This design comes from an exercise in tuning for small area and a short achievable clock period on the open sky130 flow, not from production work. RTL that was checked went through simulation tests only; none was proved equivalent to the original. Some runs may be left out. An edit can pass the tests and still lose a function that they never use. No functional check of the RTL was part of runs 4 to 8 and 13. No activity file was given, so power comes from the tool's default toggle rates.

### design/flow/run.sh
#!/bin/bash
# synth_recipe.tcl (not shown) runs the flow's synth.tcl, then flattens the netlist and writes it again
# the make line also repeats each setting of config.mk as NAME=value (left out here)
make -C /OpenROAD-flow-scripts/flow DESIGN_CONFIG=/design/flow/config.mk WORK_HOME=/design/flow/orfs CLKGATE_MAP_FILE= SYNTH_SCRIPT=/design/flow/synth_recipe.tcl finish
### design/flow/config.mk
export PLATFORM = sky130hd
export DESIGN_NAME = ADDER_TREE
export DESIGN_NICKNAME = ADDER_TREE
export VERILOG_FILES = /design/flow/design.v
export SDC_FILE = /design/flow/constraint.sdc
export NUM_CORES = 4
export LEC_CHECK = 0
export CAP_MARGIN = 20
export CORE_MARGIN = 2
export CORE_UTILIZATION = 40
export SLEW_MARGIN = 20
### design/flow/constraint.sdc
create_clock -name core_clock -period 4.0 [get_ports {clk}]
set_input_delay 0.8000 -clock core_clock [delete_from_list [all_inputs] [get_ports {clk}]]
set_output_delay 0.8000 -clock core_clock [all_outputs]
set_load 0.01 [all_outputs]
### design/flow/design.v
 module ADDER_TREE#(parameter DATA_IN_WIDTH = 8,DATA_OUT_WIDTH = 16)
							(clk,rst_n,ena,data_in1,data_in2,data_out,done,	pipe
							);
 input clk,rst_n,ena;
 input [DATA_IN_WIDTH - 1:0] data_in1,data_in2;
 output [DATA_OUT_WIDTH:0] data_out;
 output done;
 reg signed done;
 reg signed [DATA_OUT_WIDTH:0] data_out;
output [6:0] pipe;
reg signed [6:0] pipe;
wire data_in2_b0,data_in2_b1,data_in2_b2,data_in2_b3,data_in2_b4,data_in2_b5,data_in2_b6,data_in2_b7;
wire [DATA_IN_WIDTH - 1:0] M_wire0,M_wire1,M_wire2,M_wire3,M_wire4,M_wire5,M_wire6,M_wire7;
reg signed  [DATA_IN_WIDTH - 1:0] M_reg0,M_reg1,M_reg2,M_reg3,M_reg4,M_reg5,M_reg6,M_reg7;
reg signed  [DATA_IN_WIDTH:0] M_reg_ls1_0,M_reg_ls1_1,M_reg_ls1_2,M_reg_ls1_3,M_reg_ls1_4,M_reg_ls1_5,M_reg_ls1_6,M_reg_ls1_7;
reg signed  [DATA_IN_WIDTH + 1:0] Adder_reg1_0,Adder_reg1_1,Adder_reg1_2,Adder_reg1_3;
reg signed  [DATA_IN_WIDTH + 3:0] Adder_reg1_ls2_0,Adder_reg1_ls2_1,Adder_reg1_ls2_2,Adder_reg1_ls2_3,Adder_reg2_0,Adder_reg2_1;
reg signed  [DATA_IN_WIDTH + DATA_IN_WIDTH - 1:0] Adder_reg2_ls4_0,Adder_reg2_ls4_1;
reg signed  [DATA_IN_WIDTH + DATA_IN_WIDTH - 1:0] Adder_reg3_1;
assign data_in2_b0 = data_in2[0];
assign data_in2_b1 = data_in2[1];
assign data_in2_b2 = data_in2[2];
assign data_in2_b3 = data_in2[3];
assign data_in2_b4 = data_in2[4];
assign data_in2_b5 = data_in2[5];
assign data_in2_b6 = data_in2[6];
assign data_in2_b7 = data_in2[7];
assign M_wire0 = data_in2_b0 ? data_in1 : 0;
assign M_wire1 = data_in2_b1 ? data_in1 : 0;
assign M_wire2 = data_in2_b2 ? data_in1 : 0;
assign M_wire3 = data_in2_b3 ? data_in1 : 0;
assign M_wire4 = data_in2_b4 ? data_in1 : 0;
assign M_wire5 = data_in2_b5 ? data_in1 : 0;
assign M_wire6 = data_in2_b6 ? data_in1 : 0;
assign M_wire7 = data_in2_b7 ? data_in1 : 0;
always @(posedge clk or negedge rst_n)
  begin
    if(!rst_n)
	   begin
		   M_reg0 <= 0;
			M_reg1 <= 0;
			M_reg2 <= 0;
			M_reg3 <= 0;
			M_reg4 <= 0;
			M_reg5 <= 0;
			M_reg6 <= 0;
			M_reg7 <= 0;
			pipe[0] <= 0;
		end
	 else
	   begin
		  if(ena)
		    begin
			   M_reg0 <= M_wire0;
				M_reg1 <= M_wire1;
				M_reg2 <= M_wire2;
				M_reg3 <= M_wire3;
				M_reg4 <= M_wire4;
				M_reg5 <= M_wire5;
				M_reg6 <= M_wire6;
				M_reg7 <= M_wire7;
				pipe[0] <= 1;
			 end
		end
  end
always @(posedge clk or negedge rst_n)
  begin
    if(!rst_n)
	   begin
		   M_reg_ls1_0 <= 0;
			M_reg_ls1_1 <= 0;
			M_reg_ls1_2 <= 0;
			M_reg_ls1_3 <= 0;
			M_reg_ls1_4 <= 0;
			M_reg_ls1_5 <= 0;
			M_reg_ls1_6 <= 0;
			M_reg_ls1_7 <= 0;
			pipe[1] <= 0;
		end
	 else
	   begin
		  if(pipe[0])
		    begin
			   M_reg_ls1_0 <= M_reg0;
				M_reg_ls1_1 <= {M_reg1[7:0],1'b0};
				M_reg_ls1_2 <= M_reg2;
				M_reg_ls1_3 <= {M_reg3[7:0],1'b0};
				M_reg_ls1_4 <= M_reg4;
				M_reg_ls1_5 <= {M_reg5[7:0],1'b0};
				M_reg_ls1_6 <= M_reg6;
				M_reg_ls1_7 <= {M_reg7[7:0],1'b0};
				pipe[1] <= 1;
			 end
		end
  end
always @(posedge clk or negedge rst_n)
  begin
    if(!rst_n)
	   begin
		   Adder_reg1_0 <= 0;
			Adder_reg1_1 <= 0;
			Adder_reg1_2 <= 0;
			Adder_reg1_3 <= 0;
			pipe[2] <= 0;
		end
	 else
	   begin
		  if(pipe[1])
		    begin
			   Adder_reg1_0 <= M_reg_ls1_0 + M_reg_ls1_1;
				Adder_reg1_1 <= M_reg_ls1_2 + M_reg_ls1_3;
				Adder_reg1_2 <= M_reg_ls1_4 + M_reg_ls1_5;
				Adder_reg1_3 <= M_reg_ls1_6 + M_reg_ls1_7;
				pipe[2] <= 1;
			 end
		end
  end
always @(posedge clk or negedge rst_n)
  begin
    if(!rst_n)
	   begin
		   Adder_reg1_ls2_0 <= 0;
			Adder_reg1_ls2_1 <= 0;
			Adder_reg1_ls2_2 <= 0;
			Adder_reg1_ls2_3 <= 0;
			pipe[3] <= 0;
		end
	 else
	   begin
		  if(pipe[2])
		    begin
			   Adder_reg1_ls2_0 <= Adder_reg1_0;
				Adder_reg1_ls2_1 <= {Adder_reg1_1[9:0],2'b0};
				Adder_reg1_ls2_2 <= Adder_reg1_2;
				Adder_reg1_ls2_3 <= {Adder_reg1_3[9:0],2'b0};
				pipe[3] <= 1;
			 end
		end
  end
 always @(posedge clk or negedge rst_n)
  begin
    if(!rst_n)
	   begin
		   Adder_reg2_0 <= 0;
			Adder_reg2_1 <= 0;
			pipe[4] <= 0;
		end
	 else
	   begin
		  if(pipe[3])
		    begin
			   Adder_reg2_0 <= Adder_reg1_ls2_0 + Adder_reg1_ls2_1;
				Adder_reg2_1 <= Adder_reg1_ls2_2 + Adder_reg1_ls2_3;
				pipe[4] <= 1;
			 end
		end
  end
  always @(posedge clk or negedge rst_n)
  begin
    if(!rst_n)
	   begin
		   Adder_reg2_ls4_0 <= 0;
		   Adder_reg2_ls4_1 <= 0;
			pipe[5] <= 0;
		end
	 else
	   begin
		  if(pipe[4])
		    begin
				Adder_reg2_ls4_0 <= Adder_reg2_0;
				Adder_reg2_ls4_1 <= {Adder_reg2_1[11:0],4'b0};
				pipe[5] <= 1;
			 end
		end
  end
 always @(posedge clk or negedge rst_n)
  begin
    if(!rst_n)
	   begin
		   Adder_reg3_1 <= 0;
			pipe[6] <= 0;
		end
	 else
	   begin
		  if(pipe[5])
		    begin
			   Adder_reg3_1 <= Adder_reg2_ls4_0 + Adder_reg2_ls4_1;
				pipe[6] <= 1;
			 end
		end
  end
always @(posedge clk or negedge rst_n)
  begin
    if(!rst_n)
	   begin
		  data_out <= 0;
		  done <= 0; 
		end
	 else
	   begin
		  if(pipe[6])
		    begin
			  data_out <= Adder_reg3_1;
			  done <= 1'b1;
			 end
		end
  end
 endmodule 
**Run 1: ports around the boundary**

Pins as bars across the die edge, other pins in grey.
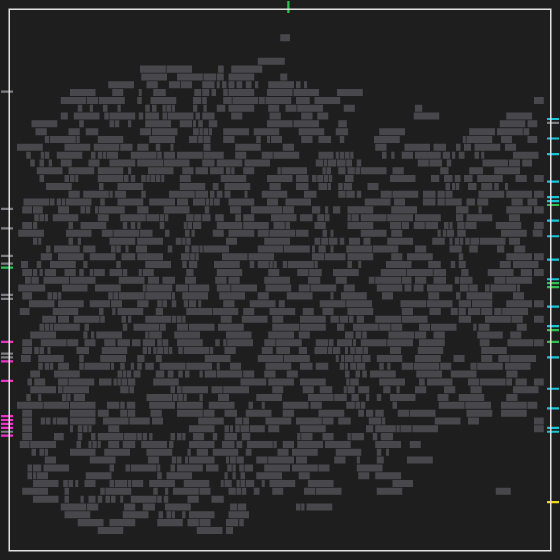
green -> pipe  # pins 7, direction output, edge 5 right, 1 left, 1 top
magenta -> data_in1  # pins 8, direction input, edge left
cyan -> data_out  # pins 17, direction output, edge right
yellow -> rst_n  # pins 1, direction input, edge right

**Run 1: zoomed window**

Bar = 5 µm. Region (84, 46) to (104, 66) µm. Cells in grey, sequential cells in the stronger grey; small squares are vias.
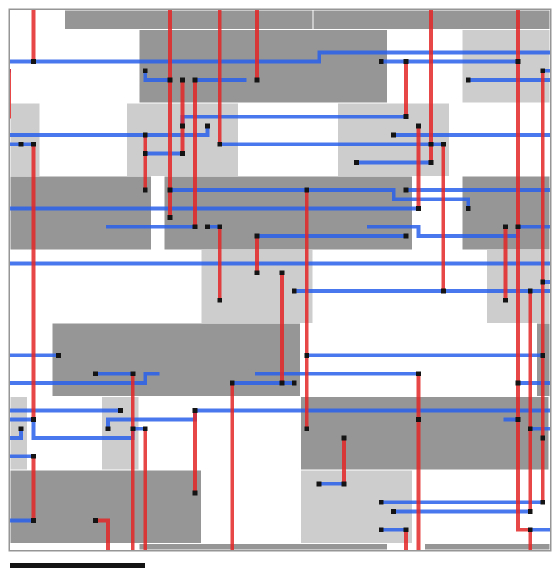
blue -> M1
red -> M2
netlist names of flops here include = Adder_reg1_1 (2), Adder_reg1_ls2_0 (2)
sequential cells in the window = 6
most frequent = dfrtp_1 (6), mux2_2 (5)
cells with their middle in the window = 13

==> impl_metrics.tcl, run 1 <==
set metrics [dict create \
    track_usage_pct 14.73 \
    total_power_mw 9.364 \
    fin_crit_sh_pct 75.59 \
    netlist.area_leader.share_pct 54.78 \
    r2r-start "M_reg_ls1_4[1]" \
    grt-ovfl-total 0 \
    synth_xor_area_share_pct 2.073 \
    path_buf_inv 1 \
    wl_per_cell_um 15.41 \
    multi_input_area_share_pct 35.97 \
    nNetsFinal 1239 \
    synth_area_leaders "dfrtp_1, mux2_2, ha_1" \
    fin_cells 1624 \
    pwr-share-comb_pct 24.3 \
    cts_setup_buffers 0 \
    dp_cells 1564 \
    tightestPinTransition_ns 1.017 \
    largest_cell_class "flip-flops and latches" \
    area_growth_pct 14.60 \
    seqCellArea_um2 7411 \
    synth_edf_count 0 \
    wl_met3_um 957 \
    status "finished clean" \
    dr_wl_met2_um 10770 \
    grtUsageMet2_pct 22.29 \
    rsz0062_at_grt "no" \
    drive_above_1_share_pct 24.06 \
    max_slew_margin_pct 32.18 \
    grt_pass1_vias 8303 \
    vias 8130 \
    power_density_nw_per_um2 604.3 \
    cts_tree "built" \
    synthMuxAreaShare_pct 15.69 \
    final_hold_viol_count 0 \
    cap_viol_max_count 0 \
    clk_share_pct 7.300 \
    seqPwrFrac_pct 42.5 \
    path_class "reg -> out" \
    cp.arrival_ns 2.22 \
    ys_seq_area_share_pct 54.78 \
    signal_buffers 52 \
    numPortBuffers 43 \
    rows 67 \
    post-route-drc-count 0 \
    seq_area_share_pct 47.83 \
    numCtsBuffers 34 \
    buffer_area_share_pct 3.391 \
    routed_via_density 5.006 \
    h-tree-depth 2 \
    taps 448 \
    fp.coreArea_um2 33450 \
    whs_ns 0.2891 \
    path_max_fanout 27 \
    swShare_pct 28.37 \
    multiInputGateArea_um2 5574 \
    grt_first_pass_wirelength_um 42880 \
    ys_types 50 \
    fmax_ghz 0.3307 \
    final_cell_mix "dfrtp_1, mux2_2, o21ai_0" \
    drt_iter0_markers 351 \
    setup_viol 0 \
    die_height_um 187.9 \
    final_core_util_pct 46.32 \
    skew_ns 0.01419 \
    met3_usage_pct 2.695 \
    nClkBuffers 49 \
    critPathRequiredTime_ns 3.20 \
    max_stage_delay_ns 1.01 \
    design.seq.count 296 \
    cp_slowest_cell "dfrtp_1" \
    die_w_um 187.9 \
    final.setup.tns_ns 0 \
    start_kind "flip-flop" \
    worstPathCellList "clkdlybuf4s50_1" \
    num_antenna_cells 0 \
    inverters 78 \
    highest_layer "met4" \
    ant_nets 0 \
    final_common_cell "dfrtp_1" \
    peakVddDrop_mv 0.3505 \
    hold_class "in -> async" \
    fill_cells 3048 \
    root_buffer "clkbuf_16" \
    clk_latency_ns 0.51 \
    ios 44 \
    p_leak_nw 7.058 \
    multi_input_gates 690 \
    cp_top_family "flip-flops" \
    worst_slack_ns 0.9762 \
    synth_area_um2 13520 \
    yosysWarnings 1 \
    reg2reg_slack_ns 1.76 \
    power_frac_clock_pct 33.2 \
    start_util_pct 40.42 \
    busiest_layer "met2" \
    met1_length_um 12790 \
    pre_cts_ws_ns 1.472 \
    synthSimpleGateAreaFrac_pct 6.848 \
    synth_compound_area_share_pct 9.939 \
    grt_max_degree 96 \
    dr.pass1.iters 6 \
]
**Run 1: nets reached from selected ports**

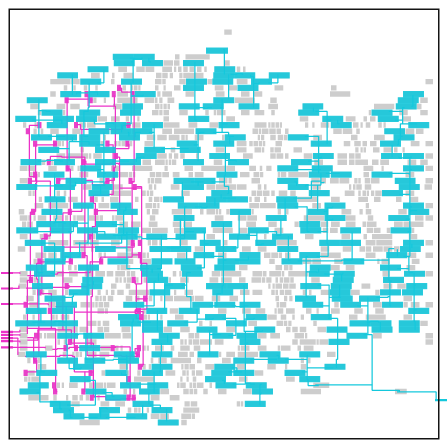
magenta -> data_in1  # bits 8, direction input, edge left, end cells 64, wire 1580 µm
cyan -> rst_n  # bits 1, direction input, edge right, end cells 296, wire 2200 µm

==> run 1: worst max path at each step <==
stage | start | end | cells past startpoint
after detailed placement | pipe[4] | pipe[4] | 1
final | pipe[4] | pipe[4] | 1
after global routing | pipe[4] | pipe[4] | 1
after floorplan | M_reg_ls1_2[1] | Adder_reg1_1[7] | 7
after global placement | pipe[4] | pipe[4] | 1
after CTS | pipe[2] | pipe[2] | 1
==> run 1: synthesized netlist by cell type (all sizes together) (10+ instances only) <==
master,instances
a211oi,14
a21o,16
a21oi,39
buf,22
clkbuf,38
dfrtp,296
ha,61
inv,78
mux2,188
nand2,27
nand3,67
nor2,39
nor2b,13
nor3,10
o21ai,103
xnor2,24
==> run 1: flip-flops by register name, indices dropped and copies added (netlist names), 12 cells and up <==
register	flops
Adder_reg2_0	12
data_out	16
Adder_reg3_1	16
Adder_reg2_ls4_1	12
Adder_reg2_ls4_0	12
Adder_reg2_1	12
==> run 1: power by group through the flow <==
stage	clock network (mW)	registers (mW)	logic, mW
final	3.11	3.98	2.28
after floorplan	0	3.94	1.72
after detailed placement	0	4.05	2.28
after global routing	3.33	4.07	2.56
after global placement	0	4.03	2.24
after CTS	3.21	4.00	2.30
**Run 1: signal wires by layer**

Only two layers are drawn.
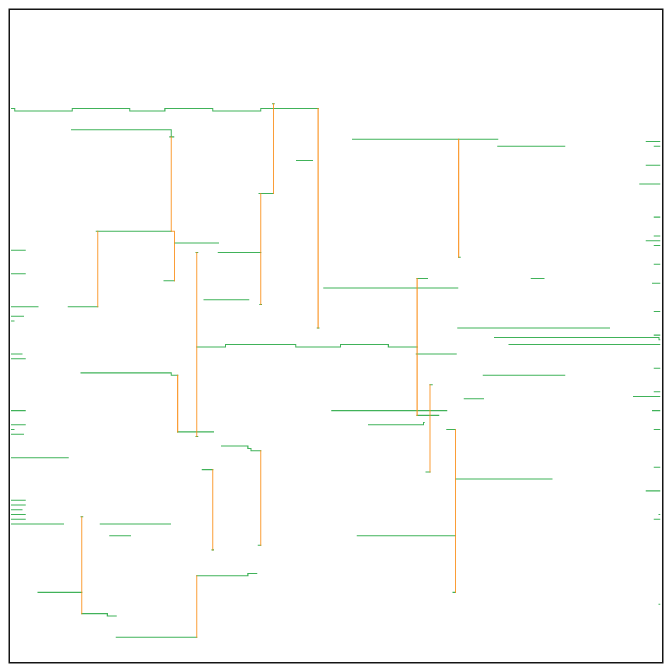

==> run 2: changes to the inputs <==
==> design/flow/design.v (replaced) <==
module ADDER_TREE #(parameter DATA_IN_WIDTH = 8, DATA_OUT_WIDTH = 16)
  (clk, rst_n, ena, data_in1, data_in2, data_out, done, pipe);
  input clk, rst_n, ena;
  input [DATA_IN_WIDTH - 1:0] data_in1, data_in2;
  output [DATA_OUT_WIDTH:0] data_out;
  output done;
  output [6:0] pipe;
  reg        done;
  reg [6:0]  pipe;
  reg [7:0]  a1, b1;
  reg [7:0]  a2;
  reg [3:0]  bh2;
  reg [11:0] x2;
  reg [15:0] p3, p4, p5, p6, p7;
  reg [15:0] p8;
  wire [11:0] x = {{4{a1[7]}}, a1} * {8'b0, b1[3:0]};
  wire [11:0] y = {{4{a2[7]}}, a2} * {8'b0, bh2};
  wire [15:0] p = {{4{x2[11]}}, x2} + {y, 4'b0};
  always @(posedge clk) begin
    if (ena) begin
      a1 <= data_in1;
      b1 <= data_in2;
    end
    a2  <= a1;
    bh2 <= b1[7:4];
    x2  <= x;
    p3  <= p;
    p4  <= p3;
    p5  <= p4;
    p6  <= p5;
    p7  <= p6;
  end
  always @(posedge clk or negedge rst_n) begin
    if (!rst_n) begin
      pipe <= 7'b0;
      done <= 1'b0;
      p8   <= 16'b0;
    end else begin
      pipe <= {pipe[5:0], pipe[0] | ena};
      done <= pipe[6];
      p8   <= pipe[6] ? p7 : 16'b0;
    end
  end
  assign data_out = {p8[15], p8};
endmodule
--- a/design/flow/config.mk
+++ b/design/flow/config.mk
@@ -7,2 +7,3 @@
 export LEC_CHECK = 0
+export ABC_CLOCK_PERIOD_IN_PS = 2000
 export CAP_MARGIN = 20
@@ -10,2 +11,4 @@
 export CORE_UTILIZATION = 40
+export CTS_BUF_LIST = sky130_fd_sc_hd__clkbuf_4 sky130_fd_sc_hd__clkbuf_8
+export SETUP_SLACK_MARGIN = 1.5
 export SLEW_MARGIN = 20
**Run 2: signal wires by layer**

Only two layers are drawn.
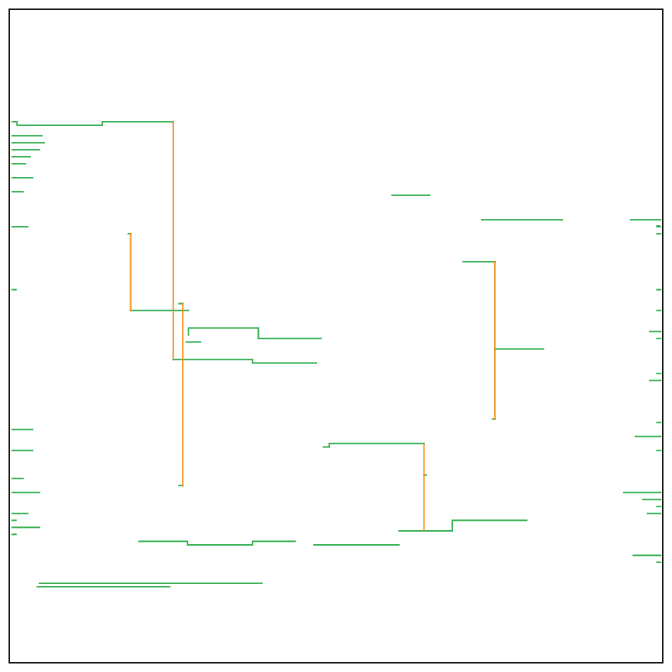
orange -> M4  # wire length 144 µm
green -> M3  # wire length 408 µm

**Run 2: ports around the boundary**

Pins as bars across the die edge, other pins in grey.
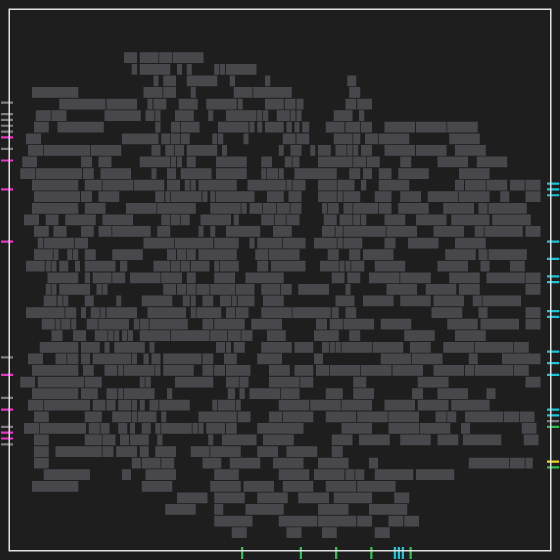
green -> pipe  # pins 7, direction output, edge 5 bottom, 2 right
yellow -> rst_n  # pins 1, direction input, edge right
magenta -> data_in1  # pins 8, direction input, edge left
cyan -> data_out  # pins 17, direction output, edge 14 right, 3 bottom
all pins by edge = 18 left, 18 right, 8 bottom

**Run 2: the clock tree on the layout**

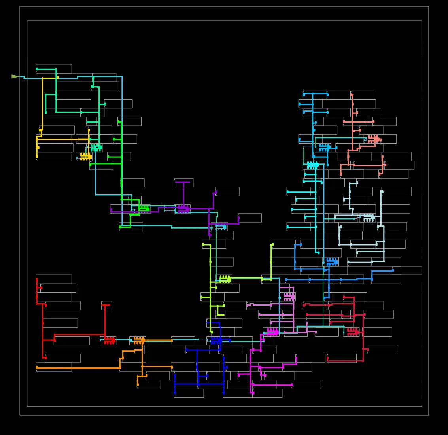
H-tree depth: 4
sequential cell count: 144
CTS Sinks: 144
clock root buffer: clkbuf_8

==> run 2 against run 1 <==
Compared with the run above:
- now fails the layout checks on negative setup slack
- critical endpoint is now p3[15]
- final cell count down 51%
- critical path depth up 17
- design area down 49%
- sequential share of layout area down 7.5 points
- count of clock-buffer cells in the layout down 31
- largest power group is now combinational cells
- global-route usage down 2.3 points
- first-iteration DRC count down 66%
- sequential cell count down 152
- critical path type is now reg -> reg
- routed wire length down 62%
- highest routed layer unchanged
- hold slack better by 0.029 ns
==> impl_metrics.tcl, run 2 <==
set metrics [dict create \
    drive_above_1_share_pct 24.96 \
    wl_um 9608 \
    report.final.slew_viol_count 0 \
    post_cts_resized 25 \
    antenna_found_initial 0 \
    wl_per_cell_um 12.06 \
    cts_buffer_depth 2 \
    synth-seq-cells 144 \
    die_height_um 126.8 \
    startpoint "bh2[2]" \
    peakVddDrop_mv 0.3411 \
    fp.coreArea_um2 14640 \
    numPortBuffers 43 \
    tightestPinTransition_ns 0.7697 \
    clk_latency_ns 0.44 \
    synth_edf_count 16 \
    cp_top_family "adder cells" \
    grt_max_degree 25 \
    grt-ovfl-total 0 \
    ys_seq_area_share_pct 52.44 \
    synth_fa_ha_area_share_pct 22.15 \
    avgSynthCellArea_um2 12.02 \
    hpwl_um 6730 \
    track_usage_pct 12.47 \
    synth_flop_cell "dfxtp_1" \
    synth_top_family_by_area "adder cells" \
    synthSimpleGateAreaFrac_pct 10.87 \
    checkFailReasons "negative setup slack" \
    grt_pass1_vias 3619 \
    ys_types 39 \
    synth_compound_area_share_pct 5.352 \
    synthTopCellsByCount "dfxtp_1, inv_1, and2_1" \
    start_util_pct 41.19 \
    fin_crit_sh_pct 100.4 \
    async_reset_ff_share_pct 16.67 \
    numCtsBuffers 17 \
    hold_class "in -> async" \
    ant_nets 0 \
    start_kind "flip-flop" \
    dpl_cell_area_um2 6844 \
    clk_pin_slew_ns 0.08 \
    final_core_util_pct 53.73 \
    drt_iter0_markers 121 \
    dr.pass1.iters 4 \
    worstPathCellList "and2_4 > ha_4 > inv_2 > fa_1 > fa_1 > inv_2 > ha_4 > a21o_1 > a21oi_2 > o21ai_2 > nor2_1 > xnor2_1 > ha_1 > nand2_1 > a211oi_2 > o41ai_2 > a32oi_1 > xnor3_1" \
    power_density_nw_per_um2 748.2 \
    synth_top_cell_by_area "dfxtp_1" \
    area_growth_pct 30.45 \
    worst_slack_ns -0.01476 \
    stdcell_area_um2 7869 \
    die_w_um 126.8 \
    cp.arrival_ns 4.33 \
    final_hold_viol_count 0 \
    critPathRequiredTime_ns 4.31 \
    synthMuxAreaShare_pct 0.1659 \
    yosysMostFrequentCell "dfxtp_1" \
    synth_cells 502 \
    syn-num-nets 608 \
    synth_xor_area_share_pct 4.729 \
    path_max_fanout 8 \
    ios 44 \
    final.setup.tns_ns -0.01476 \
    yosysWarnings 1 \
    skew_ns 0.005575 \
    fin_cells 797 \
    cts_setup_buffers 19 \
    grt_first_pass_wirelength_um 15810 \
    synth_area_leaders "dfxtp_1, ha_1, fa_1" \
    vias 3580 \
    max_slew_margin_pct 48.53 \
    cts_tree "built" \
    fp.dieArea_um2 16080 \
    num_antenna_cells 0 \
    post-route-drc-count 0 \
    p_leak_nw 3.429 \
    setup.worst_path.end_class "flip-flop" \
    whs_ns 0.3184 \
    max_stage_delay_ns 0.52 \
    dp_cells 728 \
    final_common_cell "dfxtp_1" \
    netlist.area_leader.share_pct 34.52 \
    status "failed layout checks" \
    nNetsFinal 706 \
    fmax_ghz 0.2491 \
    pre_cts_ws_ns -0.01347 \
    rsz0062_at_grt "yes" \
    path_class "reg -> reg" \
    rows 44 \
    place.gp.congestion 0.7912 \
    setup_viol 1 \
    total_power_mw 5.888 \
    r2r-start "bh2[2]" \
    cap_viol_max_count 0 \
    cp_slowest_cell "fa_1" \
    synth_area_um2 6032 \
    path_buf_inv 2 \
    fill_cells 1269 \
    routed_via_density 4.492 \
    fin_crit_ns 4.015 \
    final_cell_mix "dfxtp_1, inv_1, and2_1" \
]
run 2: path summary, 6_finish.rpt:
| check | end | depth (start not counted) | slack (ns) |
|---|---|---|---|
| max | p3[15] | 18 | -0.01 |
| min | p8[7] | 1 | 0.32 |
| max reg2reg | p3[15] | 18 | -0.01 |
| min reg2reg | p6[4] | 0 | 0.32 |
| max in group asynchronous | pipe[6] | 1 | 3.32 |
| min in group core_clock | p6[4] | 0 | 0.32 |
run 2: final cells by class:
cell class / instances / area, µm² / area share, %
Inverter: 66 / 247.7 / 3.148
Sequential cell: 144 / 3172 / 40.31
Clock buffer: 18 / 247.7 / 3.148
Timing Repair Buffer: 81 / 744.5 / 9.461
Clock inverter: 14 / 150.1 / 1.908
Multi-Input combinational cell: 290 / 3077 / 39.10
Tap cell: 184 / 230.2 / 2.926
run 2: power by group:
group	leakage, nW	switching, mW	internal, mW	total (mW)
sequential	1.29	0.144	2.01	2.15
clock	0.186	0.576	0.528	1.10
combinational	1.95	1.22	1.41	2.63
run 2: metal layers:
metal,wire (µm),vias up,global-route usage [%]
met5,0,-,0
met4,144,0,4.266
met3,407,12,4.555
met2,4826,68,21.73
met1,4230,1696,14.15
li1,-,1804,-
**Run 2: nets reached from selected ports**

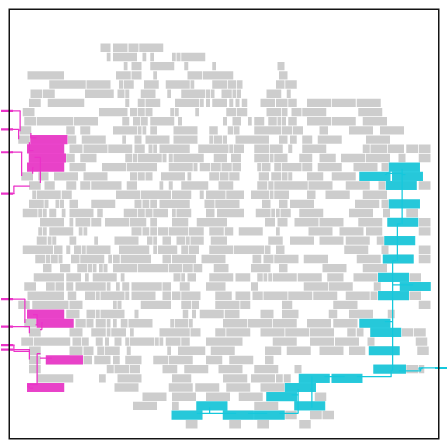

==> run 3: changes to the inputs <==
==> design/flow/config.mk (replaced) <==
export PLATFORM = sky130hd
export DESIGN_NAME = ADDER_TREE
export DESIGN_NICKNAME = ADDER_TREE
export VERILOG_FILES = /design/flow/design.v
export SDC_FILE = /design/flow/constraint.sdc
export NUM_CORES = 4
export LEC_CHECK = 0
export CAP_MARGIN = 20
export CORE_MARGIN = 2
export CORE_UTILIZATION = 40
export SLEW_MARGIN = 20
**Run 3: nets reached from selected ports**

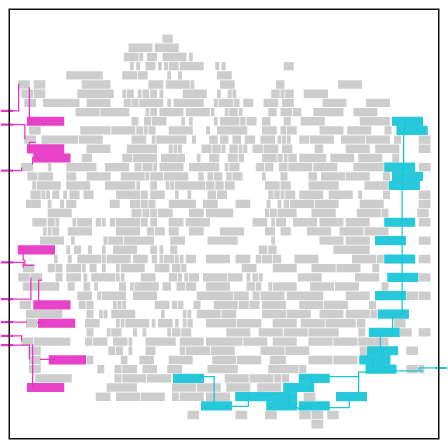
cyan -> rst_n  # bits 1, direction input, edge right, end cells 24, wire 175 µm
magenta -> data_in1  # bits 8, direction input, edge left, end cells 8, wire 114 µm

**Run 3: zoomed window**

Bar = 5 µm. Region (53, 28) to (73, 48) µm. Cells in grey, sequential cells in the stronger grey; small squares are vias.
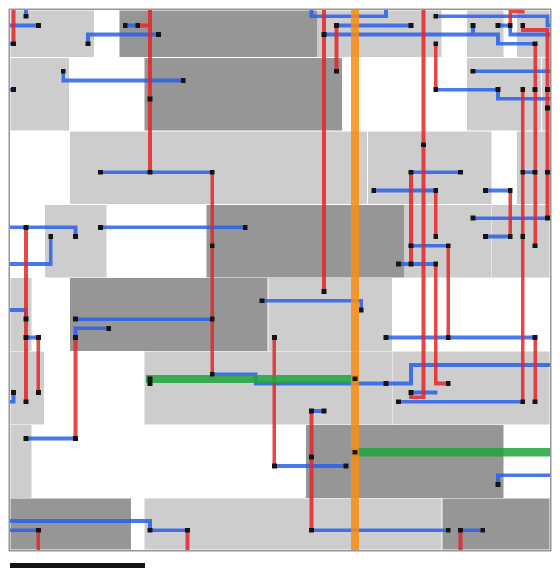
orange -> M4
green -> M3
red -> M2
blue -> M1
cells with their middle in the window = 25
netlist names of flops here include = x2 (4), p3 (3)
sequential cells in the window = 7
most frequent = dfxtp_1 (7), ha_1 (3)

==> run 3 against run 2 <==
Compared with the run above:
- largest power group unchanged
- worst setup slack better by 0.083 ns
- sequential share of layout area rose by 1.8 points
- the run now finishes clean
- routed wire length fell by 7.3%
- register-to-register slack improved by 0.08 ns
- maximum frequency rose by 2.1%
- count of clock-buffer cells in the layout increased by 1
- sequential cell count did not move
- hold slack better by 0.0011 ns
- design area is 4.3% lower
==> impl_metrics.tcl, run 3 <==
set metrics [dict create \
    status "finished clean" \
    synth_flop_cell "dfxtp_1" \
    start_util_pct 41.19 \
    grt_max_degree 25 \
    p_sw_mw 1.759 \
    seq_power_mw 2.15 \
    dp_cells 730 \
    taps 184 \
    async_reset_ff_share_pct 16.67 \
    dpl_cell_area_um2 6733 \
    path_buf_inv 2 \
    drt_iter0_markers 109 \
    power_density_nw_per_um2 793.4 \
    setup.worst_path.end_class "flip-flop" \
    internal-power_mw 4.216 \
    root_buffer "clkbuf_16" \
    cts_buffer_depth 2 \
    ff2ff_path_depth 18 \
    h-tree-depth 4 \
    r2r-end "p3[15]" \
    rows 44 \
    post-route-drc-count 0 \
    final_cell_mix "dfxtp_1, inv_1, and2_1" \
    clk_share_pct 8.506 \
    synth_area_leaders "dfxtp_1, ha_1, fa_1" \
    final_common_cell "dfxtp_1" \
    fp.coreArea_um2 14640 \
    signal_buffers 56 \
    grt-ovfl-total 0 \
    fin_cells 772 \
    design.seq.count 144 \
    nClkBuffers 19 \
    antenna_found_initial 0 \
    highest_layer "met4" \
    p_clk_mw 1.67 \
    cp.depth 18 \
    report.final.slew_viol_count 0 \
    seqCellArea_um2 3171 \
    drive_above_1_share_pct 12.41 \
    fmax_ghz 0.2544 \
    cp.arrival_ns 4.22 \
    synth_cells 502 \
    fin_crit_ns 3.931 \
    clk_latency_ns 0.41 \
    swShare_pct 29.44 \
    met1_length_um 3930 \
    wl_met3_um 384 \
    pg_comb_mw 2.16 \
    ys_seq_area_share_pct 52.44 \
    largest_cell_class "flip-flops and latches" \
    worst_slack_ns 0.06870 \
    reg2reg_slack_ns 0.07 \
    total_power_mw 5.975 \
    area_growth_pct 24.85 \
    skew_ns 0.005985 \
    synth_top_cell_by_area "dfxtp_1" \
    synthTopCellsByCount "dfxtp_1, inv_1, and2_1" \
    yosysMostFrequentCell "dfxtp_1" \
    tightestPinTransition_ns 0.7923 \
    whs_ns 0.3195 \
    final.setup.tns_ns 0 \
    path_max_fanout 8 \
    hpwl_um 6703 \
    wl_per_cell_um 11.54 \
    hold_class "reg -> reg" \
    inverters 66 \
    numCtsBuffers 17 \
    synth-seq-cells 144 \
    power_frac_clock_pct 27.9 \
    numPortBuffers 43 \
    syn-num-nets 608 \
    peakVddDrop_mv 0.3048 \
    fin_crit_sh_pct 98.28 \
    avgSynthCellArea_um2 12.02 \
    grt_pass1_vias 3558 \
    synth_edf_count 16 \
    num_antenna_cells 0 \
    ys_types 39 \
    pwr-share-comb_pct 36.1 \
    rsz0062_at_grt "yes" \
    nNetsFinal 681 \
    track_usage_pct 12.65 \
    ios 44 \
    ant_nets 0 \
    max_slew_margin_pct 47.02 \
    stdcell_area_um2 7531 \
    multi_input_area_share_pct 36.10 \
    die_w_um 126.8 \
    startpoint "bh2[2]" \
    vias 3460 \
    p_leak_nw 3.365 \
    die_height_um 126.8 \
    grtUsageMet2_pct 20.78 \
    max_stage_delay_ns 0.51 \
    grt_first_pass_wirelength_um 16060 \
    cp_slowest_cell "fa_1" \
    multi_input_gates 290 \
    cp_top_family "adder cells" \
    cap_viol_max_count 0 \
    use_met1_pct 14.53 \
    routed_via_density 4.482 \
    worstPathCellList "and2_4 > ha_4 > inv_2 > fa_1 > fa_1 > inv_2 > ha_4 > a21o_1 > a21oi_2 > o21ai_2 > nor2_1 > xnor2_1 > ha_1 > nand2_1 > a211oi_2 > o41ai_2 > a32oi_1 > xnor3_1" \
    clk_pin_slew_ns 0.06 \
    yosysWarnings 1 \
    busiest_layer "met2" \
    wl_um 8906 \
    critPathRequiredTime_ns 4.29 \
    dr_wl_met2_um 4332 \
    buffer_area_share_pct 6.945 \
]
**Run 3: ports around the boundary**

Pins as bars across the die edge, other pins in grey.
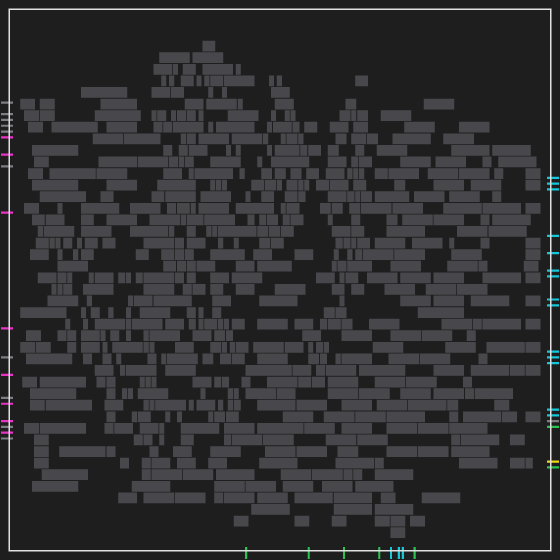
cyan -> data_out  # pins 17, direction output, edge 14 right, 3 bottom
green -> pipe  # pins 7, direction output, edge 5 bottom, 2 right
yellow -> rst_n  # pins 1, direction input, edge right
magenta -> data_in1  # pins 8, direction input, edge left
all pins by edge = 18 left, 18 right, 8 bottom

run 3: cell count changes in the layout (fill, tap and decap cells not counted), moves of 5 or more:
cell,delta
buf_4,-16
clkbuf_16,+17
ha_1,+15
clkbuf_8,-17
inv_1,+7
inv_2,-7
and2_4,-6
ha_4,-13
o21ai_0,+5
and2_1,+6
buf_6,-9
run 3: kinds of logic after synthesis:
group                      count (synthesis)  synth area share, %
AOI/OAI and AO/OA                         47                5.352
DFF                                      144                52.44
adders and majority gates                 87                22.15
muxes                                      1               0.1659
buffers and inverters                     68                4.294
xor gates and xnor gates                  31                4.729
and+or+nand+nor                          124                10.87
run 3: worst min path at each step:
stage,cells past startpoint,end,slack [ns],from
final,0,p7[1],0.32,p6[1]
after global placement,0,p5[7],0.31,p4[7]
after floorplan,0,p3[0],0.31,x2[0]
after detailed placement,0,p3[0],0.31,x2[0]
after CTS,0,p7[1],0.32,p6[1]
after global routing,0,p7[1],0.32,p6[1]
run 3: what timing repair did:
item	CTS	global route
hold buffers	0	0
setup buffers	6	4
pin swaps	22	20
setup endpoints to repair	2	2
gates resized for setup	15	7
**Run 3: signal wires by layer**

Only two layers are drawn.
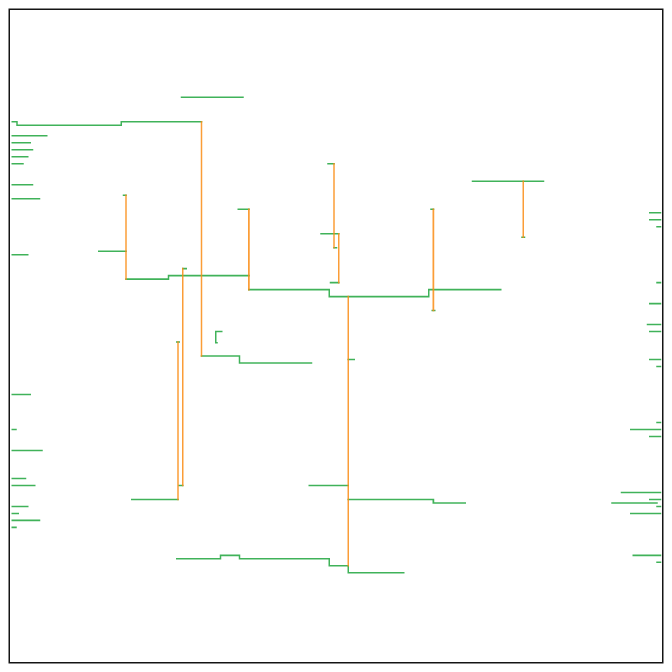

==> run 4: changes to the inputs <==
==> design/flow/design.v (replaced) <==
module ADDER_TREE #(parameter DATA_IN_WIDTH = 8, DATA_OUT_WIDTH = 16)
  (clk, rst_n, ena, data_in1, data_in2, data_out, done, pipe);
  input clk, rst_n, ena;
  input [DATA_IN_WIDTH - 1:0] data_in1, data_in2;
  output [DATA_OUT_WIDTH:0] data_out;
  output done;
  output [6:0] pipe;
  reg        done;
  reg [6:0]  pipe;
  reg [7:0]  a1, b1;
  always @(posedge clk)
    if (ena) begin
      a1 <= data_in1;
      b1 <= data_in2;
    end
  wire [9:0] s2 = {{2{a1[7] & b1[0]}}, a1 & {8{b1[0]}}}
      + {{1{a1[7] & b1[1]}}, a1 & {8{b1[1]}}, 1'b0};
  reg  [9:0] x2;
  reg  [7:0] a2;
  reg  [7:2] b2;
  always @(posedge clk) begin
    x2 <= s2;
    a2 <= a1;
    b2 <= b1[7:2];
  end
  wire [11:0] s3 = {{2{x2[9]}}, x2}
      + {{2{a2[7] & b2[2]}}, a2 & {8{b2[2]}}, 2'b0}
      + {{1{a2[7] & b2[3]}}, a2 & {8{b2[3]}}, 3'b0};
  reg  [11:0] x3;
  reg  [7:0] a3;
  reg  [7:4] b3;
  always @(posedge clk) begin
    x3 <= s3;
    a3 <= a2;
    b3 <= b2[7:4];
  end
  wire [13:0] s4 = {{2{x3[11]}}, x3}
      + {{2{a3[7] & b3[4]}}, a3 & {8{b3[4]}}, 4'b0}
      + {{1{a3[7] & b3[5]}}, a3 & {8{b3[5]}}, 5'b0};
  reg  [13:0] x4;
  reg  [7:0] a4;
  reg  [7:6] b4;
  always @(posedge clk) begin
    x4 <= s4;
    a4 <= a3;
    b4 <= b3[7:6];
  end
  wire [15:0] s5 = {{2{x4[13]}}, x4}
      + {{2{a4[7] & b4[6]}}, a4 & {8{b4[6]}}, 6'b0}
      + {{1{a4[7] & b4[7]}}, a4 & {8{b4[7]}}, 7'b0};
  reg  [15:0] x5;
  always @(posedge clk) begin
    x5 <= s5;
  end
  reg  [15:0] x6;
  always @(posedge clk) x6 <= x5;
  reg  [15:0] x7;
  always @(posedge clk) x7 <= x6;
  reg [15:0] p8;
  always @(posedge clk or negedge rst_n) begin
    if (!rst_n) begin
      pipe <= 7'b0;
      done <= 1'b0;
      p8   <= 16'b0;
    end else begin
      pipe <= {pipe[5:0], pipe[0] | ena};
      done <= pipe[6];
      p8   <= x7 & {16{pipe[6]}};
    end
  end
  assign data_out = {p8[15], p8};
endmodule
--- a/design/flow/config.mk
+++ b/design/flow/config.mk
@@ -7,2 +7,3 @@
 export LEC_CHECK = 0
+export ABC_CLOCK_PERIOD_IN_PS = 2000
 export CAP_MARGIN = 20
@@ -10,2 +11,4 @@
 export CORE_UTILIZATION = 40
+export CTS_BUF_LIST = sky130_fd_sc_hd__clkbuf_4 sky130_fd_sc_hd__clkbuf_8
+export SETUP_SLACK_MARGIN = 1.5
 export SLEW_MARGIN = 20
**Run 4: signal wires by layer**

Only two layers are drawn.
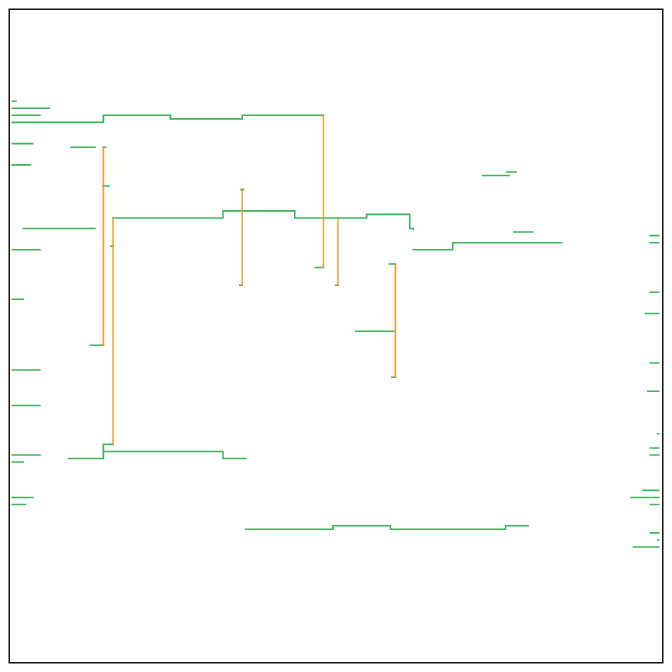
orange -> M4  # wire length 164 µm
green -> M3  # wire length 381 µm

**Run 4: nets reached from selected ports**

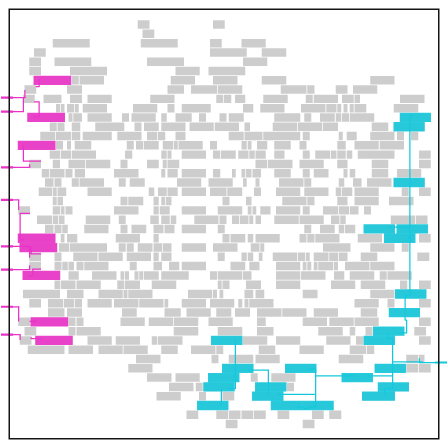
magenta -> data_in1  # bits 8, direction input, edge left, end cells 8, wire 99.1 µm
cyan -> rst_n  # bits 1, direction input, edge right, end cells 24, wire 195 µm
number of I/O port buffers: 43
I/O Pins: 44

**Run 4: the clock tree on the layout**

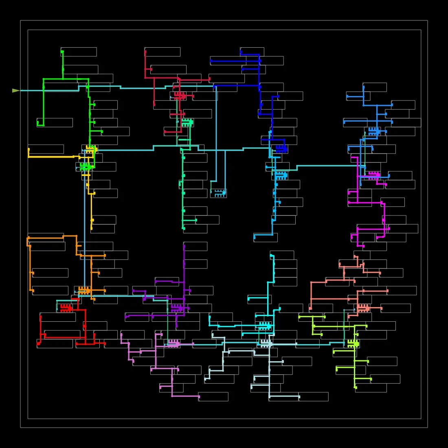
CTS Sinks: 160
sequential cell count: 160

==> run 4 against run 3 <==
Compared with the run above:
- global-route usage fell by 0.74 points
- via count shrank 4.4%
- non-clock buffer count down 12
- clock power decreased by 25%
==> impl_metrics.tcl, run 4 <==
set metrics [dict create \
    multi_input_gates 272 \
    cp_slowest_cell "fa_1" \
    antenna_found_initial 0 \
    synth_compound_area_share_pct 6.696 \
    place.gp.congestion 0.8060 \
    tightestPinTransition_ns 0.8332 \
    total_power_mw 5.132 \
    fmax_ghz 0.4220 \
    synthTopCellsByCount "dfxtp_1, and2_1, ha_1" \
    worst_slack_ns 1.630 \
    max_slew_margin_pct 44.28 \
    ys_seq_area_share_pct 59.18 \
    multi_input_area_share_pct 33.48 \
    numCtsBuffers 17 \
    synth_area_um2 5886 \
    fp.coreArea_um2 14480 \
    clk_pin_slew_ns 0.08 \
    rows 44 \
    avgSynthCellArea_um2 13.11 \
    track_usage_pct 11.90 \
    area_growth_pct 19.11 \
    synth_area_leaders "dfxtp_1, dfrtp_1, fa_1" \
    wl_um 8457 \
    yosysWarnings 1 \
    ys_types 41 \
    clk_share_pct 6.336 \
    wl_per_cell_um 11.96 \
    inverters 15 \
    grt_pass1_vias 3464 \
    signal_buffers 44 \
    cp_top_family "adder cells" \
    fin_crit_ns 2.370 \
    fin_cells 707 \
    multiInputGateArea_um2 2347 \
    path_max_fanout 8 \
    synth_flop_cell "dfxtp_1" \
    synth_top_family_by_area "adder cells" \
    final.setup.tns_ns 0 \
    peakVddDrop_mv 0.2740 \
    fill_cells 1298 \
    routed_via_density 4.680 \
    final_core_util_pct 48.42 \
    final_common_cell "dfxtp_1" \
    status "finished clean" \
    skew_ns 0.009346 \
    buffer_area_share_pct 6.175 \
    power_density_nw_per_um2 732.0 \
    clk_latency_ns 0.43 \
]
## run 4: final timing paths
| path | cells past startpoint | slack [ns] | start | end |
|---|---|---|---|---|
| min in group core_clock | 0 | 0.33 | x5[12] | x6[12] |
| hold / removal | 1 | 0.33 | rst_n | p8[4] |
| setup / recovery | 9 | 1.63 | b3[4] | x4[13] |
| max in group asynchronous | 1 | 3.29 | rst_n | pipe[6] |
| setup reg to reg | 9 | 1.63 | b3[4] | x4[13] |
| hold reg to reg | 0 | 0.33 | x5[12] | x6[12] |
## run 4: power breakdown
group	leakage (nW)	switching, mW	internal [mW]	total [mW]
registers	1.43	0.161	2.12	2.28
clock network	0.224	0.548	0.715	1.26
logic	1.33	0.792	0.797	1.59
## run 4: routing by layer
metal / wire length, µm / global-route usage (%) / share of wire, %
met5: 0 / 0 / 0
met4: 163 / 5.752 / 1.9
met3: 380 / 4.579 / 4.5
met2: 4454 / 21.23 / 53
met1: 3458 / 12.24 / 41
## run 4: timing repair
action,4_1_cts,5_1_grt
pin swaps,0,3
setup endpoints to repair,5,7
buffers inserted,0,1
resized for setup,7,8
cloned,0,0
**Run 4: zoomed window**

Bar = 5 µm. Region (53, 28) to (73, 48) µm. Cells in grey, sequential cells in the stronger grey; small squares are vias.
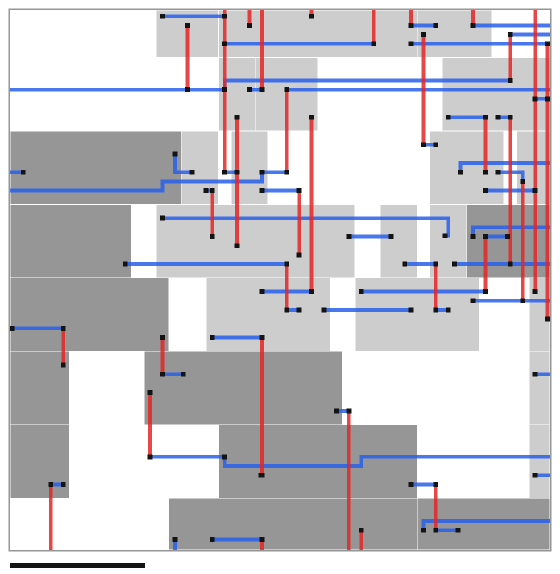

==> run 5: changes to the inputs <==
==> design/flow/design.v (replaced) <==
module ADDER_TREE #(parameter DATA_IN_WIDTH = 8, DATA_OUT_WIDTH = 16)
  (clk, rst_n, ena, data_in1, data_in2, data_out, done, pipe);
  input clk, rst_n, ena;
  input [DATA_IN_WIDTH - 1:0] data_in1, data_in2;
  output [DATA_OUT_WIDTH:0] data_out;
  output done;
  output [6:0] pipe;
  reg        done;
  reg [6:0]  pipe;
  function [8:0] bpp;
    input [7:0] a;
    input [2:0] bits;    
    reg one, two;
    begin
      one = bits[1] ^ bits[0];
      two = (bits[2] & ~bits[1] & ~bits[0]) | (~bits[2] & bits[1] & bits[0]);
      bpp = (({9{one}} & {a[7], a}) | ({9{two}} & {a, 1'b0})) ^ {9{bits[2]}};
    end
  endfunction
  reg [7:0] a1, b1;
  always @(posedge clk)
    if (ena) begin
      a1 <= data_in1;
      b1 <= data_in2;
    end
  wire [8:0]  pp0 = bpp(a1, {b1[1:0], 1'b0});
  wire [8:0]  pp1 = bpp(a1, b1[3:1]);
  wire [11:0] s2  = {{3{pp0[8]}}, pp0} + {{1{pp1[8]}}, pp1, 1'b0, b1[1]};
  reg  [11:0] x2;
  reg  [7:0]  a2;
  reg  [7:3]  b2;
  always @(posedge clk) begin
    x2 <= s2;
    a2 <= a1;
    b2 <= b1[7:3];
  end
  wire [8:0]  pp2 = bpp(a2, b2[5:3]);
  wire [13:0] s3  = {{2{x2[11]}}, x2} + {{{1{pp2[8]}}, pp2, 1'b0, b2[3]}, 2'b0};
  reg  [13:0] x3;
  reg  [7:0]  a3;
  reg  [7:5]  b3;
  always @(posedge clk) begin
    x3 <= s3;
    a3 <= a2;
    b3 <= b2[7:5];
  end
  wire [8:0]  pp3 = bpp(a3, b3[7:5]);
  wire [15:0] s4  = {{2{x3[13]}}, x3} + {{{1{pp3[8]}}, pp3, 1'b0, b3[5]}, 4'b0};
  reg  [15:0] x4;
  reg  [7:0]  a4;
  reg         b4;
  always @(posedge clk) begin
    x4 <= s4;
    a4 <= a3;
    b4 <= b3[7];
  end
  wire [15:0] s5 = x4 + {a4 & {8{b4}}, 1'b0, b4, 6'b0};
  reg  [15:0] x5, x6, x7;
  always @(posedge clk) begin
    x5 <= s5;
    x6 <= x5;
    x7 <= x6;
  end
  reg [15:0] p8;
  always @(posedge clk or negedge rst_n) begin
    if (!rst_n) begin
      pipe <= 7'b0;
      done <= 1'b0;
      p8   <= 16'b0;
    end else begin
      pipe <= {pipe[5:0], pipe[0] | ena};
      done <= pipe[6];
      p8   <= x7 & {16{pipe[6]}};
    end
  end
  assign data_out = {p8[15], p8};
endmodule
--- a/design/flow/config.mk
+++ b/design/flow/config.mk
@@ -7,3 +7,2 @@
 export LEC_CHECK = 0
-export ABC_CLOCK_PERIOD_IN_PS = 2000
 export CAP_MARGIN = 20
@@ -12,3 +11,2 @@
 export CTS_BUF_LIST = sky130_fd_sc_hd__clkbuf_4 sky130_fd_sc_hd__clkbuf_8
-export SETUP_SLACK_MARGIN = 1.5
 export SLEW_MARGIN = 20
**Run 5: zoomed window**

Bar = 5 µm. Region (57, 30) to (77, 50) µm. Cells in grey, sequential cells in the stronger grey; small squares are vias.
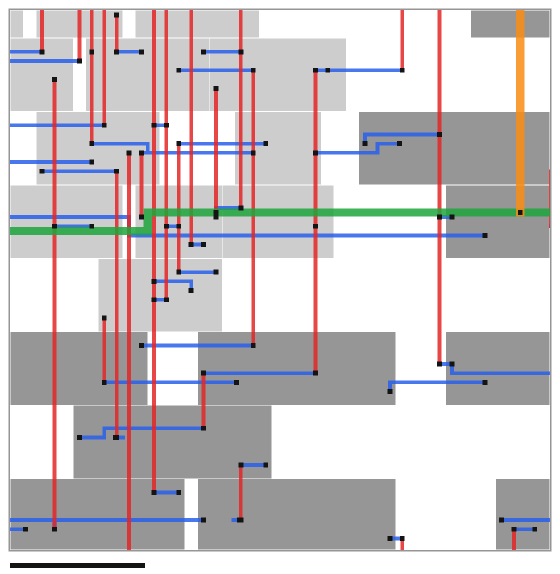
orange -> M4
green -> M3
red -> M2
blue -> M1
cells with their middle in the window = 17
sequential cells in the window = 8
netlist names of flops here include = x3 (3), x2 (2), x4 (2)
most frequent = dfxtp_1 (8), ha_1 (3), clkbuf_8 (2)

**Run 5: signal wires by layer**

Only two layers are drawn.
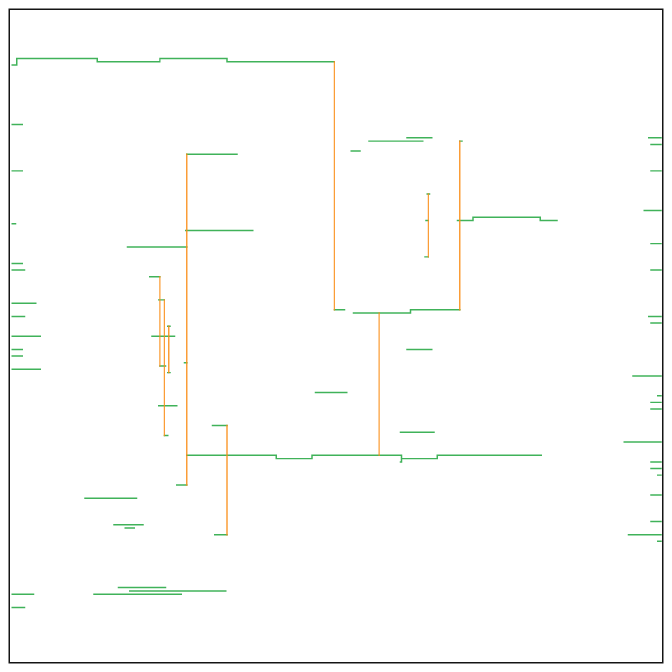
orange -> M4  # wire length 274 µm
green -> M3  # wire length 447 µm
final wirelength: 11980 µm
via count: 4676
gr usage total: 14.13%
Avg WL per Cell: 12.94 µm

**Run 5: nets reached from selected ports**

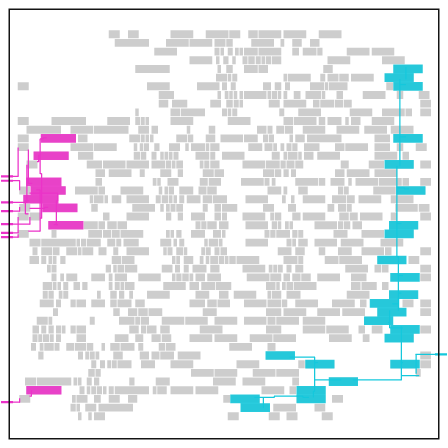
magenta -> data_in1  # bits 8, direction input, edge left, end cells 8, wire 154 µm
cyan -> rst_n  # bits 1, direction input, edge right, end cells 24, wire 203 µm

==> run 5 against run 4 <==
Compared with the run above:
- first-iteration DRC count up 98%
- final cell count increased by 31%
- global-route usage up 2.2 points
- synthesized cell count rose by 48%
- combinational power grew 13%
- register-to-register slack worse by 0.64 ns
- critical endpoint is now x2[10]
- critical path type unchanged
- maximum frequency is 21% lower
- routed wire length grew 42%
- largest power group unchanged
- sequential power up 8%
==> impl_metrics.tcl, run 5 <==
set metrics [dict create \
    num_antenna_cells 0 \
    synth_area_leaders "dfxtp_1, dfrtp_1, ha_1" \
    stdcell_area_um2 7751 \
    ys_types 56 \
    p_clk_mw 1.22 \
    path_max_fanout 25 \
    setup.worst_path.end_class "flip-flop" \
    cp_slowest_cell "edfxtp_1" \
    fin_crit_sh_pct 75.17 \
    setup_viol 0 \
    power_frac_clock_pct 22.3 \
    antenna_found_initial 0 \
    tightestPinTransition_ns 1.057 \
    pre_cts_ws_ns 1.034 \
    path_buf_inv 1 \
    synthTopCellsByCount "dfxtp_1, nand2_1, a21oi_1" \
    report.final.slew_viol_count 0 \
    clk_latency_ns 0.45 \
    wl_met3_um 446 \
    status "finished clean" \
    cts_hold_repair.buffers 0 \
    start_kind "flip-flop" \
    ios 44 \
    synth_cells 663 \
    path_class "reg -> reg" \
    grtUsageMet2_pct 24.93 \
    cp_top_family "compound AO/OA/AOI/OAI gates" \
    busiest_layer "met2" \
    yosysWarnings 1 \
    netlist.area_leader.share_pct 36.39 \
    avgSynthCellArea_um2 10.21 \
    use_met1_pct 16.28 \
    ys_seq_area_share_pct 52.37 \
    post_cts_resized 0 \
    final_cell_mix "dfxtp_1, nand2_1, a21oi_1" \
    synth_flop_cell "dfxtp_1" \
    fp.coreArea_um2 16580 \
    worst_slack_ns 0.9932 \
    root_buffer "clkbuf_8" \
    seq_power_mw 2.47 \
    dpl_cell_area_um2 7340 \
    rows 47 \
    met1_length_um 5223 \
    post-route-drc-count 0 \
    final_core_util_pct 46.74 \
    start_util_pct 40.80 \
    final_common_cell "dfxtp_1" \
    clk_pin_slew_ns 0.09 \
    dr.pass1.iters 4 \
    h-tree-depth 4 \
    highest_layer "met4" \
    fin_crit_ns 3.007 \
    die_height_um 134.1 \
    area_growth_pct 14.55 \
    fmax_ghz 0.3326 \
    skew_ns 0.01688 \
    grt_first_pass_wirelength_um 20290 \
    synth-seq-cells 163 \
    dp_cells 894 \
    rsz0062_at_grt "no" \
    synth_top_cell_by_area "dfxtp_1" \
    whs_ns 0.3248 \
    max_stage_delay_ns 0.66 \
    final.setup.tns_ns 0 \
    fp.dieArea_um2 17970 \
    ant_nets 0 \
    reg2reg_slack_ns 0.99 \
    drt_iter0_markers 295 \
    synth_area_um2 6766 \
    cts_setup_buffers 0 \
    syn-num-nets 724 \
    drive_above_1_share_pct 7.082 \
    internal-power_mw 3.751 \
    worstPathCellList "buf_4 > maj3_1 > o22ai_1 > a21oi_1 > ha_1 > a21o_1 > a21o_1 > a221oi_1 > o311ai_1" \
    p_sw_mw 1.738 \
    async_reset_ff_share_pct 14.72 \
    hpwl_um 8738 \
    swShare_pct 31.67 \
    yosysMostFrequentCell "dfxtp_1" \
    die_w_um 134.1 \
    top_power_group "registers" \
    numCtsBuffers 17 \
    hold_class "in -> async" \
    cts.sinks 163 \
    grt-ovfl-total 0 \
    grt_max_degree 39 \
    cts_tree "built" \
    nNetsFinal 754 \
    max_slew_margin_pct 29.41 \
    fin_cells 926 \
    routed_via_density 5.050 \
    total_power_mw 5.489 \
    seqPwrFrac_pct 44.9 \
    power_density_nw_per_um2 708.2 \
    grt_pass1_vias 4393 \
    numPortBuffers 43 \
    dr_wl_met2_um 6036 \
    cap_viol_max_count 0 \
    cp.arrival_ns 3.32 \
    place.gp.congestion 0.7944 \
    critPathRequiredTime_ns 4.31 \
]
-- run 5: cell types whose count changed after synthesis, sizes merged, moves of 10 or more --
cell    before  now
xnor2       14   32
o21ai        7   52
a21o         6   16
buf          1   15
and2        74   23
nor2         6   34
fa          28    0
maj3         0   23
clkbuf       1   19
a21oi       21   55
nand2       23   71
o22ai        0   20
-- run 5: layout make-up --
class                           instances  area [µm²]
Multi-Input combinational cell        453        3027
Tap cell                              220       275.3
Clock inverter                         13       160.2
Fill cell                            1578        8832
Sequential cell                       163        3545
Inverter                               13       48.80
Timing Repair Buffer                   45       440.4
Clock buffer                           19       255.2
-- run 5: path summary, 6_finish.rpt --
| path | end | start | cells past startpoint |
|---|---|---|---|
| max in group asynchronous | p8[11] | rst_n | 1 |
| max | x2[10] | b1[1] | 9 |
| min reg2reg | x7[3] | x6[3] | 0 |
| max reg2reg | x2[10] | b1[1] | 9 |
| min in group core_clock | x7[3] | x6[3] | 0 |
| min | p8[2] | rst_n | 1 |
-- run 5: logic make-up after synthesis --
kind of cell,share of synthesized area [%]
compound gates,16.49
xor+xnor,6.084
fa+ha+maj,11.17
buf+inv,2.903
flops,52.37
mux,0.1479
simple gates,10.84
**Run 5: ports around the boundary**

Pins as bars across the die edge, other pins in grey.
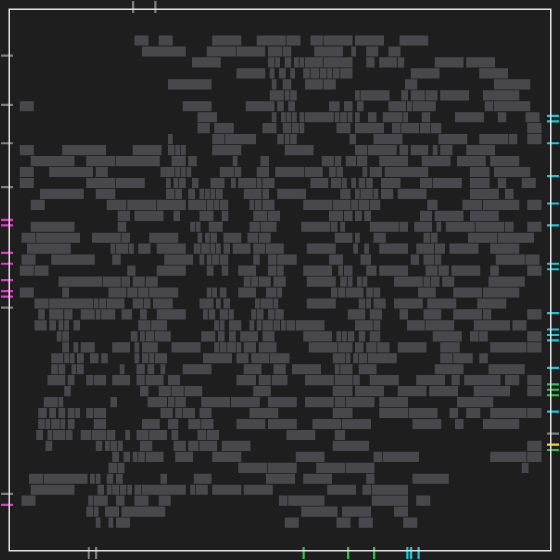

==> run 6: changes to the inputs <==
==> design/flow/flow/run.sh (new file) <==
#!/bin/bash
# The standard layout (standard.sh), with plain buffers on the ports instead
# of the delay cells buffer_ports picks by default.
set -euo pipefail
export BUFFER_PORTS_ARGS="-buffer_cell sky130_fd_sc_hd__buf_2"
bash standard.sh > standard_make.log 2>&1
==> design/flow/standard.sh (new file) <==
#!/bin/bash
# synth_recipe.tcl (not shown) runs the flow's synth.tcl, then flattens the netlist and writes it again
# the make line also repeats each setting of config.mk as NAME=value (left out here)
make -C /OpenROAD-flow-scripts/flow DESIGN_CONFIG=/design/flow/config.mk WORK_HOME=/design/flow/orfs CLKGATE_MAP_FILE= SYNTH_SCRIPT=/design/flow/synth_recipe.tcl "${@:-finish}"
removed: design/flow/run.sh
**Run 6: ports around the boundary**

Pins as bars across the die edge, other pins in grey.
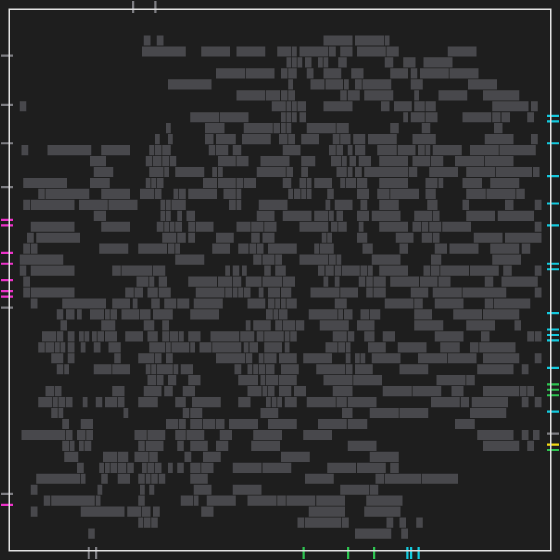
cyan -> data_out  # pins 17, direction output, edge 14 right, 3 bottom
magenta -> data_in1  # pins 8, direction input, edge left
yellow -> rst_n  # pins 1, direction input, edge right
green -> pipe  # pins 7, direction output, edge 4 right, 3 bottom
die height: 134.1 µm
Die Width: 134.1 µm

**Run 6: top view of the die**

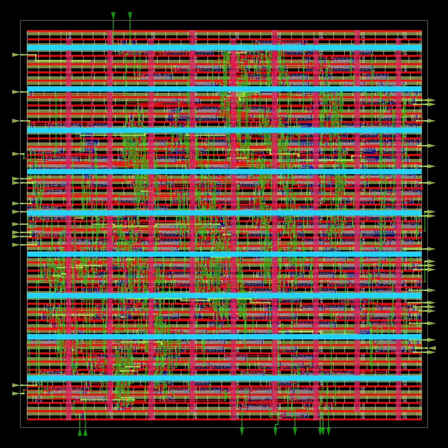
full die area: 17970 µm²
final instance area: 7525 µm²
Final Util: 45.38%
# rows: 47
final wirelength: 11730 µm

**Run 6: the clock tree on the layout**

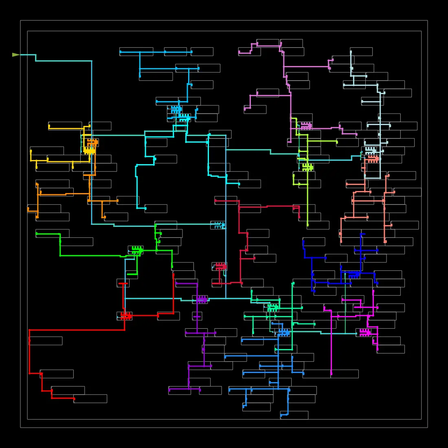
CTS Buf Count: 17
CTS Sinks: 163
sequential cell count: 163

==> run 6 against run 5 <==
Compared with the run above:
- die area unchanged
- still clean on timing, DRC and antenna
- sequential cell count is the same
- sequential power about the same
- utilization decreased by 1.4 points
- highest routed layer unchanged
- count of clock-buffer cells in the layout down 1
- non-clock buffer count shrank 1
==> impl_metrics.tcl, run 6 <==
set metrics [dict create \
    numPortBuffers 43 \
    h-tree-depth 4 \
    antenna_found_initial 0 \
    post_cts_resized 0 \
    tightestPinTransition_ns 1.066 \
    synthMuxAreaShare_pct 0.1479 \
    vias 4648 \
    hpwl_um 8479 \
    total_power_mw 5.363 \
    ant_nets 0 \
    fp.coreArea_um2 16580 \
    async_reset_ff_share_pct 14.72 \
    start_kind "flip-flop" \
    cp.arrival_ns 3.46 \
    setup_viol 0 \
    synth_flop_cell "dfxtp_1" \
    setup.worst_path.end_class "flip-flop" \
    synthTopCellsByCount "dfxtp_1, nand2_1, a21oi_1" \
    cts_buffer_depth 2 \
    final.setup.tns_ns 0 \
    drive_above_1_share_pct 12.91 \
    cts_hold_repair.buffers 0 \
    pre_cts_ws_ns 0.9306 \
    final_cell_mix "dfxtp_1, nand2_1, a21oi_1" \
    max_slew_margin_pct 28.85 \
    r2r-start "b1[1]" \
    dr.pass1.iters 5 \
    ys_types 56 \
    post-route-drc-count 0 \
    synth_top_cell_by_area "dfxtp_1" \
    track_usage_pct 14.18 \
    drt_iter0_markers 196 \
    yosysWarnings 1 \
    fin_crit_sh_pct 78.32 \
    ys_seq_area_share_pct 52.37 \
    report.final.slew_viol_count 0 \
    place.gp.congestion 0.7877 \
    power_density_nw_per_um2 712.8 \
    final_hold_viol_count 0 \
    root_buffer "clkbuf_8" \
    synth_area_leaders "dfxtp_1, dfrtp_1, ha_1" \
    path_max_fanout 26 \
    grt_pass1_vias 4468 \
    cts_setup_buffers 0 \
    reg2reg_slack_ns 0.87 \
    path_buf_inv 1 \
    wl_per_cell_um 12.68 \
    cap_viol_max_count 0 \
    synth_top_family_by_area "compound AO/OA/AOI/OAI gates" \
    synth_compound_area_share_pct 16.49 \
    synth_fa_ha_area_share_pct 11.17 \
    syn-num-nets 724 \
    synthSimpleGateAreaFrac_pct 10.84 \
    routed_via_density 5.025 \
    r2r-end "x2[8]" \
    nNetsFinal 753 \
    worst_slack_ns 0.8672 \
    fin_crit_ns 3.133 \
    fmax_ghz 0.3192 \
    p_leak_nw 3.151 \
    skew_ns 0.01391 \
    synth_xor_area_share_pct 6.084 \
    status "finished clean" \
    avgSynthCellArea_um2 10.21 \
    fin_cells 925 \
    max_stage_delay_ns 0.96 \
    dp_cells 893 \
    hold_class "in -> async" \
    ff2ff_path_depth 9 \
    synth_cells 663 \
    area_growth_pct 11.21 \
    cp_top_family "flip-flops" \
    peakVddDrop_mv 0.3447 \
    num_antenna_cells 0 \
    ios 44 \
    path_class "reg -> reg" \
    cp_slowest_cell "edfxtp_1" \
    synth_edf_count 16 \
    clk_latency_ns 0.45 \
    final_common_cell "dfxtp_1" \
    rsz0062_at_grt "no" \
    grt_max_degree 39 \
    synth_area_um2 6766 \
    worstPathCellList "buf_4 > xnor2_1 > a21oi_1 > ha_1 > a211o_1 > a21oi_2 > nor2b_1 > o41a_1 > xor2_1" \
    synth-seq-cells 163 \
]
## run 6: final cells by class
cell class,count,area (µm²)
clock buffers,18,241.5
well taps,220,275.3
multi-input cells,453,3027
inverters,13,48.80
fillers,1581,9059
clock inverters,14,165.2
repair buffers,44,222.7
flip-flops and latches,163,3545
## run 6: metal layers
metal	part of all wire (%)	track usage, %	routed length [µm]	vias up
met5	0	0	0	-
met4	1.4	5.497	170	0
met3	4.2	4.573	487	12
met2	50	24.36	5826	91
met1	45	16.48	5246	2162
li1	-	-	-	2383
## run 6: worst max path at each step
| stage | from | end | slack [ns] | depth (start not counted) |
|---|---|---|---|---|
| finish | b1[1] | x2[8] | 0.87 | 9 |
| global placement | b1[2] | x2[8] | 1.03 | 9 |
| detailed placement | b1[1] | x2[8] | 0.93 | 9 |
| floorplan | b1[1] | x2[8] | 1.51 | 10 |
| global route | b1[2] | x2[8] | 0.70 | 9 |
| CTS | b1[1] | x2[8] | 0.90 | 9 |
## run 6: report_power, final
| group | switching (mW) | internal, mW | total, mW |
|---|---|---|---|
| registers | 0.223 | 2.23 | 2.46 |
| logic | 0.870 | 0.822 | 1.69 |
| clock network | 0.631 | 0.583 | 1.21 |
| total | 1.72 | 3.64 | 5.36 |
==> run 7: changes to the inputs <==
--- a/design/flow/config.mk
+++ b/design/flow/config.mk
@@ -7,2 +7,3 @@
 export LEC_CHECK = 0
+export ABC_CLOCK_PERIOD_IN_PS = 1500
 export CAP_MARGIN = 20
**Run 7: zoomed window**

Bar = 5 µm. Region (57, 30) to (77, 50) µm. Cells in grey, sequential cells in the stronger grey; small squares are vias.
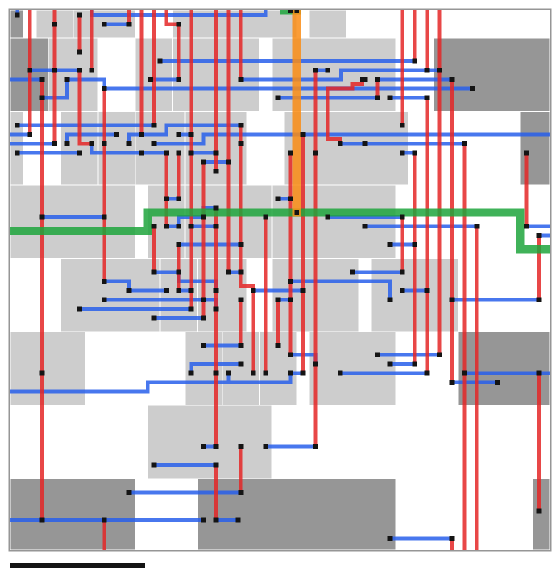
blue -> M1
green -> M3
red -> M2
orange -> M4
cells with their middle in the window = 27
sequential cells in the window = 3
most frequent = nand2_1 (5)

**Run 7: nets reached from selected ports**

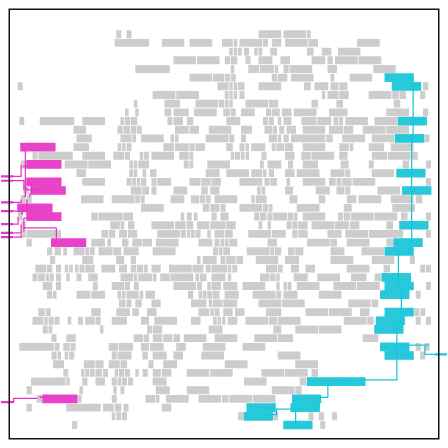
magenta -> data_in1  # bits 8, direction input, edge left, end cells 8, wire 103 µm
cyan -> rst_n  # bits 1, direction input, edge right, end cells 24, wire 165 µm

**Run 7: signal wires by layer**

Only two layers are drawn.
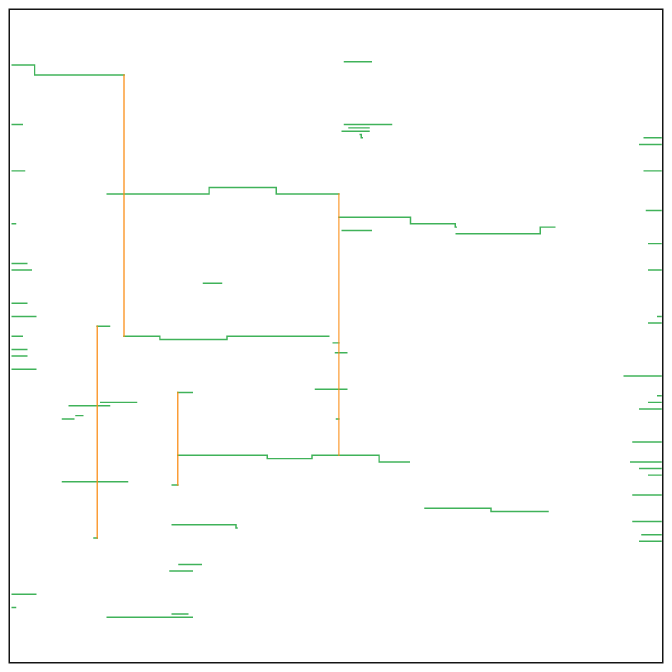
orange -> M4  # wire length 170 µm
green -> M3  # wire length 487 µm

==> run 7 against run 6 <==
Compared with the run above:
- die area stayed put
- highest routed layer unchanged
- still clean on timing, DRC and antenna
- sequential share of layout area stayed put
- final cell count stayed put
==> impl_metrics.tcl, run 7 <==
set metrics [dict create \
    wl_per_cell_um 12.68 \
    synth_top_cell_by_area "dfxtp_1" \
    synth_compound_area_share_pct 16.49 \
    critPathRequiredTime_ns 4.33 \
    total_power_mw 5.363 \
    fp.dieArea_um2 17970 \
    stdcell_area_um2 7525 \
    syn-num-nets 724 \
    start_util_pct 40.80 \
    p_leak_nw 3.151 \
    cp.arrival_ns 3.46 \
    pre_cts_ws_ns 0.9306 \
    path_class "reg -> reg" \
    post-route-drc-count 0 \
    cts_tree "built" \
    synth_cells 663 \
    clk_latency_ns 0.45 \
    r2r-end "x2[8]" \
    ys_types 56 \
    skew_ns 0.01391 \
    cts_buffer_depth 2 \
    seq_power_mw 2.46 \
    grt_first_pass_wirelength_um 20360 \
    fill_cells 1581 \
    area_growth_pct 11.21 \
    clk_pin_slew_ns 0.09 \
    dp_cells 893 \
    cts_setup_buffers 0 \
    final.setup.tns_ns 0 \
    post_cts_resized 0 \
    ys_seq_area_share_pct 52.37 \
    netlist.area_leader.share_pct 36.39 \
    vias 4648 \
    peakVddDrop_mv 0.3447 \
    drt_iter0_markers 196 \
    start_kind "flip-flop" \
    h-tree-depth 4 \
    synthMuxAreaShare_pct 0.1479 \
    synthSimpleGateAreaFrac_pct 10.84 \
    wl_um 11730 \
    die_height_um 134.1 \
    power_density_nw_per_um2 712.8 \
    ff2ff_path_depth 9 \
    track_usage_pct 14.18 \
    drive_above_1_share_pct 12.91 \
    swShare_pct 32.14 \
    p_sw_mw 1.724 \
    fin_cells 925 \
    grt_max_degree 39 \
    status "finished clean" \
    path_max_fanout 26 \
    synth_top_family_by_area "compound AO/OA/AOI/OAI gates" \
    reg2reg_slack_ns 0.87 \
    setup_viol 0 \
    cap_viol_max_count 0 \
    rsz0062_at_grt "no" \
    worst_slack_ns 0.8672 \
    yosysWarnings 1 \
]
==> run 7: routing by layer <==
layer,up-vias,part of all wire [%],track usage [%]
met5,-,0,0
met4,0,1.4,5.497
met3,12,4.2,4.573
li1,2383,-,-
met1,2162,45,16.48
met2,91,50,24.36
==> run 7: worst max path at each step <==
| stage | cells after the start | end | slack [ns] | start |
|---|---|---|---|---|
| floorplan | 10 | x2[8] | 1.51 | b1[1] |
| global placement | 9 | x2[8] | 1.03 | b1[2] |
| detailed placement | 9 | x2[8] | 0.93 | b1[1] |
| CTS | 9 | x2[8] | 0.90 | b1[1] |
| global route | 9 | x2[8] | 0.70 | b1[2] |
| finish | 9 | x2[8] | 0.87 | b1[1] |
==> run 7: layout make-up <==
type	count	area, µm²	share of cell area, %
Clock buffer	18	241.5	3.209
Clock inverter	14	165.2	2.195
Inverter	13	48.80	0.6485
Multi-Input combinational cell	453	3027	40.22
Sequential cell	163	3545	47.11
Tap cell	220	275.3	3.658
Timing Repair Buffer	44	222.7	2.960
==> run 8: changes to the inputs <==
--- a/design/flow/config.mk
+++ b/design/flow/config.mk
@@ -12,2 +12,3 @@
 export CTS_BUF_LIST = sky130_fd_sc_hd__clkbuf_4 sky130_fd_sc_hd__clkbuf_8
+export SETUP_SLACK_MARGIN = 2.2
 export SLEW_MARGIN = 20
**Run 8: the clock tree on the layout**

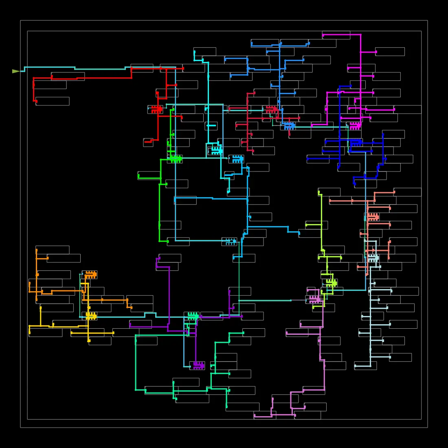

**Run 8: zoomed window**

Bar = 5 µm. Region (57, 30) to (77, 50) µm. Cells in grey, sequential cells in the stronger grey; small squares are vias.
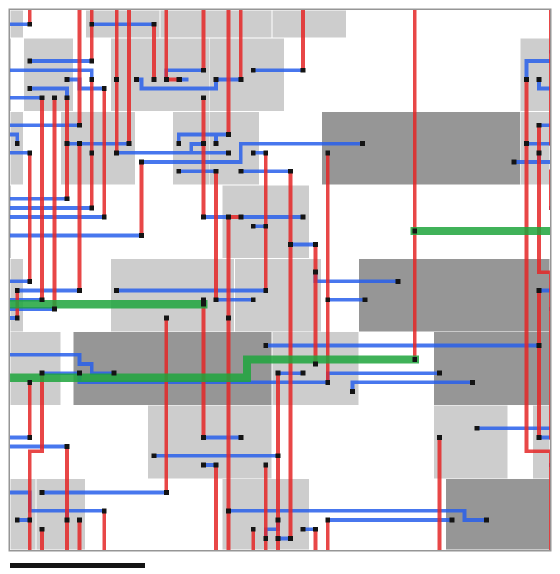
blue -> M1
red -> M2
green -> M3
cells with their middle in the window = 21
most frequent = dfxtp_1 (5), buf_4 (3)
netlist names of flops here include = x3 (3), a3 (2)
sequential cells in the window = 5

==> run 8 against run 7 <==
Compared with the run above:
- clock power shrank 8%
- utilization grew 8.0 points
- via count up 9.8%
- combinational power rose by 58%
- synthesized area unchanged
- global-route usage increased by 2.0 points
- largest cell class unchanged
- largest power group is now combinational cells
- highest routed layer unchanged
==> impl_metrics.tcl, run 8 <==
set metrics [dict create \
    status "finished clean" \
    synth_area_leaders "dfxtp_1, dfrtp_1, ha_1" \
    netlist.area_leader.share_pct 36.39 \
    largest_cell_class "flip-flops and latches" \
    synth_flop_cell "dfxtp_1" \
    syn-num-nets 724 \
    r2r-start "b1[1]" \
    setup_viol 0 \
    p_leak_nw 3.697 \
    synthTopCellsByCount "dfxtp_1, nand2_1, a21oi_1" \
    ff2ff_path_depth 10 \
    grt-ovfl-total 0 \
    inverters 13 \
    routed_via_density 5.027 \
    total_power_mw 6.228 \
    pg_comb_mw 2.67 \
    max_stage_delay_ns 0.46 \
    die_w_um 134.1 \
    swShare_pct 33.62 \
    drive_above_1_share_pct 35.72 \
    numCtsBuffers 17 \
    yosysWarnings 1 \
    cts.sinks 163 \
    rsz0062_at_grt "yes" \
    avgSynthCellArea_um2 10.21 \
    cp.depth 10 \
    root_buffer "clkbuf_8" \
    crit_end "x2[8]" \
    num_antenna_cells 0 \
    yosysMostFrequentCell "dfxtp_1" \
    antenna_found_initial 0 \
    numPortBuffers 43 \
    multi_input_gates 453 \
    seqPwrFrac_pct 39.4 \
    post-route-drc-count 0 \
    p_sw_mw 2.094 \
    final_cell_mix "dfxtp_1, nand2_1, buf_4" \
    power_frac_clock_pct 17.7 \
    synth_fa_ha_area_share_pct 11.17 \
    area_growth_pct 30.77 \
    nNetsFinal 843 \
    seqCellArea_um2 3571 \
    cp.arrival_ns 2.86 \
    dr.pass1.iters 4 \
    hold_class "in -> async" \
    path_max_fanout 5 \
    clk_pin_slew_ns 0.09 \
    cts_setup_buffers 68 \
    clk_latency_ns 0.45 \
    skew_ns 0.01524 \
    fill_cells 1476 \
    fin_cells 1015 \
    dp_cells 895 \
    cp_slowest_cell "edfxtp_1" \
    synthSimpleGateAreaFrac_pct 10.84 \
    synth-seq-cells 163 \
    multi_input_area_share_pct 40.29 \
    worstPathCellList "buf_4 > xor2_2 > nand2_1 > xnor2_1 > ha_1 > a211o_1 > a21oi_2 > nor2b_1 > o41a_1 > xor2_1" \
    setup.worst_path.end_class "flip-flop" \
    path_buf_inv 1 \
    final.setup.tns_ns 0 \
    nClkBuffers 21 \
    synth_area_um2 6766 \
    grt_first_pass_wirelength_um 23140 \
    synth_edf_count 16 \
    hpwl_um 8558 \
    cap_viol_max_count 0 \
    peakVddDrop_mv 0.3140 \
    rows 47 \
    power_density_nw_per_um2 703.8 \
    cts_hold_repair.buffers 0 \
    signal_buffers 134 \
    final_hold_viol_count 0 \
    die_height_um 134.1 \
    cts_buffer_depth 2 \
    synth_top_cell_by_area "dfxtp_1" \
    max_slew_margin_pct 65.61 \
    startpoint "b1[1]" \
    critPathRequiredTime_ns 4.34 \
    ys_seq_area_share_pct 52.37 \
    tightestPinTransition_ns 0.5159 \
    async_reset_ff_share_pct 14.72 \
    internal-power_mw 4.134 \
    fin_crit_ns 2.519 \
    h-tree-depth 4 \
    seq_power_mw 2.45 \
    path_class "reg -> reg" \
    fin_crit_sh_pct 62.97 \
    report.final.slew_viol_count 0 \
    grt_pass1_vias 5051 \
    p_clk_mw 1.11 \
    place.gp.congestion 0.7789 \
    final_common_cell "dfxtp_1" \
    seq_area_share_pct 40.36 \
    fp.coreArea_um2 16580 \
    buffer_area_share_pct 11.55 \
    ios 44 \
    cp_top_family "compound AO/OA/AOI/OAI gates" \
    reg2reg_slack_ns 1.48 \
    taps 220 \
    drt_iter0_markers 195 \
    grt_max_degree 25 \
    synthMuxAreaShare_pct 0.1479 \
]
**Run 8: signal wires by layer**

Only two layers are drawn.
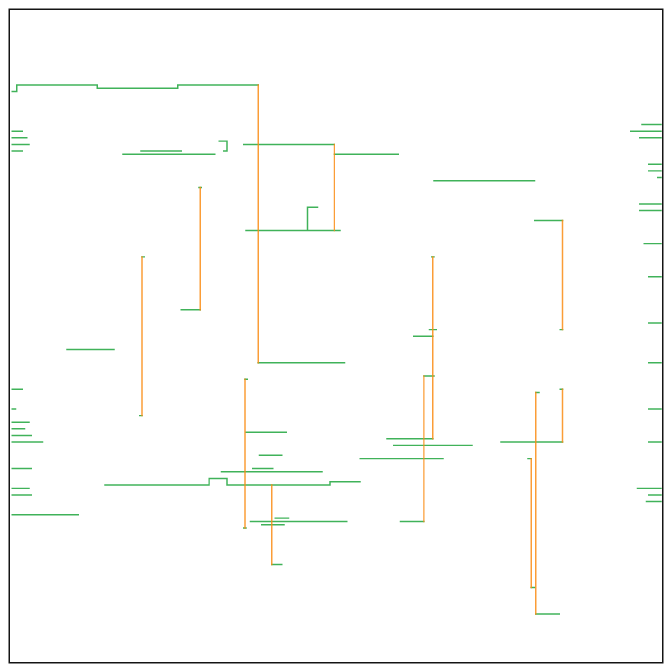
green -> M3  # wire length 509 µm
orange -> M4  # wire length 352 µm
gr usage total: 16.22%
final wirelength: 14490 µm
Avg WL per Cell: 14.27 µm
via count: 5102

run 8: cell counts after synthesis:
Identical to the previous run, type by type.
run 8: metrics by stage:
| step | cell area [µm²] | utilization (%) | hold WS (ns) | worst slack, ns |
|---|---|---|---|---|
| 2_1_floorplan | 6970 | - | 0.3095 | 1.625 |
| 3_3_place_gp | 7237 | 43.64 | 0.3096 | 1.097 |
| 3_5_place_dp | 7237 | 43.64 | 0.3120 | 1.025 |
| 4_1_cts | 8489 | 51.19 | 0.3009 | 1.552 |
| 5_1_grt | 8848 | 53.36 | 0.2980 | 1.414 |
| 6_report | 8848 | 53.36 | 0.3120 | 1.481 |
run 8: routing by layer:
| layer | share of wire, % | vias to the layer above | global-route usage [%] | wire, µm |
|---|---|---|---|---|
| met2 | 55 | 93 | 30.66 | 7965 |
| met1 | 39 | 2416 | 16.59 | 5662 |
| met5 | 0 | - | 0 | 0 |
| met3 | 3.5 | 26 | 4.611 | 509 |
| li1 | - | 2567 | - | - |
| met4 | 2.4 | 0 | 7.076 | 352 |
**Run 8: top view of the die**

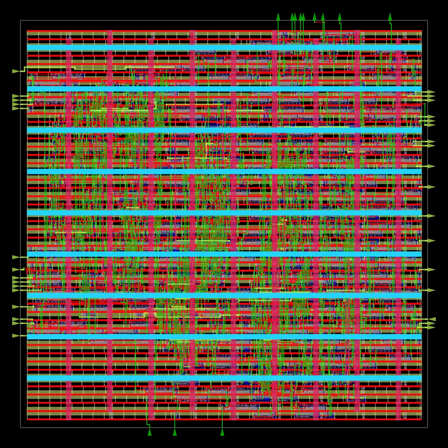

==> run 9: changes to the inputs <==
==> design/flow/design.v (replaced) <==
module ADDER_TREE #(parameter DATA_IN_WIDTH = 8, DATA_OUT_WIDTH = 16)
  (clk, rst_n, ena, data_in1, data_in2, data_out, done, pipe);
  input clk, rst_n, ena;
  input [DATA_IN_WIDTH - 1:0] data_in1, data_in2;
  output [DATA_OUT_WIDTH:0] data_out;
  output done;
  output [6:0] pipe;
  reg        done;
  reg [6:0]  pipe;
  reg [7:0] a1, b1;
  always @(posedge clk)
    if (ena) begin
      a1 <= data_in1;
      b1 <= data_in2;
    end
  wire [8:0] r0 = {a1[7], a1} & {9{b1[0]}};
  wire [8:0] r1 = {a1[7], a1} & {9{b1[1]}};
  reg  [9:0]  x2;
  reg  [7:0]  a2;
  reg  [7:2]  b2;
  always @(posedge clk) begin
    x2 <= {r0[8], r0} + {r1, 1'b0};
    a2 <= a1;
    b2 <= b1[7:2];
  end
  wire [8:0] r2 = {a2[7], a2} & {9{b2[2]}};
  reg  [10:0] x3;
  reg  [7:0]  a3;
  reg  [7:3]  b3;
  always @(posedge clk) begin
    x3 <= {x2[9], x2} + {r2, 2'b0};
    a3 <= a2;
    b3 <= b2[7:3];
  end
  wire [8:0] r3 = {a3[7], a3} & {9{b3[3]}};
  reg  [11:0] x4;
  reg  [7:0]  a4;
  reg  [7:4]  b4;
  always @(posedge clk) begin
    x4 <= {x3[10], x3} + {r3, 3'b0};
    a4 <= a3;
    b4 <= b3[7:4];
  end
  wire [8:0] r4 = {a4[7], a4} & {9{b4[4]}};
  reg  [12:0] x5;
  reg  [7:0]  a5;
  reg  [7:5]  b5;
  always @(posedge clk) begin
    x5 <= {x4[11], x4} + {r4, 4'b0};
    a5 <= a4;
    b5 <= b4[7:5];
  end
  wire [8:0] r5 = {a5[7], a5} & {9{b5[5]}};
  reg  [13:0] x6;
  reg  [7:0]  a6;
  reg  [7:6]  b6;
  always @(posedge clk) begin
    x6 <= {x5[12], x5} + {r5, 5'b0};
    a6 <= a5;
    b6 <= b5[7:6];
  end
  wire [8:0] r6 = {a6[7], a6} & {9{b6[6]}};
  reg  [14:0] x7;
  reg  [7:0]  a7;
  reg         b7;
  always @(posedge clk) begin
    x7 <= {x6[13], x6} + {r6, 6'b0};
    a7 <= a6;
    b7 <= b6[7];
  end
  wire [15:0] x8 = {x7[14], x7} + {a7[7] & b7, a7 & {8{b7}}, 7'b0};
  reg [15:0] p8;
  always @(posedge clk or negedge rst_n) begin
    if (!rst_n) begin
      pipe <= 7'b0;
      done <= 1'b0;
      p8   <= 16'b0;
    end else begin
      pipe <= {pipe[5:0], pipe[0] | ena};
      done <= pipe[6];
      p8   <= x8 & {16{pipe[6]}};
    end
  end
  assign data_out = {p8[15], p8};
endmodule
--- a/design/flow/config.mk
+++ b/design/flow/config.mk
@@ -7,3 +7,2 @@
 export LEC_CHECK = 0
-export ABC_CLOCK_PERIOD_IN_PS = 1500
 export CAP_MARGIN = 20
@@ -12,3 +11,2 @@
 export CTS_BUF_LIST = sky130_fd_sc_hd__clkbuf_4 sky130_fd_sc_hd__clkbuf_8
-export SETUP_SLACK_MARGIN = 2.2
 export SLEW_MARGIN = 20
**Run 9: top view of the die**

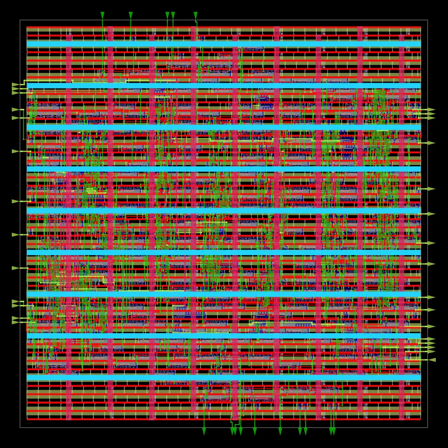
Die Width: 132.9 µm
final instance area: 7538 µm²
Final Util: 45.95%

**Run 9: ports around the boundary**

Pins as bars across the die edge, other pins in grey.
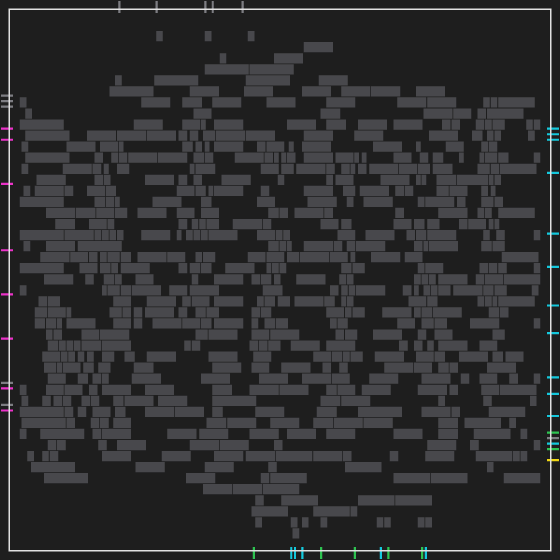
yellow -> rst_n  # pins 1, direction input, edge right
cyan -> data_out  # pins 17, direction output, edge 12 right, 5 bottom
green -> pipe  # pins 7, direction output, edge 5 bottom, 2 right
magenta -> data_in1  # pins 8, direction input, edge left
all pins by edge = 16 right, 13 left, 10 bottom, 5 top
die height: 132.9 µm

**Run 9: nets reached from selected ports**

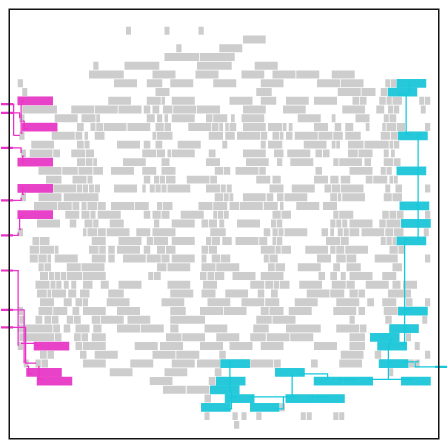
magenta -> data_in1  # bits 8, direction input, edge left, end cells 8, wire 134 µm
cyan -> rst_n  # bits 1, direction input, edge right, end cells 24, wire 203 µm

==> run 9 against run 8 <==
Compared with the run above:
- still clean on timing, DRC and antenna
- routed wire length is 27% lower
- combinational power is 45% lower
- via count is 22% lower
- sequential cell count is 21 higher
- design area is 15% lower
- worst setup slack better by 0.21 ns
- synthesized cell count is 19% lower
- clock skew is 0.0052 ns lower
- count of clock-buffer cells in the layout is 1 lower
- first-iteration DRC count is 18% lower
- critical path depth is 9 lower
- power is 16% lower
- critical endpoint is now pipe[6]
==> impl_metrics.tcl, run 9 <==
set metrics [dict create \
    hpwl_um 7934 \
    final_common_cell "dfxtp_1" \
    status "finished clean" \
    synth_area_um2 6649 \
    rows 47 \
    place.gp.congestion 0.8306 \
    area_growth_pct 13.38 \
    worstPathCellList "buf_2" \
    final.setup.tns_ns 0 \
    cts_tree "built" \
    path_class "reg -> out" \
    num_antenna_cells 0 \
    r2r-start "b1[1]" \
    synthSimpleGateAreaFrac_pct 10.91 \
    netlist.area_leader.share_pct 43.36 \
    ys_types 39 \
    power_density_nw_per_um2 691.7 \
    synthMuxAreaShare_pct 0 \
    max_stage_delay_ns 0.81 \
    clk_latency_ns 0.45 \
    syn-num-nets 618 \
    fp.dieArea_um2 17670 \
    synth_area_leaders "dfxtp_1, ha_1, dfrtp_1" \
    top_regs "p8 (16), x7 (15), x6 (14)" \
    cp_slowest_cell "dfrtp_1" \
    nNetsFinal 677 \
    synth_top_cell_by_area "dfxtp_1" \
    grt_max_degree 28 \
    avgSynthCellArea_um2 12.40 \
    vias 3970 \
    numPortBuffers 43 \
    max_slew_margin_pct 52.21 \
    fin_cells 828 \
    numCtsBuffers 17 \
    antenna_found_initial 0 \
    largest_reg_flops 16 \
    total_power_mw 5.214 \
    reg2reg_slack_ns 1.95 \
    setup.worst_path.end_class "output pin" \
    cts_buffer_depth 2 \
    h-tree-depth 4 \
    synth_cells 536 \
    start_util_pct 40.52 \
    wl_um 10590 \
    post-route-drc-count 0 \
    yosysMostFrequentCell "dfxtp_1" \
    cap_viol_max_count 0 \
    skew_ns 0.01006 \
    fill_cells 1515 \
    cts_setup_buffers 0 \
    post_cts_resized 0 \
    synth_top_family_by_area "adder cells" \
    synth-seq-cells 184 \
    clk_pin_slew_ns 0.09 \
    fmax_ghz 0.4325 \
    cp.depth 1 \
    cp.arrival_ns 1.51 \
    async_reset_ff_share_pct 13.04 \
    grt_pass1_vias 4102 \
    track_usage_pct 13.24 \
    fin_crit_ns 2.312 \
    rsz0062_at_grt "no" \
    final_hold_viol_count 0 \
    dr.pass1.iters 5 \
    synth_flop_cell "dfxtp_1" \
    startpoint "pipe[6]" \
    grt-ovfl-total 0 \
    tightestPinTransition_ns 0.7168 \
    peakVddDrop_mv 0.4018 \
    synth_edf_count 16 \
    root_buffer "clkbuf_8" \
    synth_xor_area_share_pct 4.084 \
    ff2ff_path_depth 7 \
    synthTopCellsByCount "dfxtp_1, and2_1, ha_1" \
    fp.coreArea_um2 16410 \
    drt_iter0_markers 160 \
    wl_per_cell_um 12.79 \
    routed_via_density 4.795 \
    ys_seq_area_share_pct 59.62 \
    p_leak_nw 3.258 \
    critPathRequiredTime_ns 3.20 \
    r2r-end "x2[9]" \
    hold_class "in -> async" \
    setup_viol 0 \
    synth_fa_ha_area_share_pct 12.65 \
]
[run 9: metal layers]
metal	vias to the layer above	part of all wire [%]	GRT usage, %
li1	2005	-	-
met1	1851	39	13.03
met4	0	4.6	7.945
met3	33	3.9	4.291
met2	81	53	24.12
met5	-	0	0
[run 9: per-stage QoR]
step           hold WS, ns  worst slack, ns
2_1_floorplan       0.3096            2.159
3_3_place_gp        0.3106            1.999
3_5_place_dp        0.3121            1.952
4_1_cts             0.3085            1.642
5_1_grt             0.3339            1.567
6_report            0.3186            1.688
[run 9: power by group]
| part | internal, mW | total, mW | switching (mW) |
|---|---|---|---|
| clock | 0.647 | 1.27 | 0.625 |
| sequential | 2.32 | 2.48 | 0.159 |
| combinational | 0.687 | 1.46 | 0.774 |
| total | 3.66 | 5.21 | 1.56 |
[run 9: final cells by class]
cell class | count | area [µm²] | share of cell area (%)
Multi-Input combinational cell | 340 | 2636 | 34.97
Inverter | 9 | 33.78 | 0.4481
Timing Repair Buffer | 43 | 215.2 | 2.855
Clock buffer | 20 | 262.8 | 3.485
Sequential cell | 184 | 3964 | 52.58
Clock inverter | 12 | 151.4 | 2.008
Tap cell | 220 | 275.3 | 3.651
**Run 9: signal wires by layer**

Only two layers are drawn.
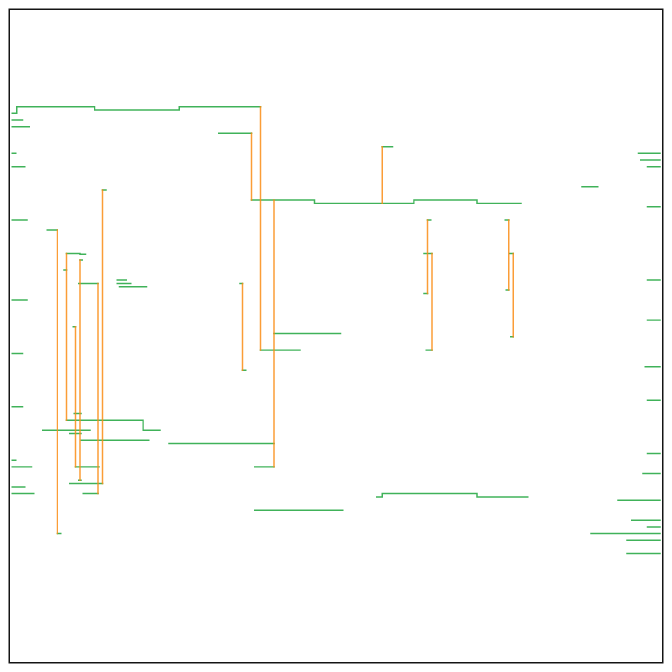

==> run 10: changes to the inputs <==
--- a/design/flow/config.mk
+++ b/design/flow/config.mk
@@ -11,2 +11,3 @@
 export CTS_BUF_LIST = sky130_fd_sc_hd__clkbuf_4 sky130_fd_sc_hd__clkbuf_8
+export SETUP_SLACK_MARGIN = 2.2
 export SLEW_MARGIN = 20
**Run 10: signal wires by layer**

Only two layers are drawn.
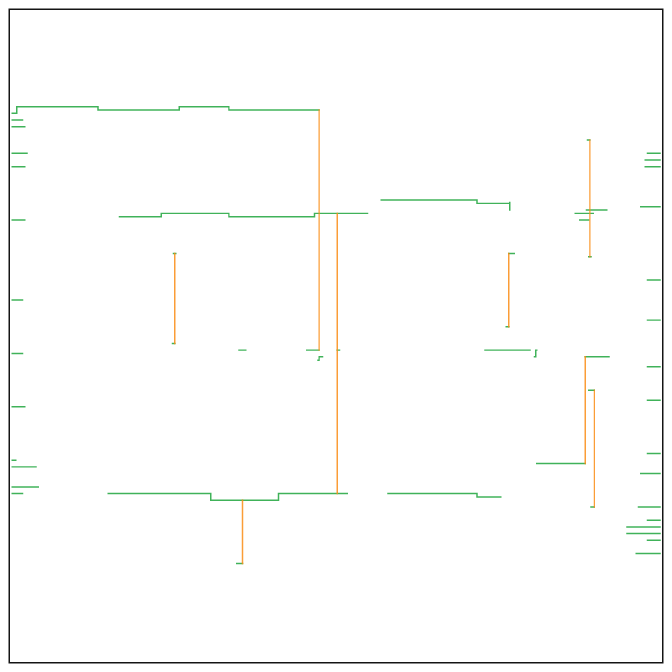
green -> M3  # wire length 358 µm
orange -> M4  # wire length 222 µm
gr usage total: 12.98%
via count: 4017

**Run 10: top view of the die**

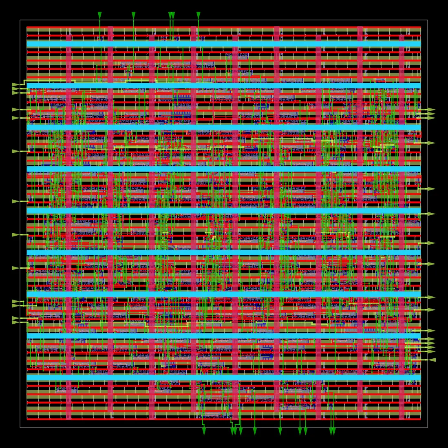
Final Non-Filler Cells: 845
final wirelength: 10840 µm
full die area: 17670 µm²
Final Util: 48.75%
final instance area: 7998 µm²

**Run 10: nets reached from selected ports**

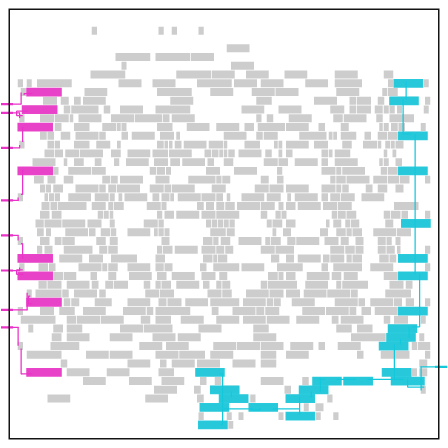
magenta -> data_in1  # bits 8, direction input, edge left, end cells 8, wire 89.4 µm
cyan -> rst_n  # bits 1, direction input, edge right, end cells 24, wire 186 µm

==> run 10 against run 9 <==
Compared with the run above:
- sequential share of layout area down 2.7 points
- global-route usage down 0.26 points
- clock skew about the same
- via count up 1.2%
- synthesized cell count unchanged
- utilization up 2.8 points
- still clean on timing, DRC and antenna
- final cell count up 2.1%
- clock power up 6%
- largest power group unchanged
- die area unchanged
- critical path depth up 6
- critical path type is now reg -> reg
==> impl_metrics.tcl, run 10 <==
set metrics [dict create \
    cts_buffer_depth 2 \
    grtUsageMet2_pct 25.24 \
    whs_ns 0.3165 \
    pg_comb_mw 1.65 \
    place.gp.congestion 0.8077 \
    cts_tree "built" \
    seqCellArea_um2 3990 \
    swShare_pct 30.29 \
    wl_per_cell_um 12.83 \
    dr_wl_met2_um 6086 \
    met1_length_um 4172 \
    ant_nets 0 \
    ys_seq_area_share_pct 59.62 \
    drive_above_1_share_pct 25.60 \
    synth_cells 536 \
    startpoint "b1[0]" \
    fin_crit_ns 1.872 \
    skew_ns 0.009872 \
    cts.sinks 184 \
    highest_layer "met4" \
    synth_edf_count 16 \
    synth_xor_area_share_pct 4.084 \
    rows 47 \
    drt_iter0_markers 103 \
    worstPathCellList "and2_4 > ha_4 > fa_2 > a21oi_2 > o21ai_1 > a211oi_1 > nor2_1" \
    grt_first_pass_wirelength_um 18170 \
    multiInputGateArea_um2 2902 \
    start_kind "flip-flop" \
    post_cts_resized 37 \
    final_cell_mix "dfxtp_1, and2_1, ha_1" \
    final.setup.tns_ns 0 \
    cp_top_family "adder cells" \
    cp_slowest_cell "edfxtp_1" \
    cts_setup_buffers 8 \
    cap_viol_max_count 0 \
    p_sw_mw 1.658 \
    power_frac_clock_pct 24.5 \
    cp.arrival_ns 2.21 \
    peakVddDrop_mv 0.3511 \
    ys_types 39 \
    antenna_found_initial 0 \
    path_class "reg -> reg" \
    seq_power_mw 2.49 \
    r2r-start "b1[0]" \
    clk_latency_ns 0.45 \
    synth_area_um2 6649 \
    worst_slack_ns 2.128 \
    synth_area_leaders "dfxtp_1, ha_1, dfrtp_1" \
    p_leak_nw 3.394 \
    yosysWarnings 1 \
    die_w_um 132.9 \
    status "finished clean" \
    final_common_cell "dfxtp_1" \
    p_clk_mw 1.34 \
    pwr-share-comb_pct 30.1 \
    dr.pass1.iters 4 \
    num_antenna_cells 0 \
    max_slew_margin_pct 65.53 \
    synthSimpleGateAreaFrac_pct 10.91 \
    clk_pin_slew_ns 0.09 \
    fin_crit_sh_pct 46.80 \
    nNetsFinal 694 \
    grt-ovfl-total 0 \
    synth_fa_ha_area_share_pct 12.65 \
    largest-register "p8" \
    use_met1_pct 12.43 \
    post-route-drc-count 0 \
    cts_hold_repair.buffers 0 \
    report.final.slew_viol_count 0 \
    avgSynthCellArea_um2 12.40 \
    hpwl_um 7682 \
    max_stage_delay_ns 0.45 \
    die_height_um 132.9 \
    wl_met3_um 358 \
    grt_pass1_vias 4141 \
    routed_via_density 4.754 \
    syn-num-nets 618 \
    netlist.area_leader.share_pct 43.36 \
    rsz0062_at_grt "yes" \
    grt_max_degree 25 \
    tightestPinTransition_ns 0.5170 \
    synth-seq-cells 184 \
    fmax_ghz 0.5342 \
    busiest_layer "met2" \
    met3_usage_pct 3.985 \
    setup_viol 0 \
    pre_cts_ws_ns 1.939 \
    ios 44 \
    yosysMostFrequentCell "dfxtp_1" \
    numPortBuffers 43 \
    synthTopCellsByCount "dfxtp_1, and2_1, ha_1" \
    largest_reg_flops 16 \
    top_regs "p8 (16), x7 (15), x6 (14)" \
    power_density_nw_per_um2 684.6 \
    start_util_pct 40.52 \
    path_max_fanout 4 \
    h-tree-depth 4 \
]
-- run 10: cell types whose count changed in the layout (fill, tap and decap cells not counted), sizes merged --
| cell | change |
|---|---|
| buf | +17 |
| inv | +3 |
| bufinv | +1 |
| clkbuf | -2 |
| clkinvlp | -2 |
-- run 10: path summary, 6_finish.rpt --
kind | to | slack, ns | cells past startpoint
min in group core_clock | x4[2] | 0.32 | 0
setup / recovery | x2[7] | 2.13 | 7
hold / removal | p8[10] | 0.32 | 1
hold reg to reg | x4[2] | 0.32 | 0
max in group asynchronous | pipe[6] | 3.29 | 1
setup reg to reg | x2[7] | 2.13 | 7
-- run 10: stage by stage --
stage               total power [mW]  std cells  cell area (µm²)  util, %
floorplan                      3.628        536             6651        -
global placement               3.942        796             7127    43.44
detailed placement             3.975        796             7127    43.44
CTS                            5.403        836             7765    47.33
global route                   5.851        845             7998    48.75
finish                         5.476        845             7998    48.75
-- run 10: final cells by class --
type                    count  share of cell area (%)
clock buffers              18                   3.098
well taps                 220                   3.442
multi-input cells         340                   36.28
clock inverters            14                   2.409
repair buffers             60                   4.459
flip-flops and latches    184                   49.89
inverters                   9                  0.4224
**Run 10: ports around the boundary**

Pins as bars across the die edge, other pins in grey.
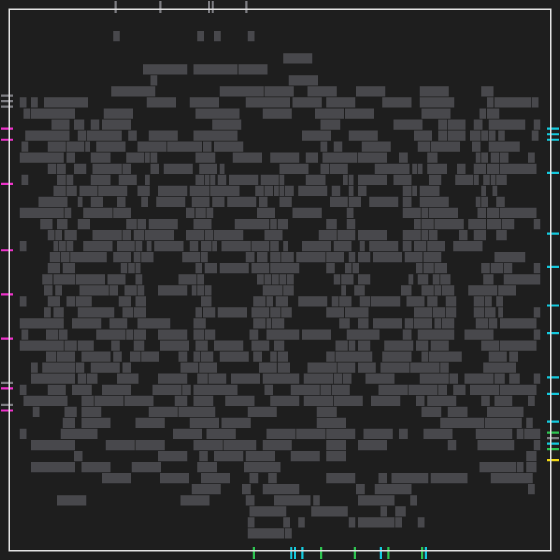

==> run 11: changes to the inputs <==
--- a/design/flow/config.mk
+++ b/design/flow/config.mk
@@ -11,3 +11,3 @@
 export CTS_BUF_LIST = sky130_fd_sc_hd__clkbuf_4 sky130_fd_sc_hd__clkbuf_8
-export SETUP_SLACK_MARGIN = 2.2
+export SETUP_SLACK_MARGIN = 1.9
 export SLEW_MARGIN = 20
**Run 11: ports around the boundary**

Pins as bars across the die edge, other pins in grey.
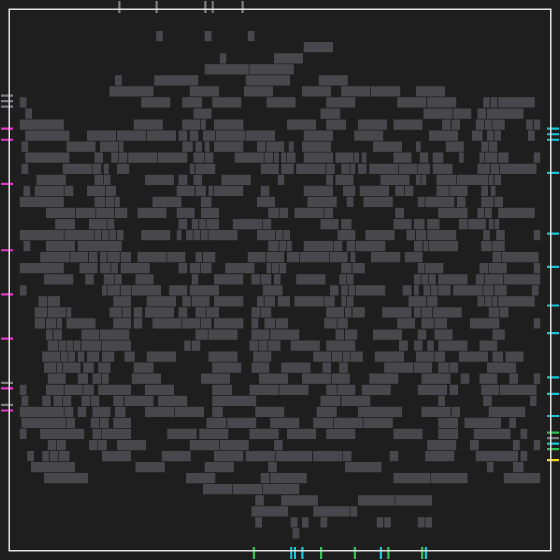
cyan -> data_out  # pins 17, direction output, edge 12 right, 5 bottom
green -> pipe  # pins 7, direction output, edge 5 bottom, 2 right
yellow -> rst_n  # pins 1, direction input, edge right
magenta -> data_in1  # pins 8, direction input, edge left

**Run 11: zoomed window**

Bar = 5 µm. Region (56, 30) to (76, 50) µm. Cells in grey, sequential cells in the stronger grey; small squares are vias.
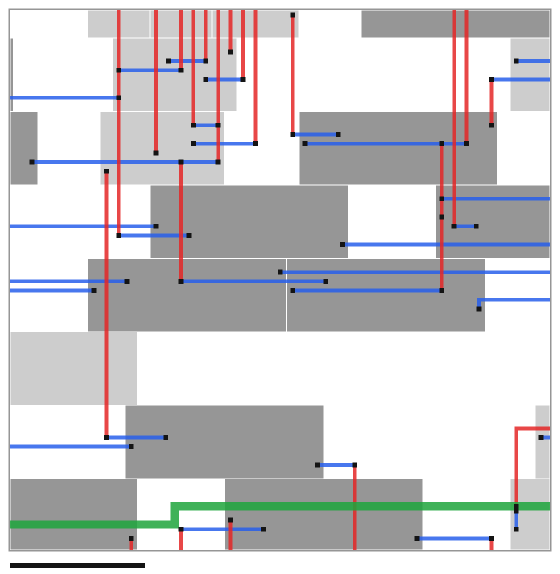
red -> M2
blue -> M1
green -> M3
most frequent = dfxtp_1 (8), ha_1 (2)
cells with their middle in the window = 10
sequential cells in the window = 8
netlist names of flops here include = a5 (3), x5 (3)

==> run 11 against run 10 <==
Compared with the run above:
- die area unchanged
- count of clock-buffer cells in the layout increased by 2
- sequential cell count unchanged
- sequential share of layout area increased by 2.4 points
- clock skew about the same
- global-route usage increased by 0.26 points
- synthesized cell count unchanged
- critical path depth decreased by 6
- critical endpoint is now pipe[6]
- routed wire length decreased by 1.1%
- largest cell class unchanged
- non-clock buffer count decreased by 14
==> impl_metrics.tcl, run 11 <==
set metrics [dict create \
    status "finished clean" \
    rows 47 \
    cp_slowest_cell "dfrtp_4" \
    ff2ff_path_depth 7 \
    cts.sinks 184 \
    synth_cells 536 \
    synth_flop_cell "dfxtp_1" \
    synth_area_leaders "dfxtp_1, ha_1, dfrtp_1" \
    start_util_pct 40.52 \
    skew_ns 0.009927 \
    synthMuxAreaShare_pct 0 \
    netlist.area_leader.share_pct 43.36 \
    synth_top_cell_by_area "dfxtp_1" \
    numPortBuffers 43 \
    max_stage_delay_ns 0.56 \
    root_buffer "clkbuf_8" \
    final.setup.tns_ns 0 \
    clk_pin_slew_ns 0.09 \
    seq_power_mw 2.48 \
    fmax_ghz 0.5065 \
    cts_buffer_depth 2 \
    grt_first_pass_wirelength_um 18320 \
    busiest_layer "met2" \
    avgSynthCellArea_um2 12.40 \
    drt_iter0_markers 147 \
    tightestPinTransition_ns 0.5379 \
    synth-seq-cells 184 \
    pwr-share-comb_pct 28.2 \
    final_hold_viol_count 0 \
    met1_length_um 4190 \
    cp_top_family "flip-flops" \
    ys_types 39 \
    path_max_fanout 15 \
    p_clk_mw 1.28 \
    fin_crit_sh_pct 49.36 \
    place.gp.congestion 0.8306 \
    cap_viol_max_count 0 \
    grt-ovfl-total 0 \
    wl_met3_um 409 \
    max_slew_margin_pct 64.14 \
    h-tree-depth 4 \
    internal-power_mw 3.662 \
    wl_per_cell_um 12.90 \
    wl_um 10720 \
    dr_wl_met2_um 5648 \
    startpoint "pipe[6]" \
    fin_cells 831 \
    die_w_um 132.9 \
    seqCellArea_um2 3968 \
    grtUsageMet2_pct 24.06 \
    hpwl_um 7934 \
    antenna_found_initial 0 \
    r2r-start "b7" \
    highest_layer "met4" \
    routed_via_density 4.846 \
    power_frac_clock_pct 24.4 \
    report.final.slew_viol_count 0 \
    synthTopCellsByCount "dfxtp_1, and2_1, ha_1" \
    path_class "reg -> out" \
]
**Run 11: nets reached from selected ports**

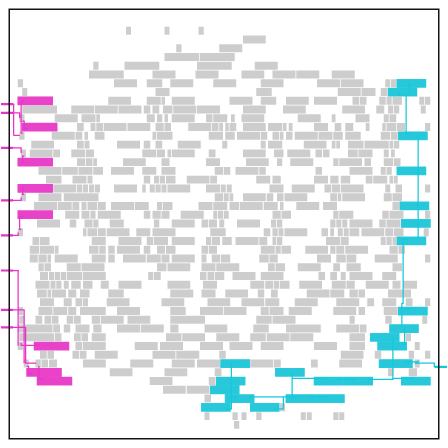
magenta -> data_in1  # bits 8, direction input, edge left, end cells 8, wire 134 µm
cyan -> rst_n  # bits 1, direction input, edge right, end cells 24, wire 203 µm

-- run 11: changes by cell type in the layout (fill, tap and decap cells not counted), moves of 6 or more --
cell	change
a21oi_1	+6
and2_1	+12
and2_4	-12
buf_4	-12
dfxtp_1	+6
dfxtp_4	-6
fa_1	+6
fa_2	-6
ha_1	+10
ha_4	-8
o21ai_0	+8
o21ai_1	-6
-- run 11: cell type report --
type                            instances  share of cell area, %
Sequential cell                       184                  52.34
Multi-Input combinational cell        340                  34.99
Tap cell                              220                  3.631
Clock buffer                           20                  3.466
Timing Repair Buffer                   46                  3.136
Clock inverter                         12                  1.997
Inverter                                9                 0.4456
-- run 11: repair_timing --
item                                    in CTS  in global routing
resized for setup                            2                  4
pin swaps                                    0                  0
setup buffers                                0                  3
endpoints found under the setup margin       1                  7
hold buffers                                 0                  0
-- run 11: per-stage QoR --
step	hold slack [ns]	cell area, µm²	setup slack (ns)
floorplan	0.3096	6649	2.159
global placement	0.3106	7124	1.999
detailed placement	0.3121	7124	1.952
CTS	0.3085	7542	1.933
global route	0.3339	7581	1.887
finish	0.3227	7581	2.026
**Run 11: the clock tree on the layout**

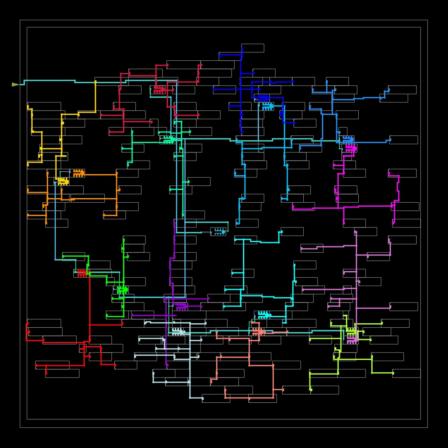

==> run 12: changes to the inputs <==
==> design/flow/flow/run.sh (replaced) <==
#!/bin/bash
# The standard layout (standard.sh) with three changes to how it is made:
# plain buffers on the ports instead of the delay cells buffer_ports picks
# by default, and clock tree synthesis with larger sink clusters and without
# dummy loads.
set -euo pipefail
export BUFFER_PORTS_ARGS="-buffer_cell sky130_fd_sc_hd__buf_1"
export CTS_ARGS="-sink_clustering_enable -repair_clock_nets -dont_use_dummy_load -buf_list {sky130_fd_sc_hd__clkbuf_8 sky130_fd_sc_hd__clkbuf_16} -sink_clustering_size 30 -sink_clustering_max_diameter 100"
bash standard.sh > standard_make.log 2>&1
**Run 12: the clock tree on the layout**

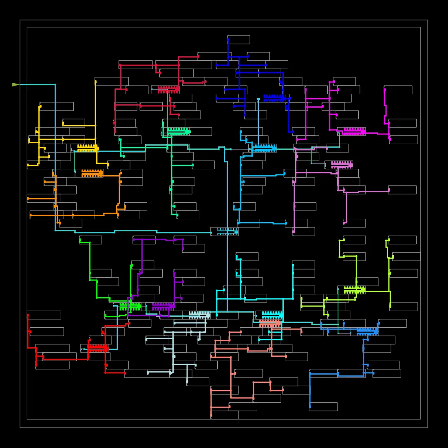
CTS Sinks: 184
clock root buffer: clkbuf_16

**Run 12: zoomed window**

Bar = 5 µm. Region (56, 30) to (76, 50) µm. Cells in grey, sequential cells in the stronger grey; small squares are vias.
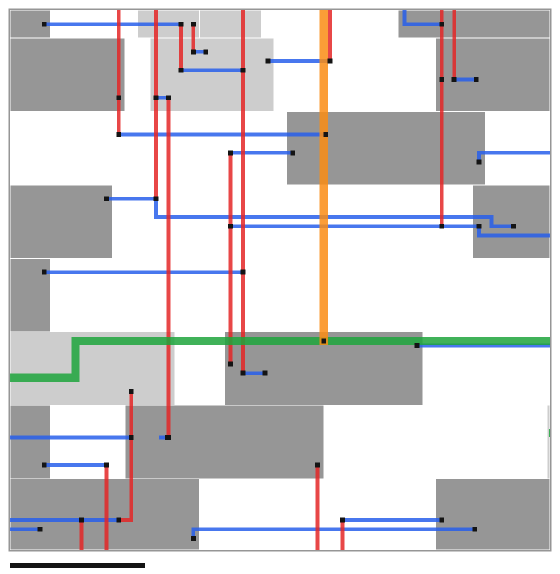
green -> M3
orange -> M4
red -> M2
blue -> M1
most frequent = dfxtp_1 (8), ha_1 (1), clkbuf_16 (1)
netlist names of flops here include = a4 (2), a5 (2), x5 (2)
sequential cells in the window = 8
cells with their middle in the window = 10

**Run 12: signal wires by layer**

Only two layers are drawn.
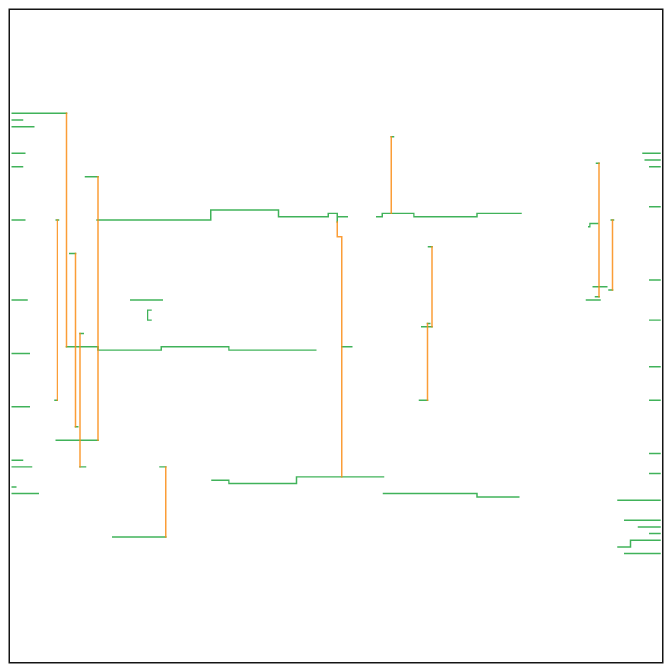
green -> M3  # wire length 369 µm
orange -> M4  # wire length 357 µm

==> run 12 against run 11 <==
Compared with the run above:
- still clean
- sequential share of layout area up 0.21 points
- final cell count down 1.8%
- combinational power about the same
- maximum frequency down 1.8%
- synthesized area unchanged
- register-to-register slack worse by 0.06 ns
- clock skew up 0.0080 ns
- synthesized cell count unchanged
- design area down 0.40%
- hold slack worse by 0.0095 ns
- highest routed layer unchanged
==> impl_metrics.tcl, run 12 <==
set metrics [dict create \
    dpl_cell_area_um2 7078 \
    synthMuxAreaShare_pct 0 \
    ant_nets 0 \
    fp.dieArea_um2 17670 \
    rows 47 \
    final_core_util_pct 46.02 \
    ys_types 39 \
    use_met1_pct 12.24 \
    yosysWarnings 1 \
    synth_area_leaders "dfxtp_1, ha_1, dfrtp_1" \
    status "finished clean" \
    grt_first_pass_wirelength_um 17440 \
    highest_layer "met4" \
    async_reset_ff_share_pct 13.04 \
    h-tree-depth 4 \
    hpwl_um 7600 \
    numCtsBuffers 17 \
    top_power_group "registers" \
    peakVddDrop_mv 0.3604 \
    min-delay-start "x6[3]" \
    synth_flop_cell "dfxtp_1" \
    met1_length_um 3972 \
    final_cell_mix "dfxtp_1, and2_1, ha_1" \
    dr.pass1.iters 4 \
    pwr-share-comb_pct 27.6 \
    synth_compound_area_share_pct 12.01 \
    startpoint "b1[1]" \
    synth_xor_area_share_pct 4.084 \
    hold_class "reg -> reg" \
    synth_area_um2 6649 \
    largest-register "p8" \
    setup.worst_path.end_class "flip-flop" \
    track_usage_pct 12.47 \
    busiest_layer "met2" \
    report.final.slew_viol_count 0 \
    skew_ns 0.01793 \
    die_w_um 132.9 \
    vias 3934 \
    power_frac_clock_pct 25.0 \
    max_stage_delay_ns 0.42 \
    fill_cells 1467 \
    fin_crit_sh_pct 50.28 \
    hold_end "x7[3]" \
    die_height_um 132.9 \
    p_sw_mw 1.503 \
    met3_usage_pct 4.138 \
    crit_end "x2[8]" \
    internal-power_mw 3.735 \
    cts_buffer_depth 2 \
    synthTopCellsByCount "dfxtp_1, and2_1, ha_1" \
    antenna_found_initial 0 \
    grt_pass1_vias 4067 \
    cap_viol_max_count 0 \
    start_kind "flip-flop" \
    critPathRequiredTime_ns 4.34 \
    seqCellArea_um2 3968 \
    stdcell_area_um2 7551 \
    wl_per_cell_um 12.39 \
    max_slew_margin_pct 33.14 \
    synth_edf_count 16 \
    fin_crit_ns 2.011 \
    tightestPinTransition_ns 1.003 \
    clk_latency_ns 0.41 \
    routed_via_density 4.821 \
    synth_fa_ha_area_share_pct 12.65 \
    yosysMostFrequentCell "dfxtp_1" \
    num_antenna_cells 0 \
    power_density_nw_per_um2 693.7 \
    ff2ff_path_depth 7 \
    grt_max_degree 28 \
    grt-ovfl-total 0 \
    r2r-end "x2[8]" \
    synthSimpleGateAreaFrac_pct 10.91 \
    wl_um 10110 \
    final_hold_viol_count 0 \
    top_regs "p8 (16), x7 (15), x6 (14)" \
]
-- run 12: cell count changes in the layout (fill, tap and decap cells not counted), moves of 3 or more --
cell,before,now
buf_1,0,43
buf_2,43,0
bufinv_16,3,0
clkbuf_16,0,17
clkbuf_8,18,0
clkinvlp_4,4,0
-- run 12: metrics by stage --
stage	std cells	power (mW)	setup WS (ns)	hold slack [ns]
floorplan	536	3.628	2.159	0.3096
global route	816	5.603	1.867	0.3230
detailed placement	797	3.955	1.941	0.3121
finish	816	5.238	1.989	0.3132
global placement	797	3.925	2.012	0.3112
CTS	814	5.294	1.919	0.3147
-- run 12: area by class of cell --
cell class	instances	share of cell area, %
flip-flops and latches	184	52.54
clock buffers	17	5.634
multi-input cells	340	35.29
well taps	220	3.645
inverters	9	0.4474
repair buffers	46	2.436
-- run 12: critical path: cells and delay by family (launching register included) --
family	cells	cell delay (ns)
compound gates	3	0.71
buf+inv	1	0.16
flops	1	0.42
xor+xnor	1	0.14
simple gates	1	0.18
fa+ha+maj	1	0.32
**Run 12: nets reached from selected ports**

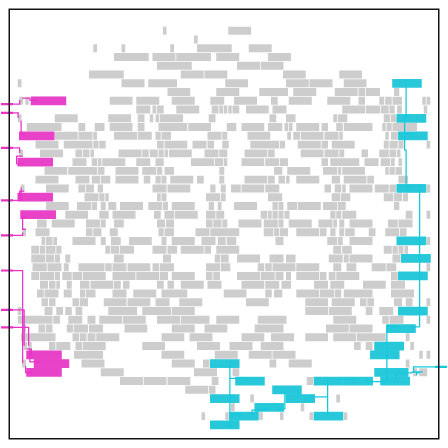

==> run 13: changes to the inputs <==
==> design/flow/design.v (replaced) <==
module ADDER_TREE #(parameter DATA_IN_WIDTH = 8, DATA_OUT_WIDTH = 16)
  (clk, rst_n, ena, data_in1, data_in2, data_out, done, pipe);
  input clk, rst_n, ena;
  input [DATA_IN_WIDTH - 1:0] data_in1, data_in2;
  output [DATA_OUT_WIDTH:0] data_out;
  output done;
  output [6:0] pipe;
  reg        done;
  reg [6:0]  pipe;
  reg [7:0] a1, b1;
  always @(posedge clk)
    if (ena) begin
      a1 <= data_in1;
      b1 <= data_in2;
    end
  wire       s0 = a1[7] & b1[0];
  wire       s1 = a1[7] & b1[1];
  reg  [9:0] x2;
  reg  [7:0] a2;
  reg  [7:2] b2;
  always @(posedge clk) begin
    x2 <= {1'b0, ~s0, s0, a1[6:0] & {7{b1[0]}}}
        + {~s1, a1[6:0] & {7{b1[1]}}, 1'b0};
    a2 <= a1;
    b2 <= b1[7:2];
  end
  reg  [10:0] x3;
  reg  [7:0]  a3;
  reg  [7:3]  b3;
  always @(posedge clk) begin
    x3 <= {1'b0, x2} + {~(a2[7] & b2[2]), a2[6:0] & {7{b2[2]}}, 2'b0};
    a3 <= a2;
    b3 <= b2[7:3];
  end
  reg  [11:0] x4;
  reg  [7:0]  a4;
  reg  [7:4]  b4;
  always @(posedge clk) begin
    x4 <= {1'b0, x3} + {~(a3[7] & b3[3]), a3[6:0] & {7{b3[3]}}, 3'b0};
    a4 <= a3;
    b4 <= b3[7:4];
  end
  reg  [12:0] x5;
  reg  [7:0]  a5;
  reg  [7:5]  b5;
  always @(posedge clk) begin
    x5 <= {1'b0, x4} + {~(a4[7] & b4[4]), a4[6:0] & {7{b4[4]}}, 4'b0};
    a5 <= a4;
    b5 <= b4[7:5];
  end
  reg  [13:0] x6;
  reg  [7:0]  a6;
  reg  [7:6]  b6;
  always @(posedge clk) begin
    x6 <= {1'b0, x5} + {~(a5[7] & b5[5]), a5[6:0] & {7{b5[5]}}, 5'b0};
    a6 <= a5;
    b6 <= b5[7:6];
  end
  reg  [14:0] x7;
  reg  [7:0]  a7;
  reg         b7;
  always @(posedge clk) begin
    x7 <= {1'b0, x6} + {~(a6[7] & b6[6]), a6[6:0] & {7{b6[6]}}, 6'b0};
    a7 <= a6;
    b7 <= b6[7];
  end
  wire [15:0] x8 = ({1'b0, x7} + {~(a7[7] & b7), a7[6:0] & {7{b7}}, 7'b0})
                   ^ 16'h8000;
  reg  [15:0] p8;
  always @(posedge clk or negedge rst_n) begin
    if (!rst_n) begin
      pipe <= 7'b0;
      done <= 1'b0;
      p8   <= 16'b0;
    end else begin
      pipe <= {pipe[5:0], pipe[0] | ena};
      done <= pipe[6];
      p8   <= x8 & {16{pipe[6]}};
    end
  end
  assign data_out = {p8[15], p8};
endmodule
**Run 13: nets reached from selected ports**

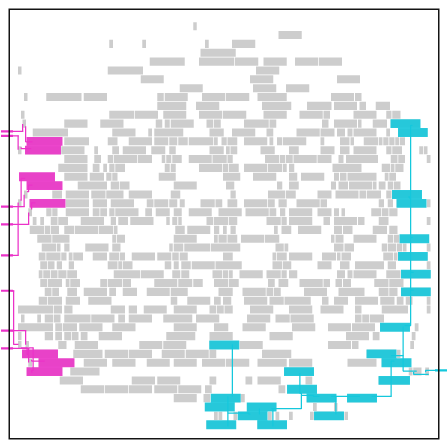
cyan -> rst_n  # bits 1, direction input, edge right, end cells 24, wire 196 µm
magenta -> data_in1  # bits 8, direction input, edge left, end cells 8, wire 126 µm

**Run 13: top view of the die**

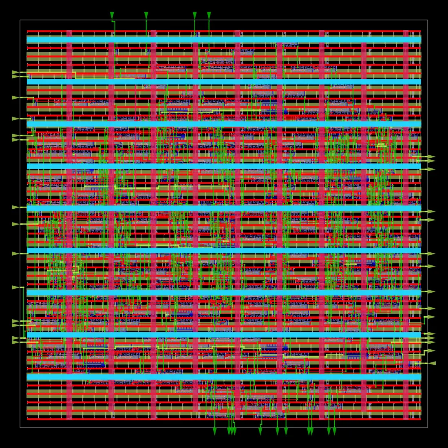
Final Util: 47.08%
Die Width: 131.5 µm
Final Non-Filler Cells: 796
final wirelength: 9838 µm

==> run 13 against run 12 <==
Compared with the run above:
- routed wire length is 2.7% lower
- synthesized cell count decreased by 3.4%
- clock skew down 0.0021 ns
- combinational power about the same
- count of clock-buffer cells in the layout unchanged
- maximum frequency down 2.5%
- sequential share of layout area is 0.56 points higher
- final cell count is 2.5% lower
- non-clock buffer count rose by 2
- sequential power barely moved
- clock power barely moved
==> impl_metrics.tcl, run 13 <==
set metrics [dict create \
    cap_viol_max_count 0 \
    seqPwrFrac_pct 47.4 \
    grt_first_pass_wirelength_um 17280 \
    path_buf_inv 0 \
    antenna_found_initial 0 \
    met1_length_um 3774 \
    highest_layer "met4" \
    routed_via_density 4.704 \
    cp.depth 7 \
    dpl_cell_area_um2 6914 \
    clk_latency_ns 0.43 \
    grt_pass1_vias 4048 \
    synth-seq-cells 184 \
    skew_ns 0.01584 \
    place.gp.congestion 0.8491 \
    wl_per_cell_um 12.36 \
    grt_max_degree 26 \
    stdcell_area_um2 7478 \
    ant_nets 0 \
    pg_comb_mw 1.42 \
    grt-ovfl-total 0 \
    synth_edf_count 16 \
    synth_top_cell_by_area "dfxtp_1" \
    whs_ns 0.3131 \
    final_hold_viol_count 0 \
    p_clk_mw 1.32 \
    final_cell_mix "dfxtp_1, and2_1, ha_1" \
    p_leak_nw 3.159 \
    numPortBuffers 43 \
    reg2reg_slack_ns 1.94 \
    tightestPinTransition_ns 1.009 \
    fmax_ghz 0.4848 \
    max_stage_delay_ns 0.40 \
    top_regs "p8 (16), x7 (15), x6 (14)" \
    synthSimpleGateAreaFrac_pct 9.417 \
    synth_flop_cell "dfxtp_1" \
    cp.arrival_ns 2.35 \
    fill_cells 1431 \
    root_buffer "clkbuf_16" \
    syn-num-nets 600 \
    internal-power_mw 3.724 \
    synth_compound_area_share_pct 10.38 \
    netlist.area_leader.share_pct 44.37 \
    power_frac_clock_pct 25.2 \
    busiest_layer "met2" \
    top_power_group "registers" \
    synth_fa_ha_area_share_pct 12.94 \
    fin_crit_sh_pct 51.57 \
    min_path_cells 0 \
    use_met1_pct 11.53 \
    peakVddDrop_mv 0.3256 \
    p_sw_mw 1.493 \
    drt_iter0_markers 149 \
    setup.worst_path.end_class "flip-flop" \
    track_usage_pct 12.61 \
    rows 46 \
    seq_power_mw 2.48 \
    fp.coreArea_um2 15890 \
    ff2ff_path_depth 7 \
    dr.pass1.iters 4 \
    max_slew_margin_pct 32.71 \
    ys_types 37 \
    clk_pin_slew_ns 0.06 \
    vias 3744 \
    worst_slack_ns 1.937 \
    r2r-start "a1[1]" \
    final.setup.tns_ns 0 \
    fin_crit_ns 2.063 \
    synth_xor_area_share_pct 4.987 \
    cp_top_family "compound AO/OA/AOI/OAI gates" \
    path_max_fanout 3 \
    rsz0062_at_grt "yes" \
    drive_above_1_share_pct 9.310 \
    status "finished clean" \
    hold_class "reg -> reg" \
    path_class "reg -> reg" \
    yosysMostFrequentCell "dfxtp_1" \
    cp_slowest_cell "edfxtp_1" \
    start_util_pct 40.90 \
    async_reset_ff_share_pct 13.04 \
    num_antenna_cells 0 \
    start_kind "flip-flop" \
    setup_viol 0 \
    pre_cts_ws_ns 1.694 \
    post-route-drc-count 0 \
    avgSynthCellArea_um2 12.54 \
    grtUsageMet2_pct 24.00 \
    ios 44 \
    synth_area_leaders "dfxtp_1, ha_1, dfrtp_1" \
    dr_wl_met2_um 5421 \
    cts.sinks 184 \
    hpwl_um 7364 \
    ys_seq_area_share_pct 61.01 \
    cts_buffer_depth 2 \
    report.final.slew_viol_count 0 \
    startpoint "a1[1]" \
    synth_top_family_by_area "adder cells" \
    synth_cells 518 \
    area_growth_pct 15.10 \
    worstPathCellList "and2_1 > ha_1 > fa_2 > a21oi_2 > o21ai_1 > a2111oi_2 > a21oi_1" \
]
**Run 13: signal wires by layer**

Only two layers are drawn.
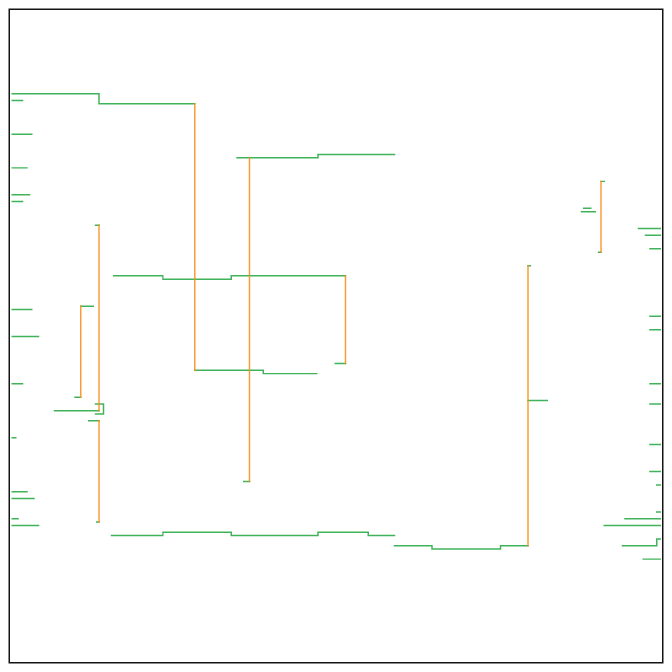
orange -> M4  # wire length 284 µm
green -> M3  # wire length 360 µm

==> run 13: cell count changes in the layout (fill, tap and decap cells not counted), moves of 7 or more <==
cell,delta
and2_1,-16
o31ai_1,+13
inv_1,+9
a21o_1,-7
o21bai_1,+7
==> run 13: through the flow <==
step                cells  utilization [%]  power, mW
CTS                   793            46.45      5.218
global placement      775            43.53      3.786
detailed placement    775            43.53      3.844
global route          796            47.08      5.582
floorplan             518                -      3.519
finish                796            47.08      5.217
==> run 13: area by class of cell <==
class | instances | area (µm²) | area share [%]
multi-input cells | 315 | 2552 | 34.13
inverters | 16 | 60.06 | 0.8031
clock buffers | 17 | 425.4 | 5.688
flip-flops and latches | 184 | 3971 | 53.10
repair buffers | 48 | 198.9 | 2.660
well taps | 216 | 270.3 | 3.614
==> run 13: logic make-up (layout without fill, tap and decap cells) <==
group | count (synthesis) | after routing
DFF | 184 | 184
and+or+nand+nor | 108 | 108
AOI/OAI and AO/OA | 107 | 107
adders and majority gates | 63 | 63
xor gates and xnor gates | 37 | 37
buffers and inverters | 19 | 81
==> run 13: what timing repair did <==
item	in CTS	in global routing
gates cloned	0	0
resized for setup	14	27
buffers inserted	1	3
pin swaps	6	10
endpoints found under the setup margin	7	10

-- re-timing with driven ports --
In the flow no input, the clock included, has a driving cell. The finished layouts below were timed again as built, in two steps.
Step 1: set_driving_cell puts a clkbuf_16 on clk and a buf_2 on each other input, an assumption about the parent block.
Step 2 moves the port delays by t, midway between the first and last clock arrival at a register: inputs arrive t later, outputs are due t later. That takes back most of the time a late clock gives input paths.
a / b / c = ideal / step 1 / step 2; a / b = the first two.
run	t, ns	slack for setup (ns)	latest minus earliest clock arrival (ns)	worst data-port slew with drivers (ns)	pins driven straight from the clock port
run 1	0.551	0.976 / 0.928 / 1.479	0.017 / 0.016	0.06	1
run 2	0.471	-0.015 / -0.015 / -0.015	0.010 / 0.009	0.03	1
run 3	0.450	0.069 / 0.069 / 0.069	0.007 / 0.008	0.03	1
run 4	0.463	1.630 / 1.617 / 1.630	0.010 / 0.009	0.03	1
run 5	0.479	0.993 / 0.993 / 0.993	0.017 / 0.017	0.04	1
run 6	0.481	0.867 / 0.867 / 0.867	0.014 / 0.014	0.04	1
run 7	0.481	0.867 / 0.867 / 0.867	0.014 / 0.014	0.04	1
run 8	0.481	1.481 / 1.481 / 1.481	0.016 / 0.017	0.03	1
run 9	0.478	1.688 / 1.653 / 1.953	0.010 / 0.010	0.03	1
run 10	0.475	2.128 / 2.116 / 2.128	0.014 / 0.014	0.03	1
run 11	0.477	2.026 / 1.991 / 2.050	0.011 / 0.011	0.04	1
run 12	0.446	1.989 / 1.989 / 1.989	0.021 / 0.021	0.04	1
run 13	0.458	1.937 / 1.937 / 1.937	0.017 / 0.016	0.03	1
